This is an optimization exercise on Yosys and OpenROAD, whose aim is small area, a short achievable clock period and few clock cycles, not a production implementation. Function was checked by simulation only, so behaviour that the tests miss may differ from the original. Some runs may be left out. An edit can pass the tests and still lose a function that they never use.

[design/flow/run.sh]
#!/bin/bash
# synth_recipe.tcl (not shown) runs the flow's synth.tcl, then flattens the netlist and writes it again
# the make line also repeats each setting of config.mk as NAME=value (left out here)
make -C /OpenROAD-flow-scripts/flow DESIGN_CONFIG=/design/flow/config.mk WORK_HOME=/design/flow/orfs CLKGATE_MAP_FILE= SYNTH_SCRIPT=/design/flow/synth_recipe.tcl finish
[design/flow/config.mk]
export PLATFORM = sky130hd
export DESIGN_NAME = FPTrig
export DESIGN_NICKNAME = FPTrig
export VERILOG_FILES = /design/flow/design.v
export SDC_FILE = /design/flow/constraint.sdc
export NUM_CORES = 4
export LEC_CHECK = 0
export CAP_MARGIN = 20
export CORE_MARGIN = 2
export CORE_UTILIZATION = 40
export SLEW_MARGIN = 20
[design/flow/constraint.sdc]
create_clock -name core_clock -period 20.0 [get_ports {clock}]
set_input_delay 4.0000 -clock core_clock [delete_from_list [all_inputs] [get_ports {clock}]]
set_output_delay 4.0000 -clock core_clock [all_outputs]
set_load 0.01 [all_outputs]
[design/flow/design.v]
`timescale 1ns / 1ps
module FPTrig(
    input clock,
    input reset,
    input start,
    input [1:0] func,
    input [31:0] a_in,
    output reg [31:0] result,
    output reg done
    );
    reg Input_1_sign, Input_2_sign, Adder_Float_sign, temp_sign;
    reg [7:0] Input_1_exp, Input_2_exp, Adder_Float_exp, Inputs_exp_diff;
    reg [23:0] Input_1_mnt, Input_2_mnt, Larger_Input_mnt, Smallerr_Input_mnt;
    reg [24:0] Adder_Float_mnt;
    reg Multiplier_Float_sign;
    reg [7:0]  Multiplier_Float_exp;
    reg [47:0] Multiplier_Float_mnt, temp_mnt;
    reg [22:0] Divider_Float_mnt;
    reg [7:0]  Divider_Float_exp;
    reg Divider_Float_sign;
    reg Divider_special;
    reg sub_flag;
    reg [24:0] partial_remainder, temp_remainder;
    reg [8:0] temp_exp;
    reg [25:0] quotient;
    reg [31:0] Adder_Float, Subtractor_Float, Multiplier_Float, Divider_Float;
    reg [31:0] Input_1, Input_2;
    reg [31:0] t1, t2, t3, a_tmp;
    reg [1:0] op;
    integer i_for;
    reg [5:0] state;
    reg [5:0] temp_state;
    localparam IDLE = 6'd63;
    always @(posedge clock)
    begin
    done = 1'b0;
    if (reset)
    begin
        state = IDLE;
        sub_flag = 1'b0;
    end
    else
    case (state)
    'd0:
    begin
        Input_1_sign = Input_1[31];
        Input_2_sign = Input_2[31];
        Input_1_exp = Input_1[30:23];
        Input_2_exp = Input_2[30:23];
        Input_1_mnt = {1'b1, Input_1[22:0]};
        Input_2_mnt = {1'b1, Input_2[22:0]};
        if(Input_1_exp == Input_2_exp)
        begin
            Larger_Input_mnt = Input_1_mnt;
            Smallerr_Input_mnt = Input_2_mnt;
            Adder_Float_exp = Input_1_exp + 1'b1;
            Adder_Float_sign = Input_1_sign;
        end
        else if(Input_1_exp > Input_2_exp)
        begin
            Inputs_exp_diff = Input_1_exp - Input_2_exp;
            Larger_Input_mnt = Input_1_mnt;
            Smallerr_Input_mnt = Input_2_mnt >> Inputs_exp_diff;  
            Adder_Float_exp = Input_1_exp + 1'b1;
            Adder_Float_sign = Input_1_sign;
        end
        else
        begin
            Inputs_exp_diff = Input_2_exp - Input_1_exp;
            Larger_Input_mnt = Input_2_mnt;
            Smallerr_Input_mnt = Input_1_mnt >> Inputs_exp_diff;  
            Adder_Float_exp = Input_2_exp + 1'b1;
            Adder_Float_sign = Input_2_sign;
        end
        temp_sign = Input_1_sign ^ Input_2_sign;
        state = 'd1;
    end
    'd1:
    begin
        if(temp_sign == 0)  
        begin
            Adder_Float_mnt = Larger_Input_mnt + Smallerr_Input_mnt;
            Adder_Float_sign = Input_1_sign;
        end
        else                
        begin
            if(Larger_Input_mnt >= Smallerr_Input_mnt)
                Adder_Float_mnt = Larger_Input_mnt - Smallerr_Input_mnt;
            else
                Adder_Float_mnt = Smallerr_Input_mnt - Larger_Input_mnt;
        end
        if(Input_1_sign == 0 && Input_2_sign == 0)               
            Adder_Float_sign = 1'b0;
        else if (Input_1_sign == 1 && Input_2_sign == 1)         
            Adder_Float_sign = 1'b1;
        else if (Input_1_sign == 0 && Input_2_sign == 1)         
        begin
            if(Input_1_exp < Input_2_exp || ((Input_1_exp == Input_2_exp) && (Input_1_mnt < Input_2_mnt)))
                Adder_Float_sign = 1'b1;                         
            else
                Adder_Float_sign = 1'b0;                         
        end
        else
        begin
            if(Input_1_exp < Input_2_exp || ((Input_1_exp == Input_2_exp) && (Input_1_mnt < Input_2_mnt)))
                Adder_Float_sign = 1'b0;                         
            else
                Adder_Float_sign = 1'b1;                         
        end
        state = 'd2;
    end
    'd2:
    begin
        for(i_for = 0; i_for < 12; i_for = i_for + 1)
            if (Adder_Float_mnt[24] == 0)
            begin
                Adder_Float_mnt = Adder_Float_mnt << 1;
                Adder_Float_exp = Adder_Float_exp - 1;
            end
        state = 'd3;
    end
    'd3:
    begin
        for(i_for = 12; i_for < 24; i_for = i_for + 1)
            if (Adder_Float_mnt[24] == 0)
            begin
                Adder_Float_mnt = Adder_Float_mnt << 1;
                Adder_Float_exp = Adder_Float_exp - 1;
            end
        if(Input_1[30:0] == 31'b0)
            Adder_Float = Input_2[31:0];
        else if (Input_2[30:0] == 31'b0)
            Adder_Float = Input_1[31:0];
        else
            Adder_Float = {Adder_Float_sign, Adder_Float_exp, Adder_Float_mnt[23:1]};
        if (sub_flag)
            Subtractor_Float = Adder_Float;
        sub_flag = 1'b0;
        state = temp_state;
    end
    'd4:
    begin
        if (Input_2[30:0] == 31'b0)
        begin
            Subtractor_Float = Input_1[31:0];
            state = temp_state;
        end
        else if(Input_1[31:0] == Input_2[31:0])
        begin
            Subtractor_Float = 32'b0;
            state = temp_state;
        end
        else
        begin
            Input_2[31:0] = {{!Input_2[31]}, {Input_2[30:0]}};
            sub_flag = 1'b1;                     
            state = 'd0;
        end
    end
    'd5:
    begin
        Input_1_sign = Input_1[31];
        Input_2_sign = Input_2[31];
        Input_1_exp = Input_1[30:23];
        Input_2_exp = Input_2[30:23];
        Input_1_mnt = {1'b1, Input_1[22:0]};
        Input_2_mnt = {1'b1, Input_2[22:0]};
        Multiplier_Float_exp = Input_1_exp + Input_2_exp;
        Multiplier_Float_exp = Multiplier_Float_exp - 8'b01111110;
        state = 'd6;
    end
    'd6:
    begin
        temp_mnt = Input_1_mnt * Input_2_mnt;    
        Multiplier_Float_mnt = temp_mnt[47:24];
        state = 'd7;
    end
    'd7:
    begin
        if(Multiplier_Float_mnt == 0)
        begin
            Multiplier_Float = 32'b0;
            state = 'd9;
        end
        else
        begin
            for(i_for = 0; i_for < 12; i_for = i_for + 1)
                if(Multiplier_Float_mnt[23] == 0)
                begin
                    Multiplier_Float_mnt = Multiplier_Float_mnt << 1;
                    Multiplier_Float_exp = Multiplier_Float_exp - 1;
                end
            state = 'd8;
        end
    end
    'd8:
    begin
        for(i_for = 12; i_for < 23; i_for = i_for + 1)
            if (Multiplier_Float_mnt[23] == 0)
            begin
                Multiplier_Float_mnt = Multiplier_Float_mnt << 1;
                Multiplier_Float_exp = Multiplier_Float_exp - 1;
            end
        state = 'd9;
    end
    'd9:
    begin
        Multiplier_Float_sign = Input_1_sign ^ Input_2_sign;     
        if(Input_1[30:0] == 31'b0 || Input_2[30:0] == 31'b0)     
            Multiplier_Float = 32'b0;
        else
            Multiplier_Float = {Multiplier_Float_sign, Multiplier_Float_exp, Multiplier_Float_mnt[22:0]};
        state = temp_state;
    end
    'd10:
    begin
        Input_1_mnt = {1'b0, Input_1[22:0]};
        Input_1_exp = Input_1[30:23];
        Input_1_sign = Input_1[31];
        Input_2_mnt = {1'b0, Input_2[22:0]};
        Input_2_exp = Input_2[30:23];
        Input_2_sign = Input_2[31];
        Divider_Float_sign = Input_1_sign ^ Input_2_sign;    
        Divider_special = 1'b1;
        if(Input_2_exp == 255)                               
        begin
            Divider_Float_exp = 'b0;
            Divider_Float_mnt = 'b0;
        end
        else if(Input_2_exp == 0 || Input_1_exp == 255)      
        begin
            Divider_Float_exp = 'b11111111;
            Divider_Float_mnt = 'b0;
        end
        else
            Divider_special = 1'b0;
        temp_exp = {{1'b0}, Input_1_exp} - {{1'b0}, Input_2_exp} + 127;
        partial_remainder = {{2'b01}, Input_1_mnt[22:0]};   
        state = 'd11;
    end
    'd11:
    begin
        for(i_for = 0; i_for < 3; i_for = i_for + 1)
        begin
            temp_remainder = partial_remainder - {{2'b01}, Input_2_mnt[22:0]};
            if(temp_remainder[24] == 1'b0)
            begin
                quotient = {quotient[24:0], 1'b1};
                partial_remainder = temp_remainder;
            end
            else
                quotient = {quotient[24:0], 1'b0};
            partial_remainder = {{partial_remainder[23:0]}, {1'b0}};
        end
        state = 'd12;
    end
    'd12, 'd13, 'd14, 'd15, 'd16, 'd17, 'd18, 'd19, 'd20, 'd21:
    begin
        for(i_for = 0; i_for < 2; i_for = i_for + 1)
        begin
            temp_remainder = partial_remainder - {{2'b01}, Input_2_mnt[22:0]};
            if(temp_remainder[24] == 1'b0)
            begin
                quotient = {quotient[24:0], 1'b1};
                partial_remainder = temp_remainder;
            end
            else
                quotient = {quotient[24:0], 1'b0};
            partial_remainder = {{partial_remainder[23:0]}, {1'b0}};
        end
        state = state + 1'b1;
    end
    'd22:
    begin
        for(i_for = 0; i_for < 3; i_for = i_for + 1)
        begin
            temp_remainder = partial_remainder - {{2'b01}, Input_2_mnt[22:0]};
            if(temp_remainder[24] == 1'b0)
            begin
                quotient = {quotient[24:0], 1'b1};
                partial_remainder = temp_remainder;
            end
            else
                quotient = {quotient[24:0], 1'b0};
            partial_remainder = {{partial_remainder[23:0]}, {1'b0}};
        end
        state = 'd23;
    end
    'd23:
    begin
        quotient = quotient + 1;         
        if(quotient[25] == 1'b1)
            Divider_Float_mnt = quotient[24:2];
        else
        begin
            Divider_Float_mnt = quotient[23:1];
            temp_exp = temp_exp - 1;
        end
        state = 'd24;
    end
    'd24:
    begin
        if(Divider_special)
        begin
            if(Input_2_exp == 255)
                Divider_Float_exp = 'b0;
            else
                Divider_Float_exp = 'b11111111;
            Divider_Float_mnt = 'b0;
        end
        else if(temp_exp[8] == 1'b1)
        begin
            if(temp_exp[7] == 1'b1)      
            begin
                Divider_Float_exp = 'b0;
                Divider_Float_mnt = 'b0;
            end
            else                         
            begin
                Divider_Float_exp = 'b11111111;
                Divider_Float_mnt = 'b0;
            end
        end
        else
            Divider_Float_exp = temp_exp[7:0];
        Divider_Float[31:0] = {{Divider_Float_sign}, {Divider_Float_exp}, {Divider_Float_mnt}};
        state = temp_state;
    end
    'd25:  
    begin
        Input_1 = a_tmp;
        Input_2 = a_tmp;
        state = 'd5;  
        temp_state = (op == 2'd1) ? 'd40 : 'd26;
    end
    'd26:
    begin
        t1 = Multiplier_Float;
        Input_1 = t1;            
        Input_2 = a_tmp;
        state = 'd5;
        temp_state = 'd27;
    end
    'd27:
    begin
        t2 = Multiplier_Float;
        Input_1 = t1;            
        Input_2 = t2;
        state = 'd5;
        temp_state = (op == 2'd0) ? 'd28 : 'd33;
    end
    'd28:
    begin
        t3 = Multiplier_Float;
        Input_1 = t2;            
        Input_2 = 32'b01000000110000000000000000000000;
        state = 'd10;
        temp_state = 'd29;
    end
    'd29:
    begin
        t2 = Divider_Float;
        Input_1 = t3;            
        Input_2 = 32'b01000010111100000000000000000000;
        state = 'd10;
        temp_state = 'd30;
    end
    'd30:
    begin
        t3 = Divider_Float;
        Input_1 = a_tmp;         
        Input_2 = t2;
        state = 'd4;
        temp_state = 'd31;
    end
    'd31:
    begin
        t1 = Subtractor_Float;
        Input_1 = t1;            
        Input_2 = t3;
        state = 'd0;
        temp_state = 'd32;
    end
    'd32:
    begin
        result = Adder_Float;
        done = 1'b1;
        state = IDLE;
    end
    'd33:
    begin
        t1 = Multiplier_Float;
        Input_1 = t2;            
        Input_2 = 32'b01000000110000000000000000000000;
        state = 'd10;
        temp_state = 'd34;
    end
    'd34:
    begin
        t2 = Divider_Float;
        Input_1 = t1;            
        Input_2 = 32'b01000000010000000000000000000000;
        state = 'd5;
        temp_state = 'd35;
    end
    'd35:
    begin
        t1 = Multiplier_Float;
        Input_1 = t1;            
        Input_2 = 32'b01000010001000000000000000000000;
        state = 'd10;
        temp_state = (op == 2'd2) ? 'd36 : 'd44;
    end
    'd36:
    begin
        t1 = Divider_Float;
        Input_1 = t1;
        Input_2 = t2;
        state = 'd0;
        temp_state = 'd37;
    end
    'd37:
    begin
        t1 = Adder_Float;
        Input_1 = a_tmp;
        Input_2 = t1;
        state = 'd0;
        temp_state = 'd38;
    end
    'd38:
    begin
        result = Adder_Float;
        done = 1'b1;
        state = IDLE;
    end
    'd40:
    begin
        t1 = Multiplier_Float;
        Input_1 = t1;            
        Input_2 = t1;
        state = 'd5;
        temp_state = 'd41;
    end
    'd41:
    begin
        t2 = Multiplier_Float;
        Input_1 = t1;            
        Input_2 = 32'b01000000000000000000000000000000;
        state = 'd10;
        temp_state = 'd42;
    end
    'd42:
    begin
        t1 = Divider_Float;
        Input_1 = t2;            
        Input_2 = 32'b01000001110000000000000000000000;
        state = 'd10;
        temp_state = 'd43;
    end
    'd43:
    begin
        t2 = Divider_Float;
        Input_1 = 32'b00111111100000000000000000000000;  
        Input_2 = t1;
        state = 'd4;
        temp_state = 'd45;
    end
    'd45:
    begin
        t1 = Subtractor_Float;
        Input_1 = t1;            
        Input_2 = t2;
        state = 'd0;
        temp_state = 'd32;
    end
    'd44:
    begin
        t1 = Divider_Float;
        Input_1 = 32'b00111111110010001111010111000011;  
        Input_2 = a_tmp;
        state = 'd4;
        temp_state = 'd46;
    end
    'd46:
    begin
        t3 = Subtractor_Float;
        Input_1 = t3;            
        Input_2 = t2;
        state = 'd4;
        temp_state = 'd47;
    end
    'd47:
    begin
        t2 = Subtractor_Float;
        Input_1 = t2;            
        Input_2 = t1;
        state = 'd4;
        temp_state = 'd48;
    end
    'd48:
    begin
        result = Subtractor_Float;
        done = 1'b1;
        state = IDLE;
    end
    IDLE:
    begin
        if (start)
        begin
            a_tmp = a_in;
            op = func;
            state = 'd25;
        end
    end
    default:
        state = IDLE;
    endcase
    end  
endmodule
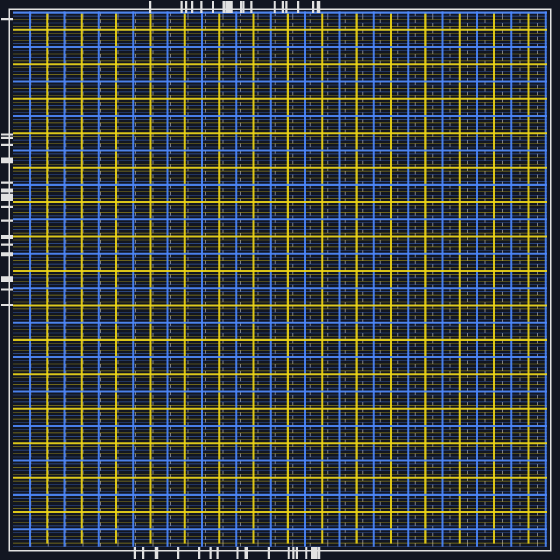
**Above:** run 1 (supply network).
Pins as bars on the die edge. Tap cells in grey.
Key: VDD = yellow; VSS = blue
The core has 155 rows. 156 met1 rails follow the rows. 31 straps on met5. 31 straps on met4. 2,355 tap cells.

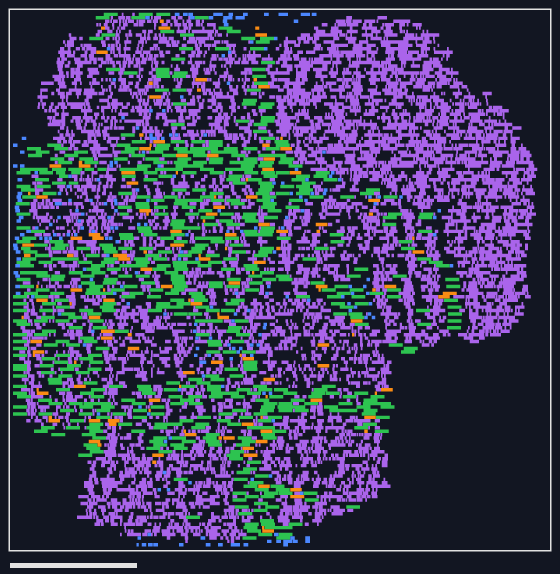
**Above:** run 1 (cell classes on the final placement).
Bar = 100 um.
Key: remaining logic cells = purple [cells 6,851]; remaining buffers and delay cells = blue [cells 243]; registers = green [cells 656]; clock drivers and dummy loads = orange [cells 140]

==> summary.txt, run 1 <==
Worst hold path
  – Hold path endpoint: Divider_Float[31]$_DFFE_PP_
  – Hold WC Path Type: flop to flop
  – Hold Startpoint: Divider_Float_sign$_DFFE_PP_

Clock tree
  – Clk sinks: between 600 and 700
  – CTS Root Cell: clkbuf_16
  – TritonCTS buffer count: 76
  – Postcts setup bufs: 0
  – H-tree levels: 3
  – Cts-stage hold buffer count: 0
  – Clk buf depth: 3
  – CTS resizes: 0
  – Worst-Skew Late Latency: roughly 0.7 ns

STA
  – Tmin final: roughly 13 ns
  – Max-slew violations: 0
  – Clk_skew: approximately 0.042 ns
  – Final critical-path share of the clock period: 0.657
  – Max-slew headroom: 0.158
  – Highest Clock Rate: roughly 76 MHz
  – Worst-Margin Slew: between 1 and 1.5 ns
  – RSZ-0062 raised after global routing: false
  – Final setup fails: 0
  – Setup tns final: 0 ns

Floorplan
  – Die Y: approximately 430 um
  – Chip Width: 426 um
  – Starting Density: 0.401
  – Die area: between 0.15 and 0.2 mm2

Setup path
  – Worst r2r path cells: 40
  – R2R setup slack: 6.85 ns
  – CP max stage delay: between 0.9 and 1 ns
  – RR Endpoint: partial_remainder[16]$_DFFE_PP_
  – CP startpoint kind: flop
  – Critical-path top delay cell: edfxtp_1
  – Kind of end point of the critical path: flop
  – WP data arrival: about 14 ns
  – Worst endpoint required time: 20.42 ns
  – Reg-to-Reg Start: Input_2_mnt[1]$_DFFE_PP_
  – CP most frequent cell: a21o_1
  – Setup CP Type: flop to flop

Route
  – Avg WL per Cell: around 26 um
  – DRT antenna net count: 0
  – Routed vias: 62,600
  – DRT Pass-1 Iters: 10
  – Initial drt markers: a little over 8,000
  – Final wirelength: about 260,000 um
  – DR DRC count: 0
  – DR vias/cell: just over 6

Layout
  – Area Growth Syn to Fin: 8.23%
  – Layout Nets: about 8,800
  – Layout cell share with drive strength beyond 1: 0.0781
  – Design Area, Final: just under 0.08 mm2

Synthesis
  – Mapped Area: roughly 0.071 mm2
  – Ys Warns: 1
  – Cell variety after synth: about 120
  – EDFF count, synth: 648
  – Top cells by area, synth: edfxtp_1 27%, fa_1 14%, ha_1 7.4%
  – Cell count after synthesis: roughly 8,000
  – Area leader, netlist: edfxtp_1
  – Predominant post-synthesis flop cell: edfxtp_1
  – Mean Syn Cell Area: a little under 9 um2
  – Sequential share of the synthesized area: 0.275
  – FFs w/ async S/R, synth: 0
  – #FFs+latches synth: about 660
  – Yosys top cell area share: 0.273

Run status
  – Status: no timing/DRC/antenna violations

Flow run
  – Max-cap violation count: 0

Placement
  – Routability cong.: between 0.9 and 1
  – Placed instance area: roughly 0.075 mm2
  – PortBufs: between 60 and 70
  – Post-DP HPWL: ~190,000 um

Global routing
  – Global-route wire length before repair: 394,000 um
  – Gr usage total: 0.286
  – Largest net degree at the start of global routing: 60
  – Vias in the first global route: about 61,000
  – Remaining Overflow, GRT: 0
Testbench counts for the RTL of run 1, summed over its fixed seeds: cycles 527,368.
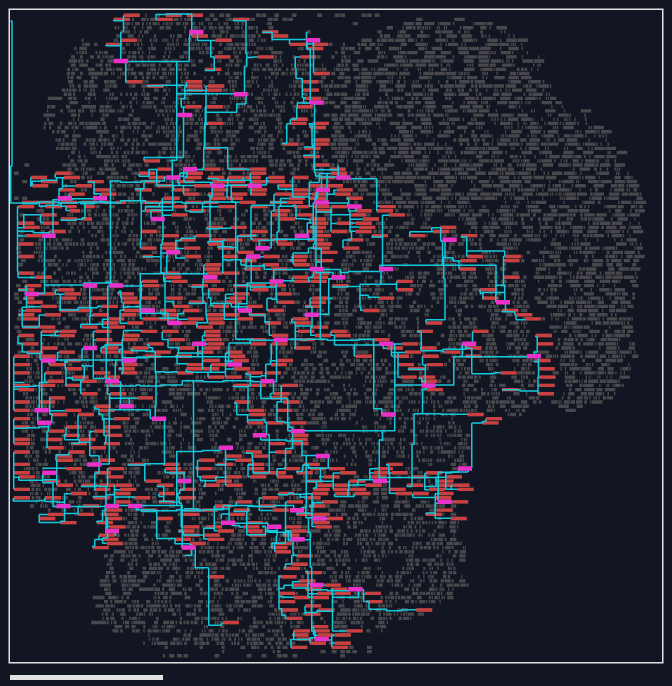
**Above:** run 1 (routed clock nets over the placement).
Bar = 100 um.
Key: clock-net drivers = magenta [count 76]; clock wires = cyan [length 10,400 um]; flip-flops = red [count 656]
There are 77 routed clock nets.

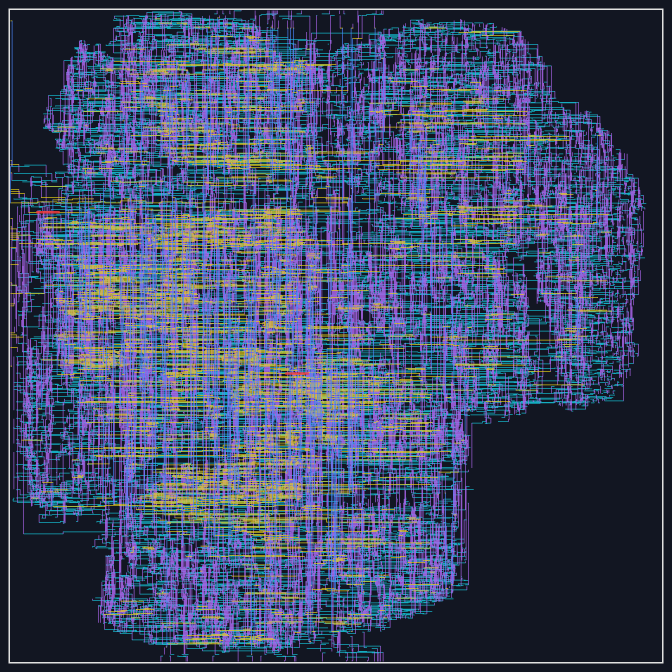
**Above:** run 1 (wiring by layer).
Key: M3 = yellow [wire length 27.3 mm]; M1 = cyan [wire length 107 mm]; M2 = purple [wire length 113 mm]; M5 = red [wire length 27.6 um]; M4 = blue [wire length 16,800 um]

==> run 1: synthesized netlist by cell type (all sizes together) (50+ instances only) <==
library cell	instances
a211oi	63
a21o	106
a21oi	509
a222oi	103
a22oi	149
a31oi	76
and2	236
and3	55
buf	70
clkbuf	454
edfxtp	648
fa	496
ha	422
inv	721
mux2	148
mux2i	249
nand2	1165
nand2b	50
nand3	184
nor2	533
nor2b	68
nor3	126
nor4	62
o21ai	394
o22ai	68
xnor2	175
xor2	115
==> run 1: layer usage <==
layer,wire length [um],track usage
met5,27,0
met3,27300,0.0613
met4,16800,0.157
met2,113000,0.428
met1,107000,0.386
==> run 1: layout by cell type, fill, tap and decap left out, drive strengths merged, types with 148 or more instances in the layout <==
cell	n
inv	727
nor2	533
nand2	1165
and2	236
ha	422
nand3	184
edfxtp	648
xnor2	175
o21ai	394
fa	496
mux2i	249
buf	175
a22oi	149
a21oi	509
mux2	148
==> run 1: registers in the layout (all words and copies together), names as in the netlist, 9 cells and up <==
register,cells
quotient,26
Multiplier_Float,32
temp_exp,9
Adder_Float_mnt,25
Input_2_mnt,24
Multiplier_Float_mnt,48
result,32
Input_2,32
Input_1_mnt,23
Input_1,32
Divider_Float,32
a_tmp,32
t1,32
Subtractor_Float,32
t2,32
partial_remainder,25
Adder_Float,32
Larger_Input_mnt,23
t3,32
Smallerr_Input_mnt,24
Divider_Float_mnt,23
==> run 1: worst max-delay path by stage <==
stage | slack (ns) | startpoint | to
floorplan | 9.86 | Input_2_mnt[3]$_DFFE_PP_ | partial_remainder[10]$_DFFE_PP_
global placement | 7.18 | Input_2_mnt[1]$_DFFE_PP_ | partial_remainder[16]$_DFFE_PP_
detailed placement | 7.17 | Input_2_mnt[1]$_DFFE_PP_ | partial_remainder[16]$_DFFE_PP_
CTS | 7.09 | Input_2_mnt[1]$_DFFE_PP_ | partial_remainder[16]$_DFFE_PP_
global route | 6.17 | Input_2_mnt[1]$_DFFE_PP_ | partial_remainder[15]$_DFFE_PP_
finish | 6.85 | Input_2_mnt[1]$_DFFE_PP_ | partial_remainder[16]$_DFFE_PP_
==> run 1: cells by family (layout without fill, tap and decap cells) <==
| family | count (synthesis) | in the layout | share of synthesized area |
|---|---|---|---|
| AOI/OAI and AO/OA | 1857 | 1857 | 0.171 |
| other | 0 | 8 | 0 |
| buffers and inverters | 1253 | 1112 | 0.0671 |
| and+or+nand+nor | 2640 | 2640 | 0.171 |
| xor gates and xnor gates | 298 | 298 | 0.0408 |
| DFF | 656 | 656 | 0.275 |
| adders and majority gates | 918 | 918 | 0.213 |
| muxes | 409 | 409 | 0.0623 |
==> run 1: through the flow <==
stage                     std cells  setup slack [ns]  hold WS [ns]  utilization
after floorplan                8031              9.86         0.400            -
after global placement        10100              7.18         0.411        0.420
after detailed placement      10100              7.17         0.413        0.420
after CTS                     10200              7.09         0.427        0.434
after global routing          10200              6.17         0.438        0.434
final                         10300              6.85         0.427        0.434
==> run 1: layout make-up <==
| type | count | area, um2 | share of cell area |
|---|---|---|---|
| inverters | 729 | 2740 | 0.0354 |
| flip-flops and latches | 656 | 19600 | 0.254 |
| repair buffers | 243 | 1990 | 0.0258 |
| diodes | 8 | 20.0 | 0.000259 |
| well taps | 2355 | 2950 | 0.0381 |
| multi-input cells | 6122 | 47400 | 0.613 |
| clock inverters | 56 | 526 | 0.00680 |
| clock buffers | 84 | 2020 | 0.0261 |
==> run 1: worst max-delay path, delay by kind of cell (launching register included) <==
family	cells	cell delay (ns)
AO/OA/AOI/OAI	24	6.37
AND/OR/NAND/NOR	6	1.25
buffers and inverters	3	1.23
adder cells (fa/ha/maj)	3	1.21
XOR/XNOR	2	1.02
flip-flops	1	0.98
multiplexers	2	0.72
## Run 2: large edit since run 1, in outline
design/flow/design.v: 519 -> 2704 lines; modules unchanged: 0
  FPTrig: edited, 518 -> 747 lines
  mul24: new, 1956 lines
--- a/design/flow/config.mk
+++ b/design/flow/config.mk
@@ -6,4 +6,5 @@
 export NUM_CORES = 4
 export LEC_CHECK = 0
+export ABC_AREA = 1
 export CAP_MARGIN = 20
 export CORE_MARGIN = 2
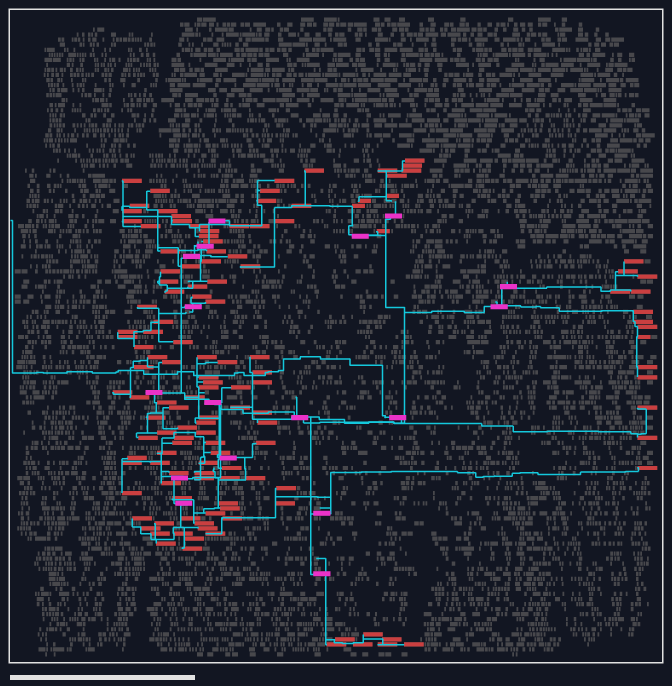
**Above:** run 2 (routed clock nets over the placement).
Bar = 100 um.
Key: clock wires = cyan [length 3,280 um]; clock-net drivers = magenta [count 17]; flip-flops = red [count 135]
There are 18 routed clock nets.

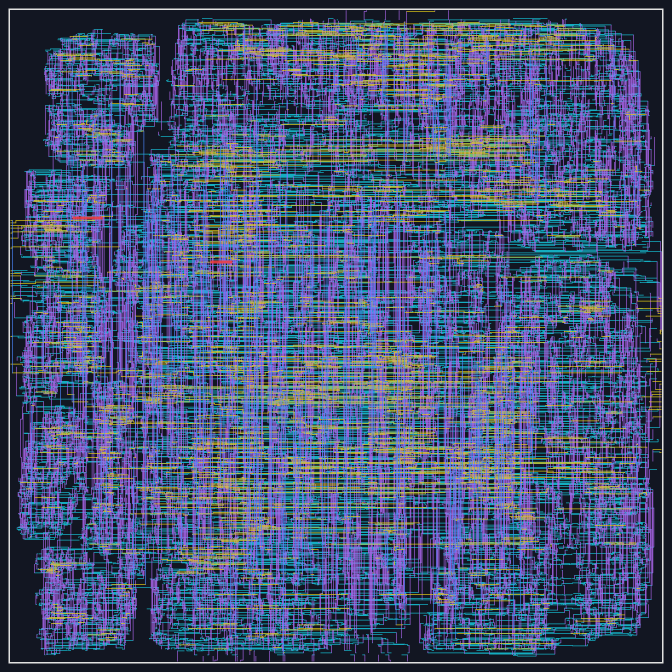
**Above:** run 2 (wiring by layer).
Avg WL per Cell: 26.3 um
routed vias: 56,400
final wirelength: 245,000 um
gr usage total: 0.381

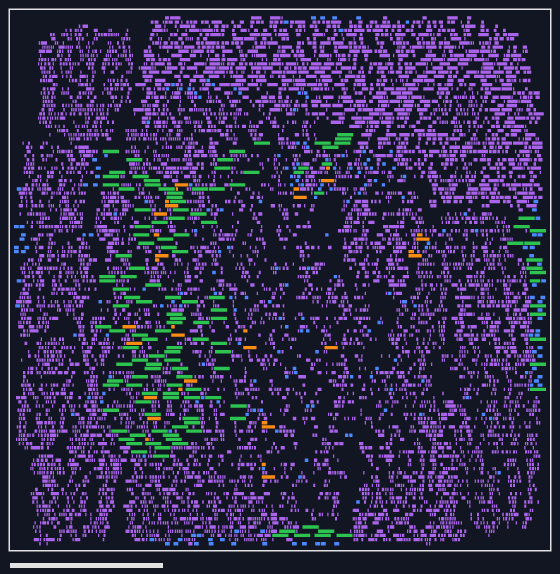
**Above:** run 2 (cell classes on the final placement).
Bar = 100 um.
Seq/total area: 0.0785
row count: 127
Design Area, Final: 0.0510 mm2
Util after Layout: 0.425
core area: 0.120 mm2

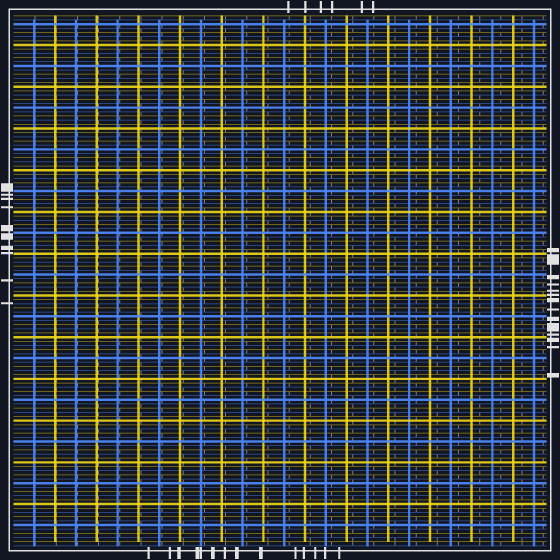
**Above:** run 2 (supply network).
Pins as bars on the die edge. Tap cells in grey.
Key: VDD = yellow; VSS = blue
1,612 tap cells. 25 straps on met4. 25 straps on met5. 128 met1 rails follow the rows.

==> run 2 against run 1 <==
Still clean. Fmax down 14%. Final area down 34%. Clock skew increased by 0.00057 ns. Synthesized cell count is 1.9% lower. Area after synthesis fell by 32%. Die area decreased by 32%. Global-route usage is 9.5 points higher. Critical path type unchanged. Highest routed layer unchanged.
==> summary.txt, run 2 <==
Global routing
  – Remaining Overflow, GRT: 0
  – Initial antenna violation count: 9
  – Global-route wire length before repair: between 300,000 and 400,000 um
  – Vias in the first global route: around 52,000
  – Largest net degree at the start of global routing: ~80

Setup path
  – R2R setup slack: 4.76 ns
  – CP startpoint kind: flop
  – Worst endpoint required time: ~20 ns
  – CP most frequent cell: nand2_1
  – Setup CP Type: flop to flop
  – CP max stage delay: just under 0.8 ns
  – WP data arrival: ~15 ns
  – Critical-path top delay cell: edfxtp_1
  – Kind of end point of the critical path: flop

Clock tree
  – Postcts setup bufs: 0
  – Cts-stage hold buffer count: 0
  – Worst-Skew Late Latency: 0.52 ns
  – CTS Root Cell: clkbuf_16
  – TritonCTS buffer count: 17
  – Clk buf depth: 2
  – H-tree levels: 4
  – CTS resizes: 0
  – Clk sinks: roughly 140

Layout
  – Most common cell after layout, fill and taps aside: nand2_1
  – Area Growth Syn to Fin: 5.30%
  – Layout cell share with drive strength beyond 1: 0.0555
  – Layout Nets: between 8,000 and 9,000
  – Most frequent cells in the layout: 1,848 x nand2_1, 1,069 x inv_1, 678 x o21ai_0

Synthesis
  – Sequential share of the synthesized area: 0.0827
  – FFs w/ async S/R, synth: 0
  – Ys Warns: 3
  – Area leader, netlist: nand2_1
  – Cell count after synthesis: around 7,900
  – Yosys top cell area share: 0.144
  – Predominant post-synthesis flop cell: edfxtp_1
  – Mapped Area: between 0.04 and 0.05 mm2
  – Cell variety after synth: just under 90
  – Count leader, synth: nand2_1
  – Mean Syn Cell Area: just over 6 um2
  – Top cells by area, synth: nand2_1 14%, fa_1 10%, inv_1 8.3%
  – EDFF count, synth: 130
  – Top cells by count, synth: 1,854 x nand2_1, 1,072 x inv_1, 679 x o21ai_0
  – #FFs+latches synth: 135

Floorplan
  – Top Ports: 70
  – Starting Density: 0.404
  – Die Y: roughly 350 um
  – Chip Width: 352 um
  – Die area: between 0.1 and 0.15 mm2

Worst hold path
  – Hold WC Path Type: flop to flop

Placement
  – Routability cong.: 1.05
  – Post-DP HPWL: 191,000 um
  – PortBufs: 69

Route
  – Initial drt markers: slightly above 7,000
  – DRT Pass-1 Iters: 9
  – DR DRC count: 0
  – DRT antenna net count: 0
  – DR vias/cell: a little over 6

STA
  – RSZ-0062 raised after global routing: false
  – Setup tns final: 0 ns
  – Final critical-path share of the clock period: 0.762
  – Highest Clock Rate: 65.6 MHz
  – Max-slew headroom: 0.156
  – Worst-Margin Slew: approximately 1.3 ns
  – Tmin final: between 15 and 20 ns
  – Max-slew violations: 0
  – Clk_skew: ~0.043 ns
  – Final setup fails: 0

Flow run
  – Max-cap violation count: 0

Run status
  – Status: no timing/DRC/antenna violations
Testbench counts for the RTL of run 2, summed over its fixed seeds: cycles 47,984.
## run 2: changes by cell type in the layout (fill, tap and decap cells not counted), sizes merged, moves of 103 or more
cell    previous run  this run
nand2           1165      1910
edfxtp           648       130
inv              727      1144
o21ai            394       773
nand3            184       461
xor2             115       382
o22ai             68       318
fa               496       251
mux2i            249        10
and2             236         8
mux2             148         0
ha               422       289
a222oi           103         0
## run 2: through the flow
| stage | setup WS [ns] | cells | hold WS, ns | cell area, um2 |
|---|---|---|---|---|
| final | 4.76 | 9320 | 0.551 | 51000 |
| after global placement | 5.09 | 9277 | 0.509 | 50400 |
| after detailed placement | 5.06 | 9277 | 0.535 | 50400 |
| after global routing | 3.42 | 9309 | 0.567 | 51000 |
| after floorplan | 8.66 | 7879 | 0.492 | 48400 |
| after CTS | 5.01 | 9309 | 0.547 | 51000 |
## run 2: final timing paths
| kind | startpoint | to | cells after the start |
|---|---|---|---|
| setup / recovery | op[0]$_DFFE_PP_ | R3[29]$_DFFE_PP_ | 76 |
| hold reg to reg | step[2]$_SDFFE_PP0P_ | step[2]$_SDFFE_PP0P_ | 2 |
| setup reg to reg | op[0]$_DFFE_PP_ | R3[29]$_DFFE_PP_ | 76 |
| hold / removal | step[2]$_SDFFE_PP0P_ | step[2]$_SDFFE_PP0P_ | 2 |
## run 2: cell type report
| type | instances | area [um2] |
|---|---|---|
| clock buffers | 17 | 425 |
| clock inverters | 15 | 158 |
| well taps | 1612 | 2020 |
| flip-flops and latches | 135 | 4000 |
| diodes | 11 | 27.5 |
| multi-input cells | 6168 | 38300 |
| fillers | 13200 | 69000 |
| repair buffers | 208 | 1730 |
| inverters | 1154 | 4350 |
## run 2: logic make-up (layout without fill, tap and decap cells)
family | count (synthesis) | after routing | share of synthesized area
muxes | 10 | 10 | 0.00207
AOI/OAI and AO/OA | 2049 | 2049 | 0.251
other | 0 | 11 | 0
buffers and inverters | 1576 | 1394 | 0.130
xor gates and xnor gates | 459 | 459 | 0.0830
DFF | 135 | 135 | 0.0827
adders and majority gates | 542 | 542 | 0.179
and+or+nand+nor | 3108 | 3108 | 0.273
## run 2: critical path: cells and delay by family (launching register included)
kind	cells	cell delay [ns]
XOR/XNOR	2	0.31
flip-flops	1	0.78
AND/OR/NAND/NOR	42	5.66
adder cells (fa/ha/maj)	5	1.85
buffers and inverters	9	2.57
AO/OA/AOI/OAI	18	3.73
## run 2: routing by layer
metal  track usage  vias up  part of all wire
li1              -    25900                 -
met1         0.513    26800              0.42
met2         0.575     3128              0.43
met3        0.0690      536             0.095
met4         0.211        4             0.062
met5             0        -          0.000098
==> inputs of run 3 (changes only) <==
--- a/design/flow/design.v
+++ b/design/flow/design.v
@@ -44,16 +44,15 @@
             neg = eq & x1[24];              
             mn = neg ? x2 : x1;
-            lz = 5'd24;
-            begin : lzc
-                integer k;
-                for (k = 0; k < 24; k = k + 1)
-                    if (mn[k + 1]) lz = 5'd23 - k;
-            end
+            mns = mn;
+            lz[4] = mns[23:8] == 16'd0;  if (lz[4]) mns = mns << 16;
+            lz[3] = mns[23:16] == 8'd0;  if (lz[3]) mns = mns << 8;
+            lz[2] = mns[23:20] == 4'd0;  if (lz[2]) mns = mns << 4;
+            lz[1] = mns[23:22] == 2'd0;  if (lz[1]) mns = mns << 2;
+            lz[0] = ~mns[23];            if (lz[0]) mns = mns << 1;
             near = esub & (eq | d1a | d1b);
             swap = blt | neg;
-            e_near = emax + 8'd1 - {3'd0, lz};
-            mns = mn << lz;
+            e_near = emax - (mns[23] ? {3'd0, lz} : 8'd23);
             if (near)
-                fadd_core = {a[31] ^ swap, e_near, mns[23:1]};
+                fadd_core = {a[31] ^ swap, e_near, mns[22:0]};
             else
                 fadd_core = {a[31] ^ (esub & swap), e_far, mfar[23:1]};
@@ -148,12 +147,14 @@
     endfunction
     reg [31:0] X, R2, R3;
-    reg [1:0]  op;
-    reg [2:0]  step;
-    reg        busy;
-    wire s1 = step == 3'd1, s2 = step == 3'd2, s3 = step == 3'd3,
-         s4 = step == 3'd4, s5 = step == 3'd5, s6 = step == 3'd6;
-    wire f_sin = op == 2'd0, f_cos = op == 2'd1, f_asin = op == 2'd2, f_acos = op == 2'd3;
-    wire [31:0] mul_a = s1 ? X : R2;
-    wire [31:0] mul_b = s1 ? X : (s3 ? R3 : (f_cos ? R2 : X));
+    reg sn1, sn2, sn3, sn4, sn5;
+    reg c1, c2, c3, c4;
+    reg a1, a2, a3, a4, a5, a6;
+    reg ac1, ac2, ac3, ac4, ac5;
+    wire first = sn1 | c1 | a1 | ac1;
+    wire last  = sn5 | c4 | a6 | ac5;
+    wire busy  = first | sn2 | sn3 | sn4 | c2 | c3 | a2 | a3 | a4 | a5 | ac2 | ac3 | ac4;
+    wire mb_r3 = sn3 | a3 | ac3;
+    wire [31:0] mul_a = first ? X : R2;
+    wire [31:0] mul_b = ({32{first | sn2 | a2 | ac2}} & X) | ({32{c2}} & R2) | ({32{mb_r3}} & R3);
     wire [47:0] mul_p;
     mul24 u_mul(.x({1'b1, mul_a[22:0]}), .z({1'b1, mul_b[22:0]}), .p(mul_p));
@@ -162,66 +163,41 @@
                         mul_p[47] ? {mul_a[31] ^ mul_b[31], mul_e, mul_p[46:24]} :
                                     {mul_a[31] ^ mul_b[31], mul_e - 8'd1, mul_p[45:24], 1'b0};
-    wire [31:0] div_in = (s3 & ~f_cos) ? R3 :
-                         (f_sin | f_cos) ? result : fmul3(f_acos ? R2 : result);
-    wire [1:0]  div_k  = (s3 | f_cos) ? 2'd0 : (f_sin ? 2'd1 : 2'd2);
-    wire [7:0]  div_ed = f_cos ? 8'd131 : s3 ? 8'd129 : (f_sin ? 8'd133 : 8'd132);
+    wire [31:0] div_in = ({32{mb_r3}} & R3) | ({32{sn4 | c3}} & result) |
+                         ({32{a4 | ac4}} & fmul3(a4 ? result : R2));
+    wire [1:0]  div_k  = sn4 ? 2'd1 : ((a4 | ac4) ? 2'd2 : 2'd0);
+    wire [7:0]  div_ed = c3 ? 8'd131 : (sn4 ? 8'd133 : ((a4 | ac4) ? 8'd132 : 8'd129));
     wire [31:0] div_y  = fdivk(div_in, div_k, div_ed);
-    reg  [31:0] add_a, add_b;
-    reg         add_sub;
-    always @* begin
-        case (op)
-        2'd0: begin
-            add_a = s4 ? X : R3;
-            add_b = s4 ? R3 : result;
-            add_sub = s4;
-        end
-        2'd1: begin
-            add_a = s2 ? ONE : R3;
-            add_b = s2 ? fhalf(R2) : result;
-            add_sub = s2;
-        end
-        2'd2: begin
-            add_a = s5 ? result : X;
-            add_b = s5 ? R3 : result;
-            add_sub = 1'b0;
-        end
-        default: begin
-            add_a = s2 ? PI_2 : result;
-            add_b = s2 ? X : (s4 ? R3 : R2);
-            add_sub = 1'b1;
-        end
-        endcase
-    end
+    wire [31:0] add_a = ({32{sn4 | a6}} & X) | ({32{sn5 | c4}} & R3) | ({32{c2}} & ONE) |
+                        ({32{a5 | ac4 | ac5}} & result) | ({32{ac2}} & PI_2);
+    wire [31:0] add_b = ({32{sn4 | a5 | ac4}} & R3) | ({32{sn5 | c4 | a6}} & result) |
+                        ({32{c2}} & fhalf(R2)) | ({32{ac2}} & X) | ({32{ac5}} & R2);
+    wire        add_sub = sn4 | c2 | ac2 | ac4 | ac5;
     wire [31:0] add_y = faddsub(add_a, add_b, add_sub);
-    wire last = (f_sin & s5) | (f_cos & s4) | (f_asin & s6) | (f_acos & s5);
     always @(posedge clock) begin
-        done <= 1'b0;
         if (reset) begin
-            busy <= 1'b0;
-            step <= 3'd0;
-        end else if (!busy) begin
-            if (start) begin
-                X <= a_in;
-                op <= func;
-                busy <= 1'b1;
-                step <= 3'd1;
-            end
+            {sn1, sn2, sn3, sn4, sn5} <= 5'd0;
+            {c1, c2, c3, c4} <= 4'd0;
+            {a1, a2, a3, a4, a5, a6} <= 6'd0;
+            {ac1, ac2, ac3, ac4, ac5} <= 5'd0;
         end else begin
-            step <= step + 3'd1;
-            if (last) begin
-                busy <= 1'b0;
-                done <= 1'b1;
-            end
-            if (s1) R2 <= mul_y;
-            else if (f_acos & s3) R2 <= mul_y;
-            else if (f_acos & s4) R2 <= div_y;
-            if (s2 & ~f_cos) R3 <= mul_y;
-            else if (s2 & f_cos) R3 <= add_y;
-            else if (s3 & ~f_cos) R3 <= div_y;
-            else if (s4 & f_sin) R3 <= add_y;
-            if ((s2 & f_cos) | (s3 & (f_sin | f_asin))) result <= mul_y;
-            else if ((s3 & f_cos) | (s4 & (f_sin | f_asin))) result <= div_y;
-            else if (last | (s2 & f_acos) | (s4 & f_acos) | (s5 & f_asin)) result <= add_y;
-        end
+            sn1 <= start & ~busy & (func == 2'd0);
+            c1  <= start & ~busy & (func == 2'd1);
+            a1  <= start & ~busy & (func == 2'd2);
+            ac1  <= start & ~busy & (func == 2'd3);
+            {sn2, sn3, sn4, sn5} <= {sn1, sn2, sn3, sn4};
+            {c2, c3, c4} <= {c1, c2, c3};
+            {a2, a3, a4, a5, a6} <= {a1, a2, a3, a4, a5};
+            {ac2, ac3, ac4, ac5} <= {ac1, ac2, ac3, ac4};
+        end
+        done <= ~reset & last;
+        if (start & ~busy) X <= a_in;
+        if (first | ac3) R2 <= mul_y;
+        else if (ac4) R2 <= div_y;
+        if (sn2 | a2 | ac2) R3 <= mul_y;
+        else if (mb_r3) R3 <= div_y;
+        else if (sn4 | c2) R3 <= add_y;
+        if (c2 | sn3 | a3) result <= mul_y;
+        else if (c3 | sn4 | a4) result <= div_y;
+        else if (sn5 | c4 | a5 | a6 | ac2 | ac4 | ac5) result <= add_y;
     end
     function [1:0] m3add(input [1:0] r, input [3:0] d);
==> design/flow/flow/run.sh (new file) <==
#!/bin/bash
# The standard layout (standard.sh, standard synthesis included) with
# a larger setup margin for the resizer's timing repair, so that it keeps
# shortening paths below the 20 ns clock. Full make output goes to flow.log.
set -euo pipefail
bash standard.sh SETUP_SLACK_MARGIN=10 finish > flow.log 2>&1
==> design/flow/standard.sh (new file) <==
#!/bin/bash
# synth_recipe.tcl (not shown) runs the flow's synth.tcl, then flattens the netlist and writes it again
# the make line also repeats each setting of config.mk as NAME=value (left out here)
make -C /OpenROAD-flow-scripts/flow DESIGN_CONFIG=/design/flow/config.mk WORK_HOME=/design/flow/orfs CLKGATE_MAP_FILE= SYNTH_SCRIPT=/design/flow/synth_recipe.tcl "${@:-finish}"
removed: design/flow/run.sh
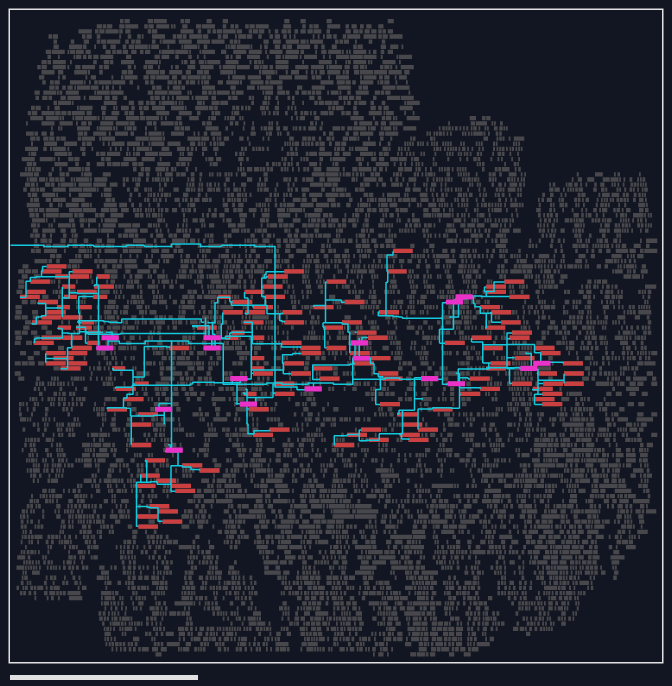
**Above:** run 3 (routed clock nets over the placement).
Bar = 100 um.
clk_skew: 0.0263 ns

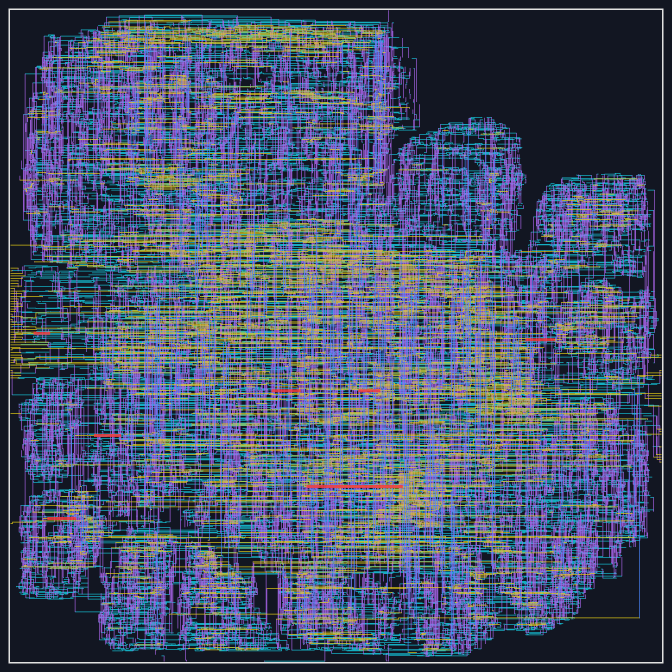
**Above:** run 3 (wiring by layer).
Key: M2 = purple [wire length 96.1 mm]; M5 = red [wire length 121 um]; M1 = cyan [wire length 94.2 mm]; M3 = yellow [wire length 32.7 mm]; M4 = blue [wire length 12,400 um]

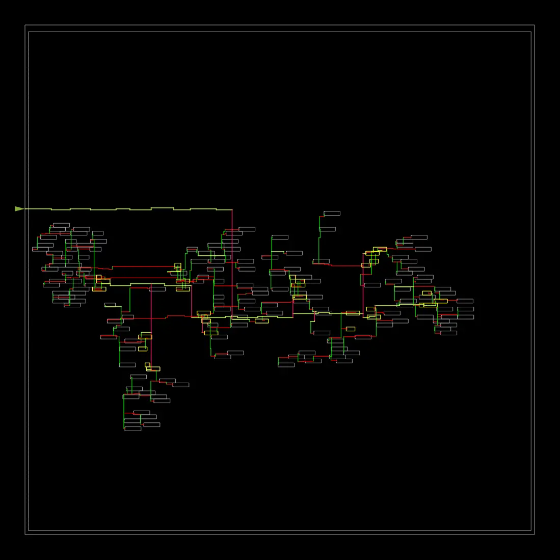
**Above:** run 3 (clock wiring as the flow saved it).
TritonCTS buffer count: 17
sequential cell count: 149
Worst-Skew Late Latency: 0.48 ns
clk sinks: 149
# clk buffers: 17

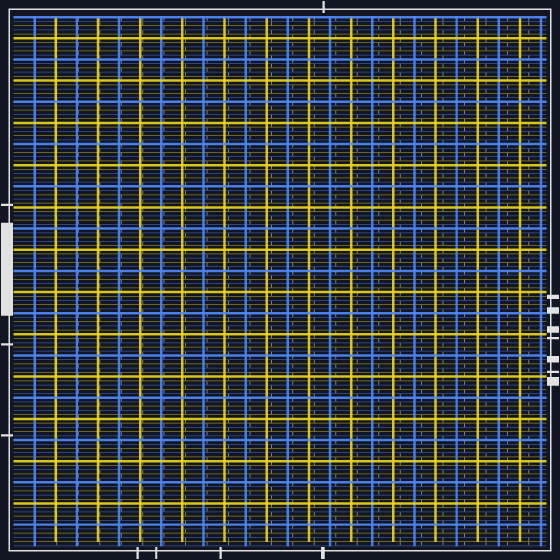
**Above:** run 3 (supply network).
Pins as bars on the die edge. Tap cells in grey.
Die Y: 347 um
core area: 0.117 mm2

==> run 3 against run 2 <==
Fmax is 47% higher. Highest routed layer unchanged. Largest cell class unchanged. Sequential share of layout area is 0.12 points lower. Critical endpoint is now result[30]$_DFFE_PP_. Still clean. Global-route usage is 1.2 points lower.
==> summary.txt, run 3 <==
Route
  – Avg WL per Cell: approximately 25 um
  – Final wirelength: around 240,000 um
  – DR DRC count: 0
  – DRT antenna net count: 0
  – Initial drt markers: around 7,700
  – DR vias/cell: slightly above 6
  – DRT Pass-1 Iters: 9

STA
  – Tmin final: between 10 and 15 ns
  – Max-slew headroom: 0.143
  – Max-slew violations: 0
  – RSZ-0062 raised after global routing: true
  – Final critical-path share of the clock period: 0.519

Synthesis
  – Ys Warns: 3
  – Mapped Area: between 0.04 and 0.05 mm2
  – Top cells by area, synth: nand2_1 14%, fa_1 11%, inv_1 8.4%
  – EDFF count, synth: between 100 and 150
  – Area leader, netlist: nand2_1
  – Cell count after synthesis: between 7,000 and 8,000
  – Cell variety after synth: 81
  – Top cells by count, synth: 1,803 x nand2_1, 1,061 x inv_1, 579 x o21ai_0
  – Sequential share of the synthesized area: 0.0904
  – #FFs+latches synth: 149
  – Count leader, synth: nand2_1

Layout
  – Area of the multi-input gates: ~0.04 mm2
  – Layout Nets: 8,323
  – Layout cell share with drive strength beyond 1: 0.144
  – # fillers: 12,300
  – Util after Layout: 0.474
  – Most frequent cells in the layout: 1,734 x nand2_1, 1,021 x inv_1, 461 x o21ai_0

Setup path
  – R2R setup slack: between 9 and 10 ns
  – RR Endpoint: result[30]$_DFFE_PP_
  – CP most frequent cell: nand2_2
  – Kind of end point of the critical path: flop
  – Critical-path top delay cell: edfxtp_1
  – Worst endpoint required time: approximately 20 ns
  – Reg-to-Reg Start: R2[26]$_DFFE_PP_
  – CP max stage delay: about 0.5 ns
  – WP buf/inv: 11

Floorplan
  – Starting Density: 0.405
  – Chip Width: ~350 um
  – Top Ports: 70
  – Die area: 0.121 mm2

Global routing
  – Global-route wire length before repair: 340,000 um
  – Largest net degree at the start of global routing: 52
  – Remaining Overflow, GRT: 0
  – Gr usage total: 0.370

Clock tree
  – Clk buf depth: 2
  – H-tree levels: 4
  – CTS Root Cell: clkbuf_16

Run status
  – Status: no timing/DRC/antenna violations

Placement
  – Routability cong.: about 1.0
  – PortBufs: approximately 70
  – Post-DP HPWL: 174,000 um

Worst hold path
  – Hold Startpoint: a1$_SDFF_PP0_
  – Hold depth: 2
  – Hold WC Path Type: flop to flop
Testbench counts for the RTL of run 3, summed over its fixed seeds: cycles 47,984.
==> run 3: cell count changes in the layout (fill, tap and decap cells not counted), moves of 48 or more <==
cell	delta
o21ai_2	+68
buf_4	+209
nand2_1	-114
o21ai_0	-217
inv_1	-48
nor2_1	-52
==> run 3: worst max path at each step <==
stage / cells past startpoint / to / start
6_report: 69 / result[30]$_DFFE_PP_ / R2[26]$_DFFE_PP_
5_1_grt: 68 / result[30]$_DFFE_PP_ / R2[23]$_DFFE_PP_
4_1_cts: 75 / result[30]$_DFFE_PP_ / R2[23]$_DFFE_PP_
3_5_place_dp: 67 / result[30]$_DFFE_PP_ / c4$_SDFF_PP0_
3_3_place_gp: 70 / result[30]$_DFFE_PP_ / c4$_SDFF_PP0_
2_1_floorplan: 66 / R3[29]$_DFFE_PP_ / R2[23]$_DFFE_PP_
==> run 3: worst min-delay path, cell delays in order (launching register included) <==
cell     delay (ns)
dfxtp_1        0.33
inv_1          0.05
nor2_1         0.03
==> run 3: cells by family (layout without fill, tap and decap cells) <==
family | count (synthesis) | in the layout | synth area share
buffers and inverters | 1524 | 1647 | 0.127
adders and majority gates | 545 | 545 | 0.185
DFF | 149 | 149 | 0.0904
other | 0 | 4 | 0
and+or+nand+nor | 3144 | 3154 | 0.288
xor gates and xnor gates | 436 | 436 | 0.0810
AOI/OAI and AO/OA | 1808 | 1810 | 0.226
muxes | 14 | 14 | 0.00297
==> run 3: area by class of cell <==
type / instances / share of cell area
Clock buffer: 17 / 0.00770
Clock inverter: 15 / 0.00360
Timing Repair inverter: 5 / 0.000589
Sequential cell: 149 / 0.0773
Multi-Input combinational cell: 5959 / 0.715
Antenna cell: 4 / 0.000181
Tap cell: 1524 / 0.0345
Inverter: 1128 / 0.0795
Timing Repair Buffer: 482 / 0.0816
==> run 3: metrics by stage <==
| step | area, um2 | hold slack, ns | setup WS (ns) | std cells |
|---|---|---|---|---|
| after global placement | 49300 | 0.422 | 5.85 | 8952 |
| after CTS | 53000 | 0.447 | 9.83 | 9167 |
| after detailed placement | 49300 | 0.424 | 5.61 | 8952 |
| after floorplan | 47300 | 0.403 | 10.0 | 7620 |
| after global routing | 55200 | 0.464 | 9.14 | 9279 |
| final | 55200 | 0.432 | 9.62 | 9283 |
==> run 3: routing by layer <==
| metal | global-route usage | vias up | wire length (um) |
|---|---|---|---|
| li1 | - | 25600 | - |
| met1 | 0.502 | 27000 | 94200 |
| met2 | 0.538 | 3818 | 96100 |
| met3 | 0.116 | 768 | 32700 |
| met4 | 0.155 | 14 | 12400 |
| met5 | 0.00120 | - | 121 |
==> run 3: repair_timing <==
item | 4_1_cts | 5_1_grt
buffers inserted | 154 | 107
pin swaps | 115 | 154
cloned | 29 | 5
setup endpoints to repair | 93 | 92
resized for setup | 388 | 342
==> inputs of run 4 (changes only) <==
==> design/flow/run.sh (new file) <==
#!/bin/bash
# synth_recipe.tcl (not shown) runs the flow's synth.tcl, then flattens the netlist and writes it again
# the make line also repeats each setting of config.mk as NAME=value (left out here)
make -C /OpenROAD-flow-scripts/flow DESIGN_CONFIG=/design/flow/config.mk WORK_HOME=/design/flow/orfs CLKGATE_MAP_FILE= SYNTH_SCRIPT=/design/flow/synth_recipe.tcl finish
--- a/design/flow/config.mk
+++ b/design/flow/config.mk
@@ -10,3 +10,4 @@
 export CORE_MARGIN = 2
 export CORE_UTILIZATION = 40
+export SETUP_SLACK_MARGIN = 5
 export SLEW_MARGIN = 20
removed: design/flow/flow/run.sh
removed: design/flow/standard.sh
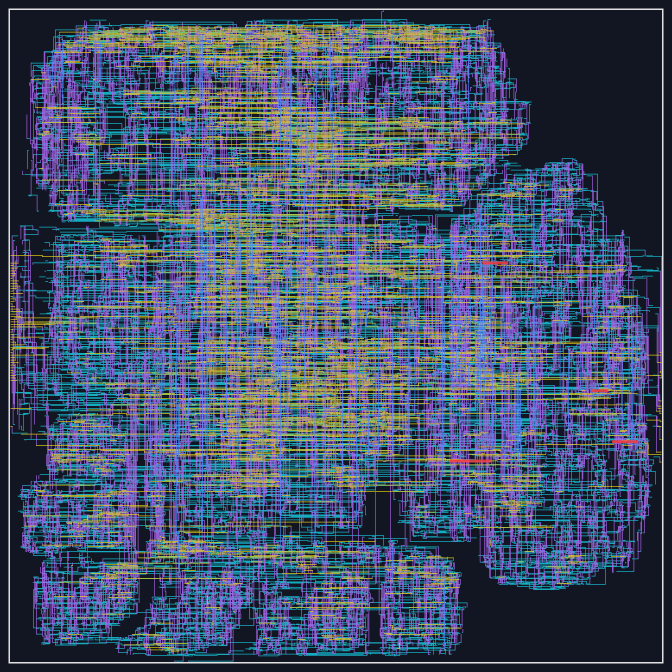
**Above:** run 4 (wiring by layer).
Key: M1 = cyan [wire length 94.4 mm]; M2 = purple [wire length 89.3 mm]; M5 = red [wire length 51.5 um]; M4 = blue [wire length 10,000 um]; M3 = yellow [wire length 30.4 mm]

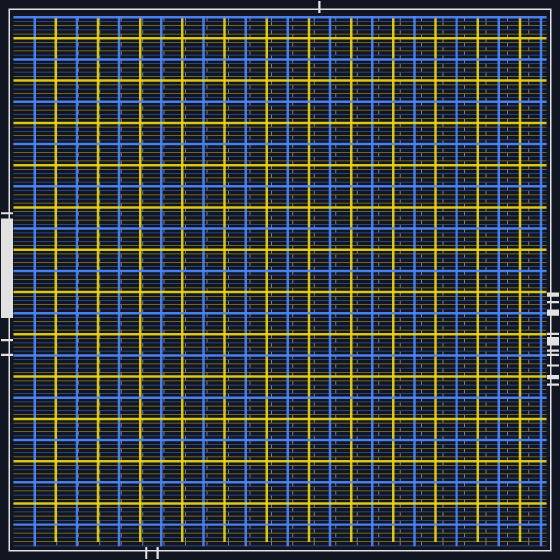
**Above:** run 4 (supply network).
Pins as bars on the die edge. Tap cells in grey.
Key: VSS = blue; VDD = yellow
The core has 125 rows. 1,524 tap cells. 70 signal pins sit on the boundary.

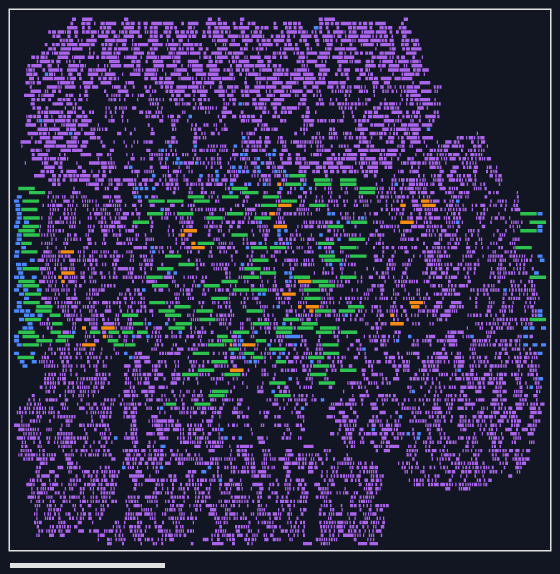
**Above:** run 4 (cell classes on the final placement).
Bar = 100 um.
Key: registers = green [cells 149]; clock drivers and dummy loads = orange [cells 32]; remaining buffers and delay cells = blue [cells 210]; remaining logic cells = purple [cells 7,075]

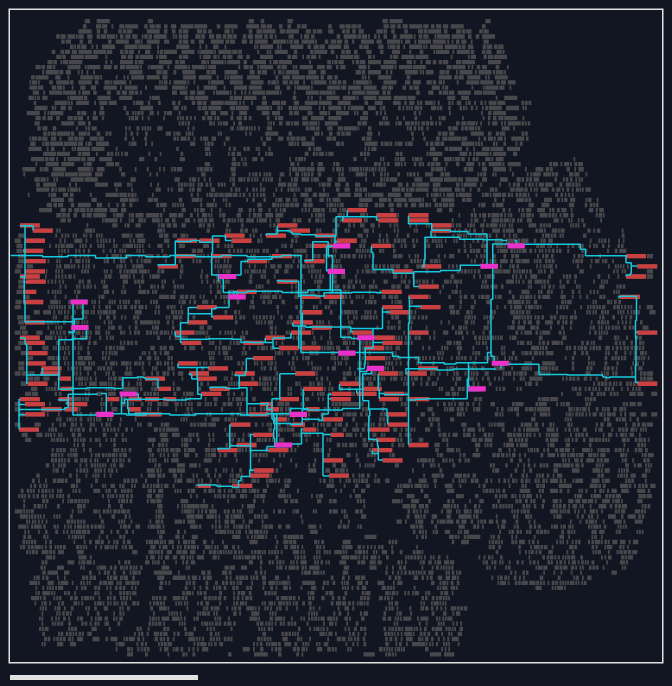
**Above:** run 4 (routed clock nets over the placement).
Bar = 100 um.
Key: flip-flops = red [count 149]; clock wires = cyan [length 3,170 um]; clock-net drivers = magenta [count 17]
There are 18 routed clock nets.

==> run 4 against run 3 <==
Critical path depth did not move. Sequential share of layout area rose by 0.81 points. Hold slack got worse by 0.0084 ns. Global-route usage fell by 1.2 points. Worst setup slack got worse by 3.4 ns. Sequential cell count did not move. First-iteration DRC count fell by 3.5%. Register-to-register slack got worse by 3.4 ns. Clock skew fell by 0.0094 ns. Via count fell by 4.3%.
==> summary.txt, run 4 <==
Layout
  – Most common cell after layout, fill and taps aside: nand2_1
  – Cell Count, Final, Fillers Out: between 8,000 and 9,000
  – # fillers: about 13,000
  – Most frequent cells in the layout: 1,798 x nand2_1, 1,057 x inv_1, 576 x o21ai_0
  – Area Growth Syn to Fin: 5.86%
  – Layout cell share with drive strength beyond 1: 0.0593
  – Layout Nets: around 8,000

Clock tree
  – Worst-Skew Late Latency: ~0.5 ns
  – CTS Root Cell: clkbuf_16
  – H-tree levels: 4
  – Cts-stage hold buffer count: 0
  – Clk buf depth: 2
  – Clk sinks: 149
  – TritonCTS buffer count: 17
  – CTS clk-pin slew, worst paths: 0.08 ns
  – CTS tree: built

Route
  – Initial drt markers: 7,404
  – Avg WL per Cell: roughly 25 um
  – DRT Pass-1 Iters: 7
  – DR vias/cell: roughly 6
  – Final wirelength: between 200,000 and 250,000 um
  – DRT antenna net count: 0
  – DR DRC count: 0
  – Routed vias: 54,800

STA
  – Clk_skew: 0.0169 ns
  – WHS: roughly 0.42 ns
  – Final critical-path share of the clock period: 0.688
  – Max-slew headroom: 0.177
  – Setup tns final: 0 ns
  – Highest Clock Rate: between 70 and 80 MHz
  – Max-slew violations: 0
  – Final setup fails: 0
  – Tmin final: 13.77 ns
  – RSZ-0062 raised after global routing: false
  – Worst-Margin Slew: approximately 1.2 ns
  – Final Hold Vio Count: 0

Synthesis
  – Top cells by count, synth: 1,803 x nand2_1, 1,061 x inv_1, 579 x o21ai_0
  – #FFs+latches synth: about 150
  – Count leader, synth: nand2_1
  – Mapped Area: 0.0471 mm2
  – Area leader, netlist: nand2_1
  – Yosys top cell area share: 0.144
  – FFs w/ async S/R, synth: 0
  – EDFF count, synth: about 130
  – Mean Syn Cell Area: between 6 and 7 um2
  – Ys Warns: 3
  – Cell variety after synth: 81
  – Cell count after synthesis: ~7,600
  – Sequential share of the synthesized area: 0.0904
  – Predominant post-synthesis flop cell: edfxtp_1
  – Top cells by area, synth: nand2_1 14%, fa_1 11%, inv_1 8.4%

Global routing
  – Vias in the first global route: roughly 50,000
  – Remaining Overflow, GRT: 0
  – Gr usage total: 0.358
  – Global-route wire length before repair: approximately 330,000 um
  – Largest net degree at the start of global routing: slightly above 90
  – Initial antenna violation count: 7

Setup path
  – Worst endpoint required time: 20.23 ns
  – Delay-heaviest family, CP: simple AND/OR/NAND/NOR gates
  – Kind of end point of the critical path: flop
  – Crit Path Max Fanout: 79
  – WP buf/inv: 10
  – R2R setup slack: 6.23 ns
  – Setup CP Type: flop to flop
  – WP data arrival: 14.00 ns
  – CP startpoint kind: flop
  – CP max stage delay: 0.52 ns
  – Worst r2r path cells: 69
  – CP most frequent cell: nand2_1
  – CP Depth: between 60 and 70
  – Critical-path top delay cell: nand2_1

Floorplan
  – Row count: 125
  – Die area: between 0.1 and 0.15 mm2
  – Top Ports: 70
  – Die Y: ~350 um
  – Starting Density: 0.405
  – Core area: about 0.12 mm2
  – Chip Width: about 350 um

Worst hold path
  – Hold depth: 2
  – Hold WC Path Type: flop to flop

Flow run
  – Max-cap violation count: 0

Placement
  – Routability cong.: about 1.1
  – Post-placement cell count: 8,956
  – Post-DP HPWL: 172,000 um
  – PortBufs: between 60 and 70

Run status
  – Status: no timing/DRC/antenna violations
## run 4: cell counts after synthesis
Identical to the previous run, type by type.
## run 4: cell type report
class / count / area [um2] / share of cell area
antenna: 2 / 5.00 / 0.000100
clock buffer: 17 / 425 / 0.00852
clock inverter: 15 / 143 / 0.00286
inverter: 1128 / 4270 / 0.0855
multi-input combinational: 5947 / 37100 / 0.744
sequential: 149 / 4270 / 0.0855
tap: 1524 / 1910 / 0.0382
timing repair buffer: 210 / 1770 / 0.0354
## run 4: worst paths after layout
check	endpoint	from
worst max-delay path	result[30]$_DFFE_PP_	c4$_SDFF_PP0_
worst min-delay path	a4$_SDFF_PP0_	a3$_SDFF_PP0_
worst max register to register	result[30]$_DFFE_PP_	c4$_SDFF_PP0_
worst min register to register	a4$_SDFF_PP0_	a3$_SDFF_PP0_
## run 4: routing by layer
| metal | share of wire | up-vias | global-route usage |
|---|---|---|---|
| met5 | 0.00023 | - | 0.000400 |
| li1 | - | 25000 | - |
| met3 | 0.14 | 518 | 0.115 |
| met4 | 0.045 | 8 | 0.132 |
| met1 | 0.42 | 25700 | 0.498 |
| met2 | 0.40 | 3566 | 0.512 |
## run 4: worst reg2reg max path, delay by kind of cell, from the launching register on
family / cells / cell delay (ns)
AO/OA/AOI/OAI: 25 / 4.25
adder cells (fa/ha/maj): 6 / 1.98
AND/OR/NAND/NOR: 26 / 4.63
flip-flops: 1 / 0.30
buffers and inverters: 10 / 1.99
XOR/XNOR: 2 / 0.34
## run 4: cells by family after synthesis
family / share of synthesized area
AOI/OAI and AO/OA: 0.226
xor gates and xnor gates: 0.0810
adders and majority gates: 0.185
buffers and inverters: 0.127
DFF: 0.0904
muxes: 0.00297
and+or+nand+nor: 0.288
## run 4: what timing repair did
action / 4_1_cts / 5_1_grt
buffers inserted: 0 / 2
gates resized for setup: 2 / 17
setup endpoints to repair: 22 / 60
## run 4: stage by stage
step	setup slack, ns	utilization	instance area, um2
6_report	6.23	0.428	49900
3_5_place_dp	4.32	0.423	49300
5_1_grt	5.12	0.428	49900
4_1_cts	5.19	0.428	49800
2_1_floorplan	9.22	-	47100
3_3_place_gp	4.41	0.422	49200
## Run 5: large edit since run 4, in outline
design/flow/design.v: 2680 -> 2149 lines; modules unchanged: 1
  FPTrig: edited, 723 -> 192 lines
==> module FPTrig as of run 5 <==
module FPTrig(
    input clock,
    input reset,
    input start,
    input [1:0] func,
    input [31:0] a_in,
    output reg [31:0] result,
    output reg done
    );
    localparam [31:0] ONE  = 32'h3f800000;
    localparam [31:0] PI_2 = 32'h3fc8f5c3;
    function [31:0] fadd_core(input [31:0] a, input [31:0] b);
        reg        swap;
        reg [7:0]  d, E;
        reg [23:0] L, Sx, S;
        reg [24:0] m;
        reg [4:0]  lz;
        begin
            swap = b[30:0] > a[30:0];
            d  = swap ? b[30:23] - a[30:23] : a[30:23] - b[30:23];
            L  = swap ? {1'b1, b[22:0]} : {1'b1, a[22:0]};
            Sx = swap ? {1'b1, a[22:0]} : {1'b1, b[22:0]};
            S  = (d >= 8'd24) ? 24'd0 : Sx >> d[4:0];
            E  = swap ? b[30:23] : a[30:23];
            m  = (a[31] ^ b[31]) ? {1'b0, L} - {1'b0, S} : {1'b0, L} + {1'b0, S};
            if (m[24]) begin
                fadd_core = {a[31], E + 8'd1, m[23:1]};
            end else begin
                lz[4] = m[23:8] == 16'd0;  if (lz[4]) m = m << 16;
                lz[3] = m[23:16] == 8'd0;  if (lz[3]) m = m << 8;
                lz[2] = m[23:20] == 4'd0;  if (lz[2]) m = m << 4;
                lz[1] = m[23:22] == 2'd0;  if (lz[1]) m = m << 2;
                lz[0] = ~m[23];            if (lz[0]) m = m << 1;
                fadd_core = {a[31] ^ ((a[31] ^ b[31]) & swap), E - (m[23] ? {3'd0, lz} : 8'd23), m[22:0]};
            end
        end
    endfunction
    function [31:0] faddsub(input [31:0] a, input [31:0] b, input sub);
        reg [31:0] bb;
        reg a0, b0;
        begin
            bb = {b[31] ^ sub, b[30:0]};
            a0 = a[30:0] == 31'd0;
            b0 = b[30:0] == 31'd0;
            if (sub ? b0 : (b0 & ~a0))
                faddsub = a;
            else if (sub && a == b)
                faddsub = 32'd0;
            else if (a0)
                faddsub = bb;
            else
                faddsub = fadd_core(a, bb);
        end
    endfunction
    function [3:0] add15(input [3:0] x, input [3:0] y);
        reg [4:0] s, t;
        begin
            s = {1'b0, x} + {1'b0, y};
            t = {1'b0, x} + {1'b0, y} + 5'd1;
            add15 = t[4] ? t[3:0] : s[3:0];
        end
    endfunction
    function [3:0] qd15(input [3:0] r, input [3:0] d);
        reg [4:0] t;
        begin
            t = {1'b0, r} + {1'b0, d} + 5'd1;
            qd15 = r + {3'd0, t[4]};
        end
    endfunction
    function [31:0] fdivk(input [31:0] a, input [1:0] k, input [7:0] ed);
        reg        ge, p25, k5;
        reg [23:0] n;
        reg [21:0] u;
        reg [2:0]  g;
        reg [26:0] x, y, t;
        reg [31:0] v;
        reg [3:0]  c [0:7];
        reg [3:0]  s1, s2, s3, s4, s5, s6, p23, p45, p123;
        reg [23:0] q;
        reg [7:0]  e;
        reg [8:0]  te;
        integer i;
        begin
            n  = {1'b1, a[22:0]};
            k5 = k == 2'd2;
            u   = n[23:2];
            g   = n[1] ? (n[0] ? 3'd6 : 3'd3) : 3'd0;
            p25 = n >= 24'd11184811;
            case (k)
            2'd0:    ge = a[22];
            2'd1:    ge = a[22] & a[21] & a[20];
            default: ge = ~p25 | (n >= 24'd13981014);
            endcase
            x = k5 ? {5'd0, u} : {3'd0, n};
            y = k5 ? {2'd0, u, g} : {1'b0, n, 2'b00};
            t = x + y + {26'd0, ~k[1] & ~k[0] & ~ge};
            case (k)
            2'd0:    v = ge ? {4'd0, t, 1'b0} : {3'd0, t, 2'b01};           
            2'd1:    v = ge ? {5'd0, n, 3'b011} : {4'd0, n, 4'b0111};       
            default: v = p25 ? (ge ? {3'd0, t, 2'b11} : {2'd0, t, 3'b110})   
                             : {2'd0, t, 3'b011};                             
            endcase
            for (i = 0; i < 8; i = i + 1)
                c[i] = (v[4*i +: 4] == 4'd15) ? 4'd0 : v[4*i +: 4];
            s6   = add15(c[6], c[7]);
            p45  = add15(c[4], c[5]);
            p23  = add15(c[2], c[3]);
            s5   = add15(c[5], s6);
            s4   = add15(p45, s6);
            p123 = add15(c[1], p23);
            s3   = add15(c[3], s4);
            s2   = add15(p23, s4);
            s1   = add15(p123, s4);
            q = {qd15(s6, v[23:20]), qd15(s5, v[19:16]), qd15(s4, v[15:12]),
                 qd15(s3, v[11:8]), qd15(s2, v[7:4]), qd15(s1, v[3:0])};
            e  = k5 ? a[30:23] + 8'd1 + {7'd0, p25} : a[30:23];
            te = {1'b0, e} - {1'b0, ed} + 9'd127 - {8'd0, ~ge};
            if (k5 && a[30:0] == 31'd0)
                fdivk = 32'd0;
            else if (e == 8'd255)
                fdivk = {a[31], 8'd255, 23'd0};
            else if (te[8])
                fdivk = {a[31], te[7] ? 8'd0 : 8'd255, 23'd0};
            else
                fdivk = {a[31], te[7:0], q[22:0]};
        end
    endfunction
    function [31:0] fhalf(input [31:0] a);
        begin
            if (a[30:23] == 8'd255)
                fhalf = {a[31], 8'd255, 23'd0};
            else if (a[30:23] == 8'd0)
                fhalf = {a[31], 31'd0};
            else
                fhalf = {a[31], a[30:23] - 8'd1, a[22:0]};
        end
    endfunction
    reg [31:0] X, A;
    reg sn1, sn2, sn3, sn4, sn5;
    reg c1, c2, c3, c4;
    reg a1, a2, a3, a4, a5, a6;
    reg ac1, ac2, ac3, ac4, ac5;
    wire first = sn1 | c1 | a1 | ac1;
    wire last  = sn5 | c4 | a6 | ac5;
    wire busy  = first | sn2 | sn3 | sn4 | c2 | c3 | a2 | a3 | a4 | a5 | ac2 | ac3 | ac4;
    wire m3    = sn3 | a3 | ac3;           
    wire m4    = sn4 | a4 | ac4;           
    wire [31:0] mul_a = first ? X : A;
    wire [31:0] mul_b = ({32{first | sn2 | a2 | ac2}} & X) | ({32{c2}} & A) | ({32{m3}} & result);
    wire [47:0] mul_p;
    mul24 u_mul(.x({1'b1, mul_a[22:0]}), .z({1'b1, mul_b[22:0]}), .p(mul_p));
    wire [7:0]  mul_e = mul_a[30:23] + mul_b[30:23] - 8'd126;
    wire [31:0] mul_y = (mul_a[30:0] == 31'b0 || mul_b[30:0] == 31'b0) ? 32'b0 :
                        mul_p[47] ? {mul_a[31] ^ mul_b[31], mul_e, mul_p[46:24]} :
                                    {mul_a[31] ^ mul_b[31], mul_e - 8'd1, mul_p[45:24], 1'b0};
    wire [31:0] div_in = m4 ? A : result;
    wire [1:0]  div_k  = sn4 ? 2'd1 : ((a4 | ac4) ? 2'd2 : 2'd0);
    wire [7:0]  div_ed = c3 ? 8'd131 : (sn4 ? 8'd133 : ((a4 | ac4) ? 8'd132 : 8'd129));
    wire [31:0] div_y  = fdivk(div_in, div_k, div_ed);
    wire [31:0] add_a = ({32{sn4 | a6 | ac4}} & X) | ({32{sn5 | ac5}} & result) | ({32{c2}} & ONE) |
                        ({32{c4 | a5}} & A) | ({32{ac2}} & PI_2);
    wire [31:0] add_b = ({32{sn4 | c4 | a5 | ac4}} & result) | ({32{sn5 | a6 | ac5}} & A) |
                        ({32{c2}} & fhalf(A)) | ({32{ac2}} & X);
    wire        add_sub = sn4 | c2 | ac2 | ac4 | ac5;
    wire [31:0] add_y = faddsub(add_a, add_b, add_sub);
    always @(posedge clock) begin
        if (reset) begin
            {sn1, sn2, sn3, sn4, sn5} <= 5'd0;
            {c1, c2, c3, c4} <= 4'd0;
            {a1, a2, a3, a4, a5, a6} <= 6'd0;
            {ac1, ac2, ac3, ac4, ac5} <= 5'd0;
        end else begin
            sn1 <= start & ~busy & (func == 2'd0);
            c1  <= start & ~busy & (func == 2'd1);
            a1  <= start & ~busy & (func == 2'd2);
            ac1 <= start & ~busy & (func == 2'd3);
            {sn2, sn3, sn4, sn5} <= {sn1, sn2, sn3, sn4};
            {c2, c3, c4} <= {c1, c2, c3};
            {a2, a3, a4, a5, a6} <= {a1, a2, a3, a4, a5};
            {ac2, ac3, ac4, ac5} <= {ac1, ac2, ac3, ac4};
        end
        done <= ~reset & last;
        if (start & ~busy) X <= a_in;
        else if (ac2) X <= add_y;
        if (first | m3) A <= mul_y;
        else if (m4) A <= div_y;
        else if (c2 | a5) A <= add_y;
        if (sn2 | a2 | ac2 | c2) result <= mul_y;
        else if (m3 | c3) result <= div_y;
        else if (sn4 | sn5 | c4 | a6 | ac4 | ac5) result <= add_y;
    end
endmodule
==> design/flow/flow/run.sh (new file) <==
#!/bin/bash
# The standard layout (standard.sh, standard synthesis included) with
# a larger setup margin for the resizer's timing repair, so that it keeps
# shortening paths below the 20 ns clock. Full make output goes to flow.log.
set -euo pipefail
bash standard.sh SETUP_SLACK_MARGIN=11 finish > flow.log 2>&1
==> design/flow/standard.sh (new file) <==
#!/bin/bash
# synth_recipe.tcl (not shown) runs the flow's synth.tcl, then flattens the netlist and writes it again
# the make line also repeats each setting of config.mk as NAME=value (left out here)
make -C /OpenROAD-flow-scripts/flow DESIGN_CONFIG=/design/flow/config.mk WORK_HOME=/design/flow/orfs CLKGATE_MAP_FILE= SYNTH_SCRIPT=/design/flow/synth_recipe.tcl "${@:-finish}"
--- a/design/flow/config.mk
+++ b/design/flow/config.mk
@@ -9,5 +9,4 @@
 export CAP_MARGIN = 20
 export CORE_MARGIN = 2
-export CORE_UTILIZATION = 40
-export SETUP_SLACK_MARGIN = 5
+export CORE_UTILIZATION = 30
 export SLEW_MARGIN = 20
removed: design/flow/run.sh
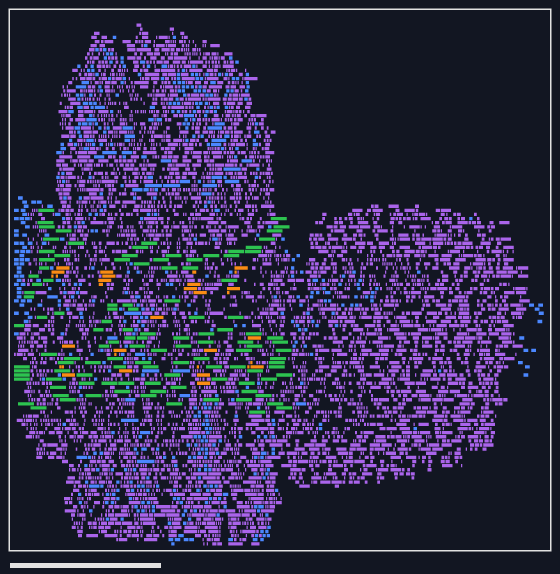
**Above:** run 5 (cell classes on the final placement).
Bar = 100 um.
Key: clock drivers and dummy loads = orange [cells 32]; remaining logic cells = purple [cells 5,306]; registers = green [cells 117]; remaining buffers and delay cells = blue [cells 546]

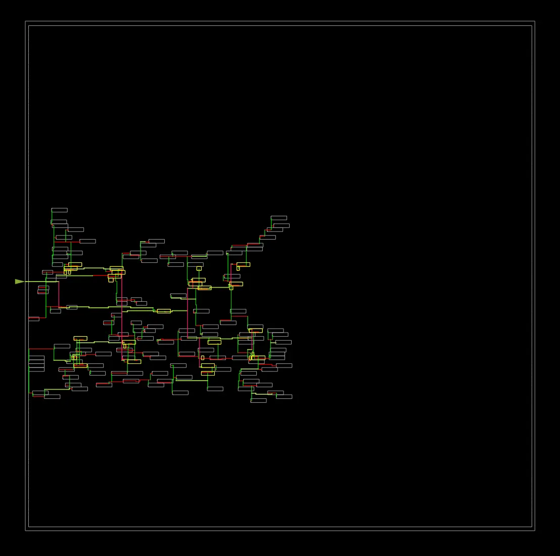
**Above:** run 5 (clock wiring as the flow saved it).
# clk buffers: 25
sequential cell count: 117

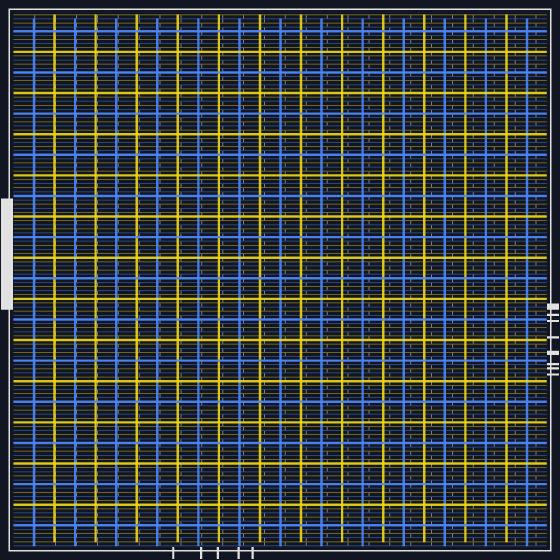
**Above:** run 5 (supply network).
Pins as bars on the die edge. Tap cells in grey.
Key: VDD = yellow; VSS = blue
1,637 tap cells. 25 straps on met5.

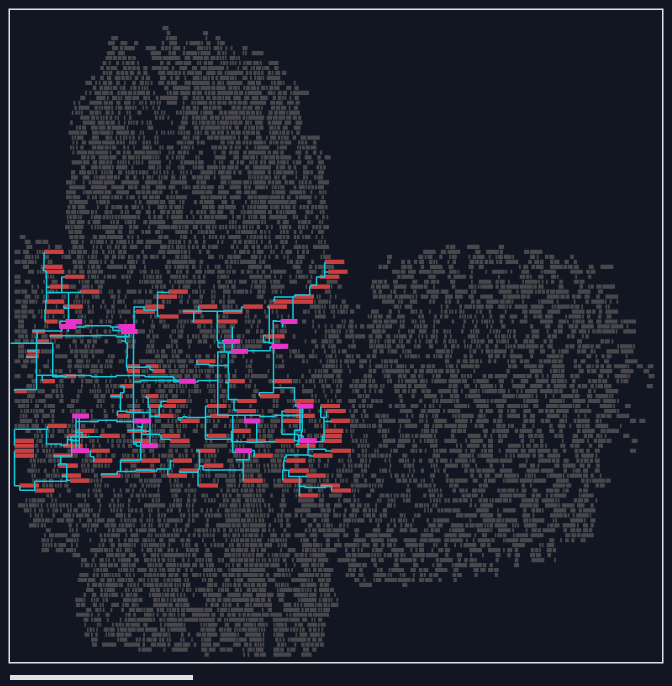
**Above:** run 5 (routed clock nets over the placement).
Bar = 100 um.
clk_skew: 0.0160 ns
Worst-Skew Late Latency: 0.45 ns

==> run 5 against run 4 <==
Still clean on timing, DRC and antenna. Global-route usage shrank 9.0 points. Worst setup slack gained 2.3 ns. Core utilization shrank 3.4 points. Cell count shrank 15%. Sequential share of layout area shrank 1.8 points. Via count shrank 20%. First-iteration DRC count shrank 20%. Final area shrank 2.4%. Largest cell class unchanged. Highest routed layer unchanged.
==> summary.txt, run 5 <==
Run status
  – Status: no timing/DRC/antenna violations

Setup path
  – Critical-path top delay cell: fa_2
  – CP startpoint kind: flop
  – Setup CP Type: flop to flop
  – Worst endpoint required time: just over 20 ns
  – RR Endpoint: result[6]$_DFFE_PP_
  – Worst r2r path cells: just over 70
  – Worst Setup EP: result[6]$_DFFE_PP_
  – CP most frequent cell: ha_4
  – CP max stage delay: around 0.6 ns
  – Kind of end point of the critical path: flop
  – Crit Path Max Fanout: 5

Layout
  – Layout Nets: roughly 6,600
  – Regs by FF count: A (32), X (32), result (32)
  – Most common cell after layout, fill and taps aside: nand2_1
  – Area Growth Syn to Fin: 30.5%
  – Cell Count, Final, Fillers Out: about 7,600
  – Most frequent cells in the layout: 1,018 x nand2_1, 792 x inv_1, 401 x buf_4
  – Layout cell share with drive strength beyond 1: 0.229
  – Diodes inserted: 0

STA
  – RSZ-0062 raised after global routing: true
  – Max-slew violations: 0
  – Setup tns final: 0 ns
  – Final Hold Vio Count: 0
  – Tmin final: ~11 ns
  – Final setup fails: 0
  – Max-slew headroom: 0.192
  – Worst-Margin Slew: 1.20 ns
  – Highest Clock Rate: approximately 87 MHz

Clock tree
  – CTS Root Cell: clkbuf_16
  – CTS clk-pin slew, worst paths: roughly 0.060 ns
  – CTS tree: built
  – H-tree levels: 4
  – Clk sinks: between 100 and 150
  – Cts-stage hold buffer count: 0
  – Clk buf depth: 2
  – TritonCTS buffer count: 17

Route
  – Initial drt markers: approximately 6,000
  – Avg WL per Cell: 23.3 um
  – Final wirelength: ~180,000 um
  – DRT antenna net count: 0
  – DR vias/cell: ~5.8
  – DR DRC count: 0

Placement
  – Routability cong.: between 1 and 1.5
  – Post-placement cell count: ~7,000
  – Post-DP HPWL: about 120,000 um
  – PortBufs: 69

Synthesis
  – Yosys top cell area share: 0.139
  – Count leader, synth: nand2_1
  – Ys Warns: 2
  – Predominant post-synthesis flop cell: edfxtp_1
  – Mux cell area share after synthesis: 0.000268
  – Cell count after synthesis: 5,693
  – Largest family of logic cells by synthesized area: simple AND/OR/NAND/NOR gates
  – Cell variety after synth: 67
  – Top cells by area, synth: fa_1 14%, nand2_1 12%, ha_1 10%
  – #FFs+latches synth: 117
  – Mean Syn Cell Area: about 6.6 um2
  – EDFF count, synth: between 90 and 100
  – Mapped Area: between 0.03 and 0.04 mm2
  – Simple-gate share of the synthesized area: 0.250
  – Adder-cell share of the synthesized area: 0.239
  – FFs w/ async S/R, synth: 0
  – Top cells by count, synth: 1,218 x nand2_1, 838 x inv_1, 388 x xor2_1
  – Sequential share of the synthesized area: 0.0885

Floorplan
  – Top Ports: 70
  – Core area: between 0.1 and 0.15 mm2
  – Row count: between 100 and 150
  – Die area: about 0.13 mm2
  – Starting Density: 0.302

Global routing
  – Largest net degree at the start of global routing: 57
  – Initial antenna violation count: 4
  – Gr usage total: 0.268
  – Remaining Overflow, GRT: 0

Worst hold path
  – Hold depth: 2
  – Hold WC Path Type: flop to flop

Flow run
  – Max-cap violation count: 0
Testbench counts for the RTL of run 5, summed over its fixed seeds: cycles 47,984.
run 5: layer usage:
layer,vias up,wire [um],track usage
met3,653,21400,0.0612
met4,6,12300,0.151
met5,-,39,0
met2,2878,75500,0.407
met1,20900,69000,0.348
li1,19500,-,-
run 5: kinds of logic after synthesis:
group	count (synthesis)
compound gates	1202
xor+xnor	476
fa+ha+maj	559
buf+inv	1173
flops	117
mux	1
other cells	1
simple gates	2164
run 5: area by class of cell:
type | count | area (um2)
fill | 12800 | 74900
multi-input combinational | 4420 | 34200
clock buffer | 25 | 519
timing repair buffer | 546 | 5030
inverter | 879 | 3490
timing repair inverter | 7 | 75.1
sequential | 117 | 3310
clock inverter | 7 | 43.8
tap | 1637 | 2050
run 5: repair_timing:
action                     CTS  global route
pin swaps                  285           244
cloned                      34             3
gates resized for setup    623           318
setup buffers              279            86
setup endpoints to repair   96            96
run 5: metrics by stage:
step	utilization	hold WS [ns]	area (um2)	worst slack [ns]
floorplan	-	0.413	38100	9.22
global placement	0.327	0.445	40400	6.33
detailed placement	0.327	0.447	40400	6.20
CTS	0.377	0.448	46600	9.08
global route	0.394	0.470	48700	8.11
finish	0.394	0.453	48700	8.55
run 5: worst max-delay path, delay by kind of cell (launching register included):
kind | cells | cell delay, ns
AOI/OAI and AO/OA | 14 | 2.11
buffers and inverters | 16 | 1.49
xor gates and xnor gates | 5 | 0.76
DFF | 1 | 0.36
adders and majority gates | 14 | 3.93
and+or+nand+nor | 22 | 2.49
run 5: worst min-delay path by stage:
stage,to,start,slack [ns]
2_1_floorplan,ac2$_SDFF_PP0_,ac1$_SDFF_PP0_,0.41
3_3_place_gp,ac2$_SDFF_PP0_,ac1$_SDFF_PP0_,0.45
3_5_place_dp,ac2$_SDFF_PP0_,ac1$_SDFF_PP0_,0.45
4_1_cts,ac4$_SDFF_PP0_,ac3$_SDFF_PP0_,0.45
5_1_grt,ac2$_SDFF_PP0_,ac1$_SDFF_PP0_,0.47
6_report,ac4$_SDFF_PP0_,ac3$_SDFF_PP0_,0.45
==> inputs of run 6 (changes only) <==
--- a/design/flow/flow/run.sh
+++ b/design/flow/flow/run.sh
@@ -4,3 +4,3 @@
 # shortening paths below the 20 ns clock. Full make output goes to flow.log.
 set -euo pipefail
-bash standard.sh SETUP_SLACK_MARGIN=11 finish > flow.log 2>&1
+bash standard.sh SETUP_SLACK_MARGIN=13 finish > flow.log 2>&1
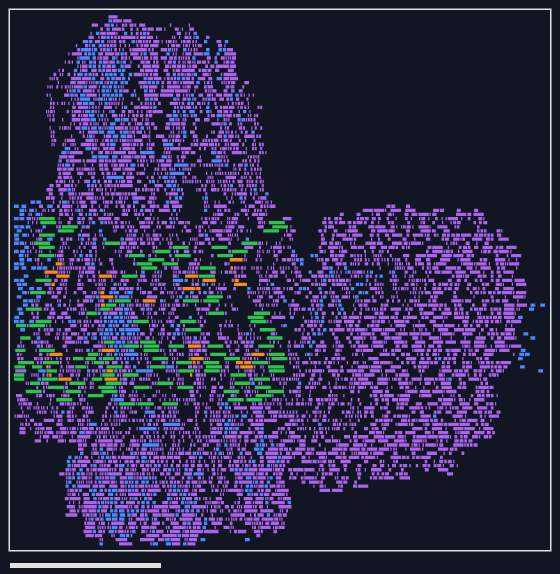
**Above:** run 6 (cell classes on the final placement).
Bar = 100 um.
Key: remaining logic cells = purple [cells 5,314]; clock drivers and dummy loads = orange [cells 32]; registers = green [cells 117]; remaining buffers and delay cells = blue [cells 599]

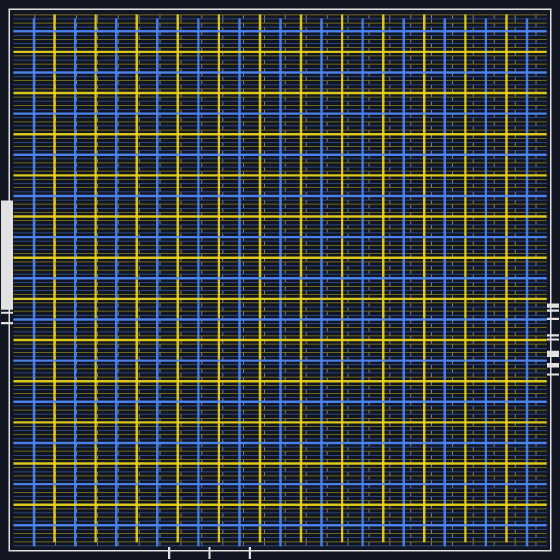
**Above:** run 6 (supply network).
Pins as bars on the die edge. Tap cells in grey.
Key: VSS = blue; VDD = yellow
25 straps on met4. 25 straps on met5.

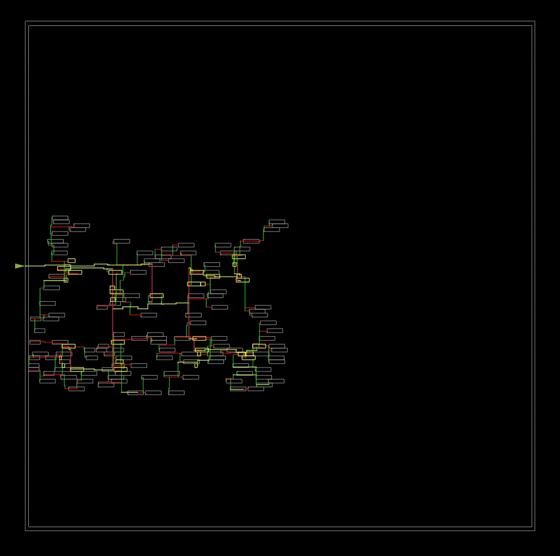
**Above:** run 6 (clock wiring as the flow saved it).
clk sinks: 117
clk_skew: 0.00809 ns
# clk buffers: 23

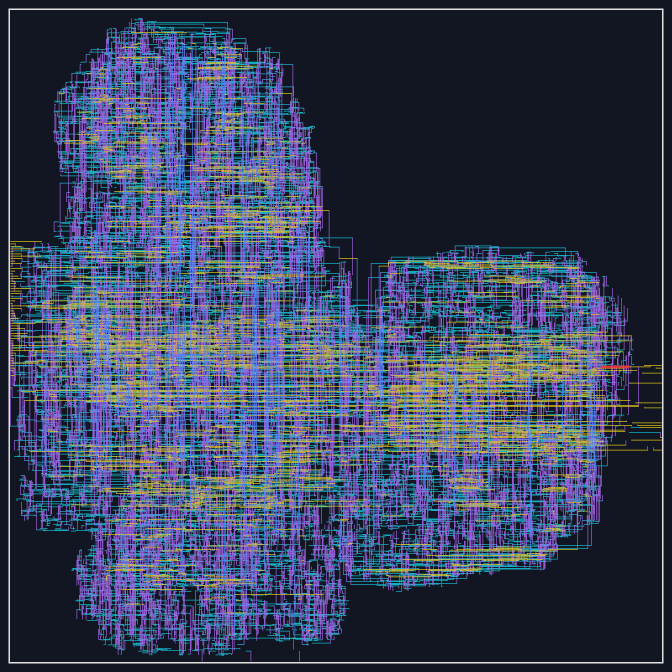
**Above:** run 6 (wiring by layer).
gr usage total: 0.269
Avg WL per Cell: 23.3 um

==> run 6 against run 5 <==
Still clean. Core utilization decreased by 0.11 points. Clock-buffer cell count is 2 lower. First-iteration DRC count is 8.0% lower. Critical path depth decreased by 8. Worst setup slack lost 0.15 ns. Fmax down 1.3%. Synthesized cell count did not move. Largest cell class unchanged. Highest routed layer unchanged.
==> summary.txt, run 6 <==
Run status
  – Status: no timing/DRC/antenna violations

Floorplan
  – Row count: 129
  – Die area: around 0.13 mm2
  – Core area: 0.124 mm2
  – Top Ports: 70
  – Die Y: roughly 360 um
  – Chip Width: 357 um
  – Starting Density: 0.302

Route
  – Routed vias: about 44,000
  – DR DRC count: 0
  – Final wirelength: between 150,000 and 200,000 um
  – DRT antenna net count: 0
  – DR vias/cell: about 5.7
  – DRT Pass-1 Iters: 9
  – Initial drt markers: around 5,400

STA
  – Final WS setup: 8.39 ns
  – Max-slew violations: 0
  – Max-slew headroom: 0.0773
  – RSZ-0062 raised after global routing: true
  – Final critical-path share of the clock period: 0.580
  – Worst-Margin Slew: around 1.4 ns
  – Tmin final: ~12 ns
  – Final setup fails: 0
  – Setup tns final: 0 ns
  – Highest Clock Rate: 86.2 MHz
  – Final Hold Vio Count: 0

Setup path
  – Worst r2r path cells: 63
  – Kind of end point of the critical path: flop
  – Setup CP Type: flop to flop
  – Critical-path top delay cell: fa_2
  – CP most frequent cell: ha_4
  – CP startpoint kind: flop
  – RR Endpoint: A[10]$_DFFE_PP_
  – Reg-to-Reg Start: ac4$_SDFF_PP0_
  – CP max stage delay: 0.57 ns
  – R2R setup slack: between 8 and 9 ns
  – Worst endpoint required time: 20.30 ns
  – Crit Path Max Fanout: 7
  – WP data arrival: 11.90 ns

Layout
  – Most frequent cells in the layout: 1,048 x nand2_1, 786 x inv_1, 426 x buf_4
  – Regs by FF count: A (32), X (32), result (32)
  – # fillers: about 13,000
  – Layout Nets: around 6,600
  – Layout cell share with drive strength beyond 1: 0.223
  – Area Growth Syn to Fin: 30.1%
  – Most common cell after layout, fill and taps aside: nand2_1
  – Area of the multi-input gates: ~0.034 mm2
  – Sequential cell area: 0.00331 mm2

Synthesis
  – EDFF count, synth: 96
  – Top cells by area, synth: fa_1 14%, nand2_1 12%, ha_1 10%
  – Mapped Area: about 0.037 mm2
  – Yosys top cell area share: 0.139
  – Cell count after synthesis: 5,693
  – #FFs+latches synth: approximately 120
  – Sequential share of the synthesized area: 0.0885
  – Cell variety after synth: between 60 and 70
  – Count leader, synth: nand2_1
  – Top cells by count, synth: 1,218 x nand2_1, 838 x inv_1, 388 x xor2_1
  – Area leader, netlist: fa_1
  – Ys Warns: 2
  – Predominant post-synthesis flop cell: edfxtp_1
  – FFs w/ async S/R, synth: 0
  – Mean Syn Cell Area: roughly 6.6 um2

Worst hold path
  – Hold Startpoint: ac3$_SDFF_PP0_
  – Hold WC Path Type: flop to flop
  – Hold depth: 2
  – Hold path endpoint: ac4$_SDFF_PP0_

Clock tree
  – Clk buf depth: 2
  – CTS Root Cell: clkbuf_16
  – CTS tree: built
  – H-tree levels: 4
  – CTS clk-pin slew, worst paths: roughly 0.06 ns
  – TritonCTS buffer count: 17
  – Worst-Skew Late Latency: 0.45 ns

Placement
  – Routability cong.: approximately 1.0
  – Setup WS pre-CTS: about 5.3 ns
  – Post-DP HPWL: roughly 120,000 um
  – PortBufs: slightly below 70

Global routing
  – Remaining Overflow, GRT: 0
  – Initial antenna violation count: 2
  – Global-route wire length before repair: 263,000 um
  – Vias in the first global route: 42,600
  – Grt met1 use: 0.346
  – Largest net degree at the start of global routing: between 50 and 60
  – Met3 usage: 0.0699
  – Most crowded layer after global routing: met2
  – Met2 GRT Util: 0.412

Flow run
  – Max-cap violation count: 0
[run 6: cell counts after synthesis]
Identical to the previous run, type by type.
[run 6: cells by family (layout without fill, tap and decap cells)]
logic type                 after synthesis  count (layout)  synth area share
AOI/OAI and AO/OA                     1202            1206             0.189
xor gates and xnor gates               476             476             0.112
adders and majority gates              559             559             0.239
buffers and inverters                 1173            1517             0.121
DFF                                    117             117            0.0885
muxes                                    1               1          0.000268
other                                    1               4          0.000100
and+or+nand+nor                       2164            2184             0.250
[run 6: cell type report]
cell class | instances | share of cell area
well taps | 1637 | 0.0422
repair buffers | 599 | 0.110
repair inverters | 7 | 0.00108
clock buffers | 23 | 0.0105
clock inverters | 9 | 0.00134
flip-flops and latches | 117 | 0.0681
multi-input cells | 4428 | 0.696
diodes | 2 | 0.000103
inverters | 879 | 0.0709
[run 6: timing repair]
action                                  4_1_cts  5_1_grt
gates resized for setup                     585      283
hold buffers                                  0        0
endpoints found under the setup margin       96       96
pin swaps                                   311      270
cloned                                       38        1
buffers inserted                            315      116
[run 6: routing by layer]
layer / routed length, um / share of wire / vias to the layer above
met5: 13 / 0.000073 / -
met4: 11900 / 0.066 / 2
met3: 21600 / 0.12 / 672
met2: 76700 / 0.43 / 2860
met1: 69000 / 0.39 / 21000
li1: - / - / 19700
[run 6: per-stage QoR]
| step | instances | hold slack, ns | utilization | instance area [um2] |
|---|---|---|---|---|
| 6_report | 7701 | 0.446 | 0.393 | 48600 |
| 3_5_place_dp | 7197 | 0.445 | 0.327 | 40400 |
| 4_1_cts | 7582 | 0.455 | 0.375 | 46400 |
| 2_1_floorplan | 5694 | 0.413 | - | 38200 |
| 3_3_place_gp | 7196 | 0.442 | 0.326 | 40400 |
| 5_1_grt | 7699 | 0.478 | 0.393 | 48600 |
[run 6: worst max-delay path, delay by kind of cell (launching register included)]
family,cells,cell delay [ns]
adders and majority gates,12,3.50
AOI/OAI and AO/OA,14,2.62
and+or+nand+nor,16,2.01
xor gates and xnor gates,8,1.55
buffers and inverters,13,1.40
DFF,1,0.33
[run 6: how the worst max path moves through the flow]
stage / depth (start not counted) / endpoint / slack, ns / from
floorplan: 76 / A[2]$_DFFE_PP_ / 9.22 / sn4$_SDFF_PP0_
global placement: 68 / A[30]$_DFFE_PP_ / 5.58 / sn4$_SDFF_PP0_
detailed placement: 70 / A[30]$_DFFE_PP_ / 5.29 / ac5$_SDFF_PP0_
CTS: 75 / result[2]$_DFFE_PP_ / 8.86 / sn4$_SDFF_PP0_
global route: 73 / A[7]$_DFFE_PP_ / 7.95 / ac4$_SDFF_PP0_
finish: 63 / A[10]$_DFFE_PP_ / 8.39 / ac4$_SDFF_PP0_
==> inputs of run 7 (changes only) <==
--- a/design/flow/design.v
+++ b/design/flow/design.v
@@ -55,16 +55,25 @@
     endfunction
     function [3:0] add15(input [3:0] x, input [3:0] y);
-        reg [4:0] s, t;
+        reg [3:0] g, p, c;
         begin
-            s = {1'b0, x} + {1'b0, y};
-            t = {1'b0, x} + {1'b0, y} + 5'd1;
-            add15 = t[4] ? t[3:0] : s[3:0];
+            g = x & y;
+            p = x | y;
+            c[0] = g[3] | (p[3] & g[2]) | (p[3] & p[2] & g[1]) | (p[3] & p[2] & p[1] & g[0]);
+            c[1] = g[0] | (p[0] & c[0]);
+            c[2] = g[1] | (p[1] & g[0]) | (p[1] & p[0] & c[0]);
+            c[3] = g[2] | (p[2] & g[1]) | (p[2] & p[1] & g[0]) | (p[2] & p[1] & p[0] & c[0]);
+            add15 = x ^ y ^ c;
         end
     endfunction
-    function [3:0] qd15(input [3:0] r, input [3:0] d);
-        reg [4:0] t;
+    function [3:0] qd15(input [3:0] r15, input [3:0] d);
+        reg [3:0] r, g, p;
+        reg       ge;
         begin
-            t = {1'b0, r} + {1'b0, d} + 5'd1;
-            qd15 = r + {3'd0, t[4]};
+            r = (r15 == 4'd15) ? 4'd0 : r15;
+            g = r & d;
+            p = r ^ d;
+            ge = g[3] | (p[3] & g[2]) | (p[3] & p[2] & g[1]) | (p[3] & p[2] & p[1] & g[0]) |
+                 (p[3] & p[2] & p[1] & p[0]);
+            qd15 = {r[3] ^ (ge & r[2] & r[1] & r[0]), r[2] ^ (ge & r[1] & r[0]), r[1] ^ (ge & r[0]), r[0] ^ ge};
         end
     endfunction
@@ -103,5 +112,5 @@
             endcase
             for (i = 0; i < 8; i = i + 1)
-                c[i] = (v[4*i +: 4] == 4'd15) ? 4'd0 : v[4*i +: 4];
+                c[i] = v[4*i +: 4];
             s6   = add15(c[6], c[7]);
             p45  = add15(c[4], c[5]);
--- a/design/flow/flow/run.sh
+++ b/design/flow/flow/run.sh
@@ -4,3 +4,3 @@
 # shortening paths below the 20 ns clock. Full make output goes to flow.log.
 set -euo pipefail
-bash standard.sh SETUP_SLACK_MARGIN=13 finish > flow.log 2>&1
+bash standard.sh SETUP_SLACK_MARGIN=11 finish > flow.log 2>&1
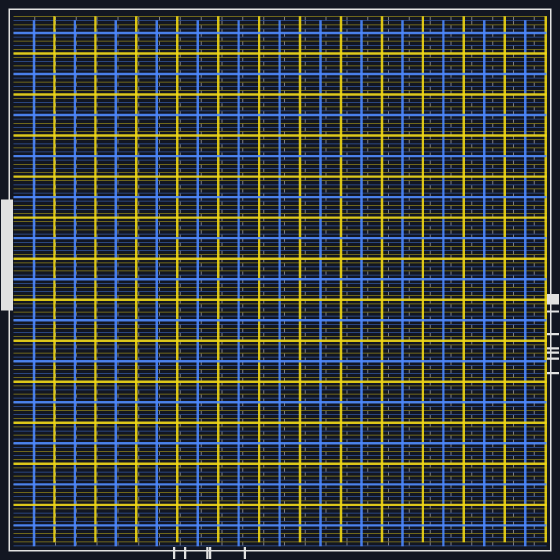
**Above:** run 7 (supply network).
Pins as bars on the die edge. Tap cells in grey.
core area: 0.124 mm2
Chip Width: 358 um

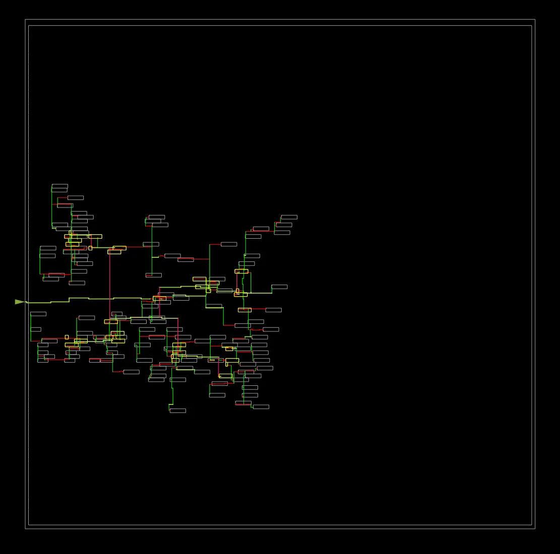
**Above:** run 7 (clock wiring as the flow saved it).
Worst-Skew Late Latency: 0.44 ns

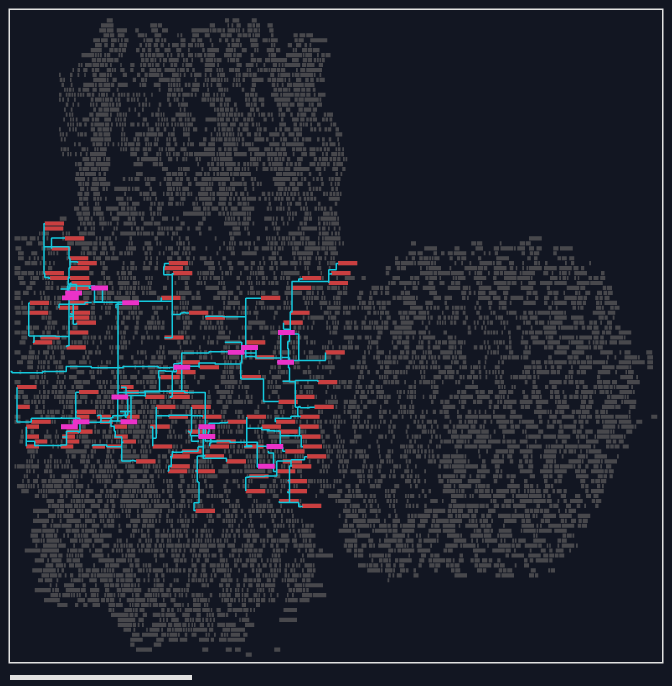
**Above:** run 7 (routed clock nets over the placement).
Bar = 100 um.
Key: flip-flops = red [count 117]; clock wires = cyan [length 2,010 um]; clock-net drivers = magenta [count 17]
There are 18 routed clock nets.

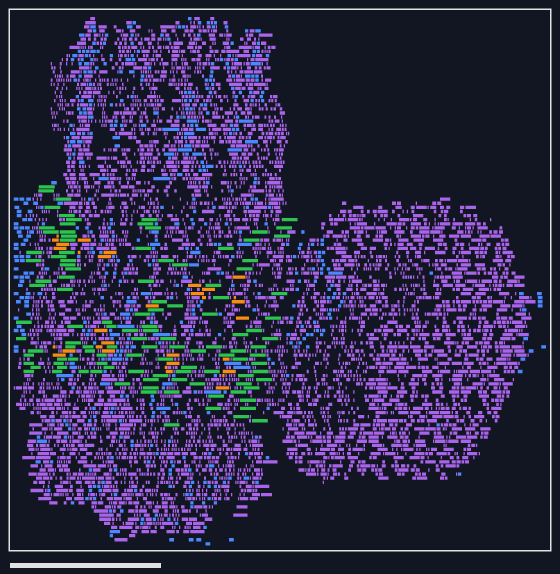
**Above:** run 7 (cell classes on the final placement).
Bar = 100 um.
Key: registers = green [cells 117]; clock drivers and dummy loads = orange [cells 32]; remaining logic cells = purple [cells 5,371]; remaining buffers and delay cells = blue [cells 500]

==> run 7 against run 6 <==
Global-route usage increased by 0.72 points. Sequential cell count unchanged. Hold slack got worse by 0.013 ns. Cell count decreased by 0.52%. Worst setup slack improved by 0.50 ns. Via count decreased by 1.0%. Die area increased by 0.67%. Clock skew increased by 0.0041 ns. Non-clock buffer count decreased by 99. Final area decreased by 2.4%.
==> summary.txt, run 7 <==
Layout
  – Most frequent cells in the layout: 1,059 x nand2_1, 862 x inv_1, 362 x buf_4
  – Layout Nets: between 6,000 and 7,000
  – Util after Layout: 0.382
  – Regs by FF count: A (32), X (32), result (32)
  – Layout cell share with drive strength beyond 1: 0.193
  – Most common cell after layout, fill and taps aside: nand2_1
  – Cell Count, Final, Fillers Out: 7,661
  – Area Growth Syn to Fin: 26.1%

Route
  – DRT antenna net count: 0
  – Routed vias: around 44,000
  – DR vias/cell: 5.71
  – DR DRC count: 0
  – Initial drt markers: around 5,500
  – DRT Pass-1 Iters: 7
  – Final wirelength: about 180,000 um
  – Avg WL per Cell: 23.9 um

Synthesis
  – Yosys top cell area share: 0.138
  – Top cells by count, synth: 1,201 x nand2_1, 907 x inv_1, 371 x xor2_1
  – EDFF count, synth: 96
  – Top cells by area, synth: fa_1 14%, nand2_1 12%, ha_1 11%
  – Cell variety after synth: 67
  – #FFs+latches synth: around 120
  – FFs w/ async S/R, synth: 0
  – Ys Warns: 2
  – Area leader, netlist: fa_1
  – Sequential share of the synthesized area: 0.0879
  – Mean Syn Cell Area: approximately 6.5 um2
  – Count leader, synth: nand2_1
  – Cell count after synthesis: 5,756
  – Predominant post-synthesis flop cell: edfxtp_1
  – Mapped Area: between 0.03 and 0.04 mm2

STA
  – Final critical-path share of the clock period: 0.555
  – Clk_skew: ~0.012 ns
  – Setup tns final: 0 ns
  – Max-slew violations: 0
  – Highest Clock Rate: 90.0 MHz
  – Final setup fails: 0
  – RSZ-0062 raised after global routing: true
  – Worst-Margin Slew: approximately 1.2 ns
  – Max-slew headroom: 0.183
  – Tmin final: 11.11 ns
  – Final Hold Vio Count: 0

Setup path
  – CP Depth: between 70 and 80
  – Reg-to-Reg Start: A[24]$_DFFE_PP_
  – Crit Path Max Fanout: 8
  – Worst endpoint required time: about 20 ns
  – Worst Setup EP: result[30]$_DFFE_PP_
  – Worst r2r path cells: between 70 and 80
  – Crit path from: A[24]$_DFFE_PP_
  – Setup CP Type: flop to flop
  – Critical-path top delay cell: xnor2_1
  – WP data arrival: roughly 11 ns
  – RR Endpoint: result[30]$_DFFE_PP_
  – Kind of end point of the critical path: flop
  – R2R setup slack: 8.89 ns
  – Delay-heaviest family, CP: simple AND/OR/NAND/NOR gates
  – CP most frequent cell: nand2_2
  – CP max stage delay: around 0.7 ns
  – WP buf/inv: 13
  – CP startpoint kind: flop

Global routing
  – Vias in the first global route: ~42,000
  – Met2 GRT Util: 0.412
  – Gr usage total: 0.276
  – Global-route wire length before repair: around 270,000 um
  – Remaining Overflow, GRT: 0
  – Most crowded layer after global routing: met2
  – Largest net degree at the start of global routing: 66
  – Grt met1 use: 0.365
  – Initial antenna violation count: 8
  – Met3 usage: 0.0684

Placement
  – PortBufs: between 60 and 70
  – Post-DP HPWL: 131,000 um
  – Post-placement cell count: 7,283
  – Routability cong.: approximately 1.0

Floorplan
  – Starting Density: 0.303
  – Row count: around 130
  – Die area: 0.128 mm2
  – Top Ports: 70

Clock tree
  – H-tree levels: 4
  – Clk buf depth: 2
  – Clk sinks: roughly 120
  – CTS Root Cell: clkbuf_16
  – TritonCTS buffer count: 17
  – CTS tree: built
  – Cts-stage hold buffer count: 0
  – CTS clk-pin slew, worst paths: 0.06 ns

Worst hold path
  – Hold WC Path Type: flop to flop
  – Hold Startpoint: a1$_SDFF_PP0_

Run status
  – Status: no timing/DRC/antenna violations

Flow run
  – Max-cap violation count: 0
Testbench counts for the RTL of run 7, summed over its fixed seeds: cycles 47,984.
==> run 7: worst register-to-register path: cells and delay by family, from the launching register on <==
| family | cells | cell delay, ns |
|---|---|---|
| xor gates and xnor gates | 4 | 1.11 |
| adders and majority gates | 5 | 1.31 |
| buffers and inverters | 13 | 1.70 |
| and+or+nand+nor | 37 | 4.28 |
| AOI/OAI and AO/OA | 14 | 2.01 |
| DFF | 1 | 0.43 |
==> run 7: how the worst min path moves through the flow <==
stage | endpoint | slack [ns] | depth (start not counted)
finish | a2$_SDFF_PP0_ | 0.43 | 2
global route | sn2$_SDFF_PP0_ | 0.46 | 2
CTS | a2$_SDFF_PP0_ | 0.43 | 2
detailed placement | a2$_SDFF_PP0_ | 0.43 | 2
global placement | sn2$_SDFF_PP0_ | 0.43 | 2
floorplan | ac2$_SDFF_PP0_ | 0.40 | 2
==> run 7: area by class of cell <==
class | count | area [um2]
Inverter | 950 | 3690
Clock inverter | 4 | 26.3
Timing Repair Buffer | 500 | 4650
Fill cell | 13100 | 76600
Timing Repair inverter | 6 | 61.3
Clock buffer | 28 | 592
Antenna cell | 4 | 10.0
Multi-Input combinational cell | 4415 | 33000
Tap cell | 1637 | 2050
Sequential cell | 117 | 3310
==> run 7: cell families (layout without fill, tap and decap cells) <==
group / Yosys count / after routing / share of synthesized area
multiplexers: 1 / 1 / 0.000266
XOR/XNOR: 434 / 434 / 0.101
buffers and inverters: 1237 / 1488 / 0.128
adder cells (fa/ha/maj): 583 / 583 / 0.246
other: 2 / 6 / 0.000200
flip-flops: 117 / 117 / 0.0879
AO/OA/AOI/OAI: 1211 / 1214 / 0.189
AND/OR/NAND/NOR: 2171 / 2181 / 0.248
==> run 7: layer usage <==
metal / vias up / wire length, um
met2: 2844 / 77300
met1: 20800 / 72400
met5: - / 51
met4: 8 / 12000
li1: 19500 / -
met3: 639 / 21300
==> run 7: timing repair <==
item	4_1_cts	5_1_grt
endpoints found under the setup margin	96	96
gates cloned	30	0
setup buffers	237	72
pin swaps	186	164
resized for setup	491	229
==> run 7: per-stage QoR <==
step / worst slack [ns] / area (um2) / hold WS, ns
global placement: 5.50 / 40600 / 0.425
floorplan: 10.0 / 38200 / 0.403
global route: 8.31 / 47400 / 0.458
detailed placement: 5.35 / 40600 / 0.427
finish: 8.89 / 47400 / 0.433
CTS: 9.29 / 45800 / 0.434
==> inputs of run 8 (changes only) <==
--- a/design/flow/config.mk
+++ b/design/flow/config.mk
@@ -11,2 +11,3 @@
 export CORE_UTILIZATION = 30
 export SLEW_MARGIN = 20
+export TNS_END_PERCENT = 30
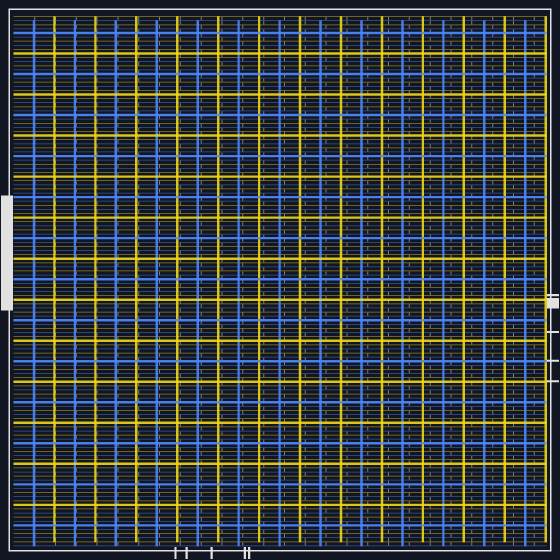
**Above:** run 8 (supply network).
Pins as bars on the die edge. Tap cells in grey.
Key: VSS = blue; VDD = yellow
130 met1 rails follow the rows. 70 signal pins sit on the boundary. 26 straps on met4.

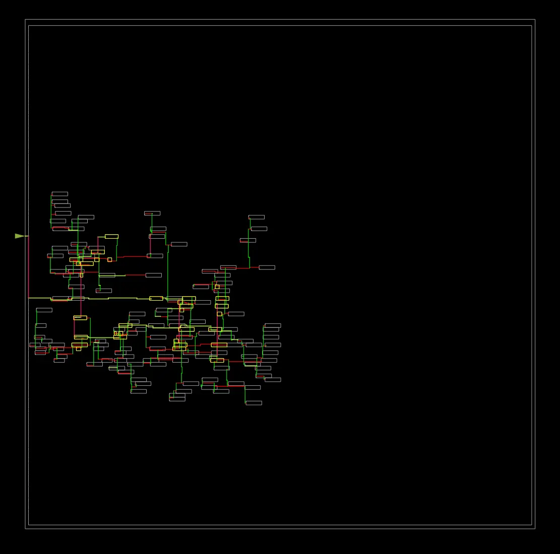
**Above:** run 8 (clock wiring as the flow saved it).
clk_skew: 0.0160 ns
# clk buffers: 17

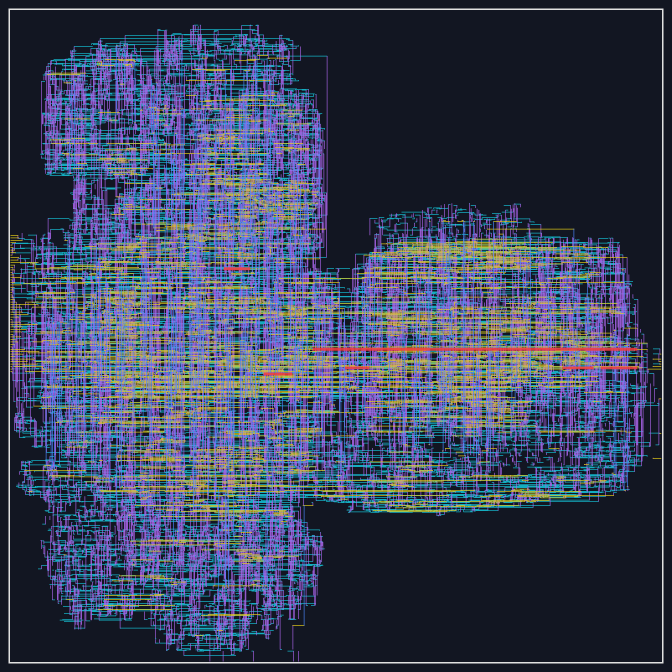
**Above:** run 8 (wiring by layer).
Key: M1 = cyan [wire length 69.8 mm]; M2 = purple [wire length 76.6 mm]; M4 = blue [wire length 13,700 um]; M3 = yellow [wire length 23.5 mm]; M5 = red [wire length 249 um]

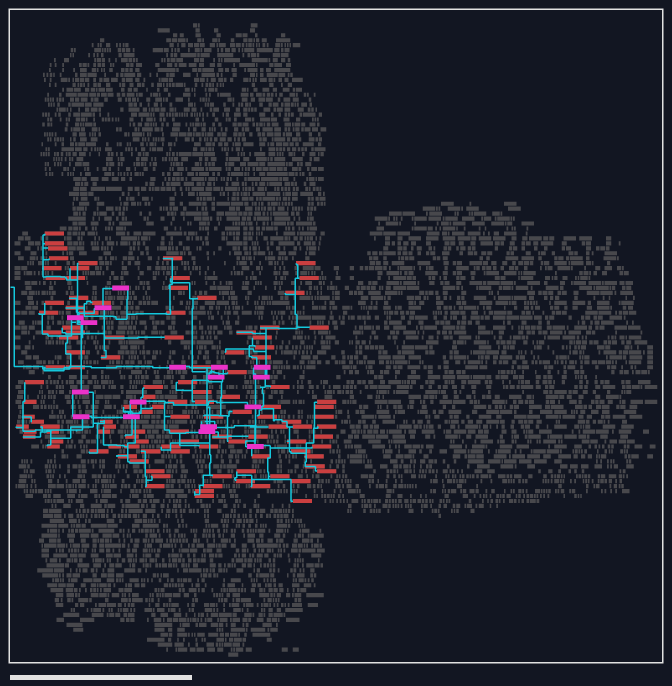
**Above:** run 8 (routed clock nets over the placement).
Bar = 100 um.
Key: clock wires = cyan [length 2,150 um]; clock-net drivers = magenta [count 17]; flip-flops = red [count 117]
There are 18 routed clock nets.

==> run 8 against run 7 <==
Register-to-register slack gained 0.13 ns. Clock skew grew 0.0038 ns. Hold slack gained 0.0017 ns. Area after synthesis is the same. Sequential share of layout area is essentially flat. Synthesized cell count is the same. Sequential cell count is the same. First-iteration DRC count grew 8.1%.
==> summary.txt, run 8 <==
Placement
  – Post-DP HPWL: between 100,000 and 150,000 um
  – Post-placement cell count: a little over 7,000
  – PortBufs: about 70
  – Setup WS pre-CTS: 4.77 ns
  – Routability cong.: 1.05

Route
  – DR DRC count: 0
  – Avg WL per Cell: 24.0 um
  – DRT antenna net count: 0
  – Initial drt markers: 5,985
  – Final wirelength: ~180,000 um
  – DR vias/cell: a little under 6
  – DRT Pass-1 Iters: 8
  – Routed vias: between 40,000 and 50,000

Setup path
  – Kind of end point of the critical path: flop
  – Setup CP Type: flop to flop
  – CP max stage delay: slightly below 0.7 ns
  – Crit Path Max Fanout: 5
  – CP most frequent cell: nand2_1
  – WP data arrival: 11.11 ns
  – CP startpoint kind: flop
  – Critical-path top delay cell: edfxtp_1
  – Worst endpoint required time: 20.14 ns

Clock tree
  – CTS clk-pin slew, worst paths: about 0.06 ns
  – Clk sinks: approximately 120
  – Worst-Skew Late Latency: ~0.44 ns
  – CTS tree: built
  – Clk buf depth: 2
  – TritonCTS buffer count: 17
  – H-tree levels: 4
  – CTS Root Cell: clkbuf_16

STA
  – RSZ-0062 raised after global routing: true
  – Final setup fails: 0
  – Highest Clock Rate: about 90 MHz
  – Setup tns final: 0 ns
  – Max-slew headroom: 0.0985
  – Final Hold Vio Count: 0
  – Max-slew violations: 0
  – WHS: between 0.4 and 0.5 ns
  – Final WS setup: approximately 9 ns
  – Worst-Margin Slew: approximately 1.3 ns
  – Tmin final: 10.97 ns
  – Final critical-path share of the clock period: 0.549

Synthesis
  – Synth Area in Compound Gates: 0.189
  – Largest family of logic cells by synthesized area: simple AND/OR/NAND/NOR gates
  – Top cells by count, synth: 1,201 x nand2_1, 907 x inv_1, 371 x xor2_1
  – Simple-gate share of the synthesized area: 0.248
  – Sequential share of the synthesized area: 0.0879
  – Count leader, synth: nand2_1
  – Yosys top cell area share: 0.138
  – EDFF count, synth: 96
  – Adder-cell share of the synthesized area: 0.246
  – Cell variety after synth: 67
  – Predominant post-synthesis flop cell: edfxtp_1
  – Mean Syn Cell Area: about 6.5 um2
  – Cell count after synthesis: roughly 5,800
  – Top cells by area, synth: fa_1 14%, nand2_1 12%, ha_1 11%
  – Mux cell area share after synthesis: 0.000266
  – FFs w/ async S/R, synth: 0
  – Mapped Area: 0.0376 mm2
  – Post-Synth XOR/XNOR Area: 0.101
  – Ys Warns: 2
  – #FFs+latches synth: about 120
  – Area leader, netlist: fa_1

Layout
  – Cell Count, Final, Fillers Out: 7,669
  – Util after Layout: 0.381
  – # fillers: ~13,000
  – Area of the multi-input gates: roughly 0.033 mm2
  – Most frequent cells in the layout: 1,081 x nand2_1, 857 x inv_1, 357 x xor2_1
  – Layout cell share with drive strength beyond 1: 0.190
  – Sequential cell area: roughly 0.0033 mm2
  – Regs by FF count: A (32), X (32), result (32)
  – Layout Nets: between 6,000 and 7,000
  – Area Growth Syn to Fin: 25.8%
  – Most common cell after layout, fill and taps aside: nand2_1

Global routing
  – Remaining Overflow, GRT: 0
  – Vias in the first global route: 41,800
  – Global-route wire length before repair: 268,000 um
  – Met2 GRT Util: 0.408
  – Grt met1 use: 0.352
  – Gr usage total: 0.276
  – Most crowded layer after global routing: met2
  – Met3 usage: 0.0841
  – Initial antenna violation count: 9
  – Largest net degree at the start of global routing: 54

Floorplan
  – Top Ports: 70
  – Die Y: around 360 um
  – Chip Width: ~360 um
  – Core area: 0.124 mm2
  – Starting Density: 0.303
  – Row count: 129
  – Die area: about 0.13 mm2

Worst hold path
  – Hold WC Path Type: flop to flop

Run status
  – Status: no timing/DRC/antenna violations

Flow run
  – Max-cap violation count: 0
==> run 8: cell families after synthesis <==
group | Yosys count
and+or+nand+nor | 2171
buffers and inverters | 1237
AOI/OAI and AO/OA | 1211
adders and majority gates | 583
xor gates and xnor gates | 434
DFF | 117
other | 2
muxes | 1
==> run 8: final timing paths <==
check	from	end	slack [ns]	cells after the start
setup / recovery	result[10]$_DFFE_PP_	result[30]$_DFFE_PP_	9.03	72
hold / removal	a1$_SDFF_PP0_	a2$_SDFF_PP0_	0.44	2
setup reg to reg	result[10]$_DFFE_PP_	result[30]$_DFFE_PP_	9.03	72
hold reg to reg	a1$_SDFF_PP0_	a2$_SDFF_PP0_	0.44	2
==> run 8: layer usage <==
layer,up-vias,wire length (um)
li1,19500,-
met5,-,249
met2,3049,76600
met4,12,13700
met1,20900,69800
met3,749,23500
==> run 8: timing repair <==
action                     CTS  global route
buffers inserted           252            62
hold buffers                 0             0
setup endpoints to repair   96            96
gates resized for setup    457           251
cloned                      46             1
pin swaps                  186           154
==> run 8: layout make-up <==
| cell class | instances | share of cell area |
|---|---|---|
| Multi-Input combinational cell | 4427 | 0.699 |
| Timing Repair Buffer | 491 | 0.0947 |
| Inverter | 950 | 0.0786 |
| Sequential cell | 117 | 0.0701 |
| Tap cell | 1637 | 0.0433 |
| Clock buffer | 17 | 0.00900 |
| Clock inverter | 15 | 0.00381 |
| Timing Repair inverter | 11 | 0.00172 |
| Antenna cell | 4 | 0.000212 |
==> run 8: critical path, delay by kind of cell, from the launching register on <==
family                     cells  cell delay [ns]
buffers and inverters          9             1.29
AOI/OAI and AO/OA             23             3.45
and+or+nand+nor               32             3.35
DFF                            1             0.68
xor gates and xnor gates       4             0.72
adders and majority gates      4             1.20
==> run 8: through the flow <==
stage / cell area (um2)
floorplan: 38100
global placement: 40400
detailed placement: 40400
CTS: 45600
global route: 47300
finish: 47300

-- static timing again, ports no longer ideal --
The results above use ideal ports. As a check the final layouts listed here were re-extracted and re-timed, cells and wires unchanged.
Step 1 sets driving cells, clkbuf_16 on the clock port and buf_2 on the other inputs (assumed; they add their load-dependent delay and slew).
Step 2, shift: input delay + t, output delay - t, t = (earliest + latest rising clock arrival at the registers) / 2. This alone moves slack from input paths to output paths.
Slacks: no drivers / after step 1 / after step 2; pairs: no drivers / after step 1.
run | shift t [ns] | setup WS [ns] | worst setup path after step 2
run 1 | 0.763 | 6.853 / 6.853 / 6.853 | register to register
run 2 | 0.584 | 4.760 / 4.760 / 4.760 | register to register
run 3 | 0.536 | 9.618 / 9.618 / 9.618 | register to register
run 4 | 0.561 | 6.231 / 6.231 / 6.231 | register to register
run 5 | 0.488 | 8.546 / 8.546 / 8.546 | register to register
run 6 | 0.491 | 8.393 / 8.393 / 8.393 | register to register
run 7 | 0.480 | 8.893 / 8.893 / 8.893 | register to register
run 8 | 0.479 | 9.026 / 9.026 / 9.026 | register to register
After both steps setup and hold are still met in every run listed.
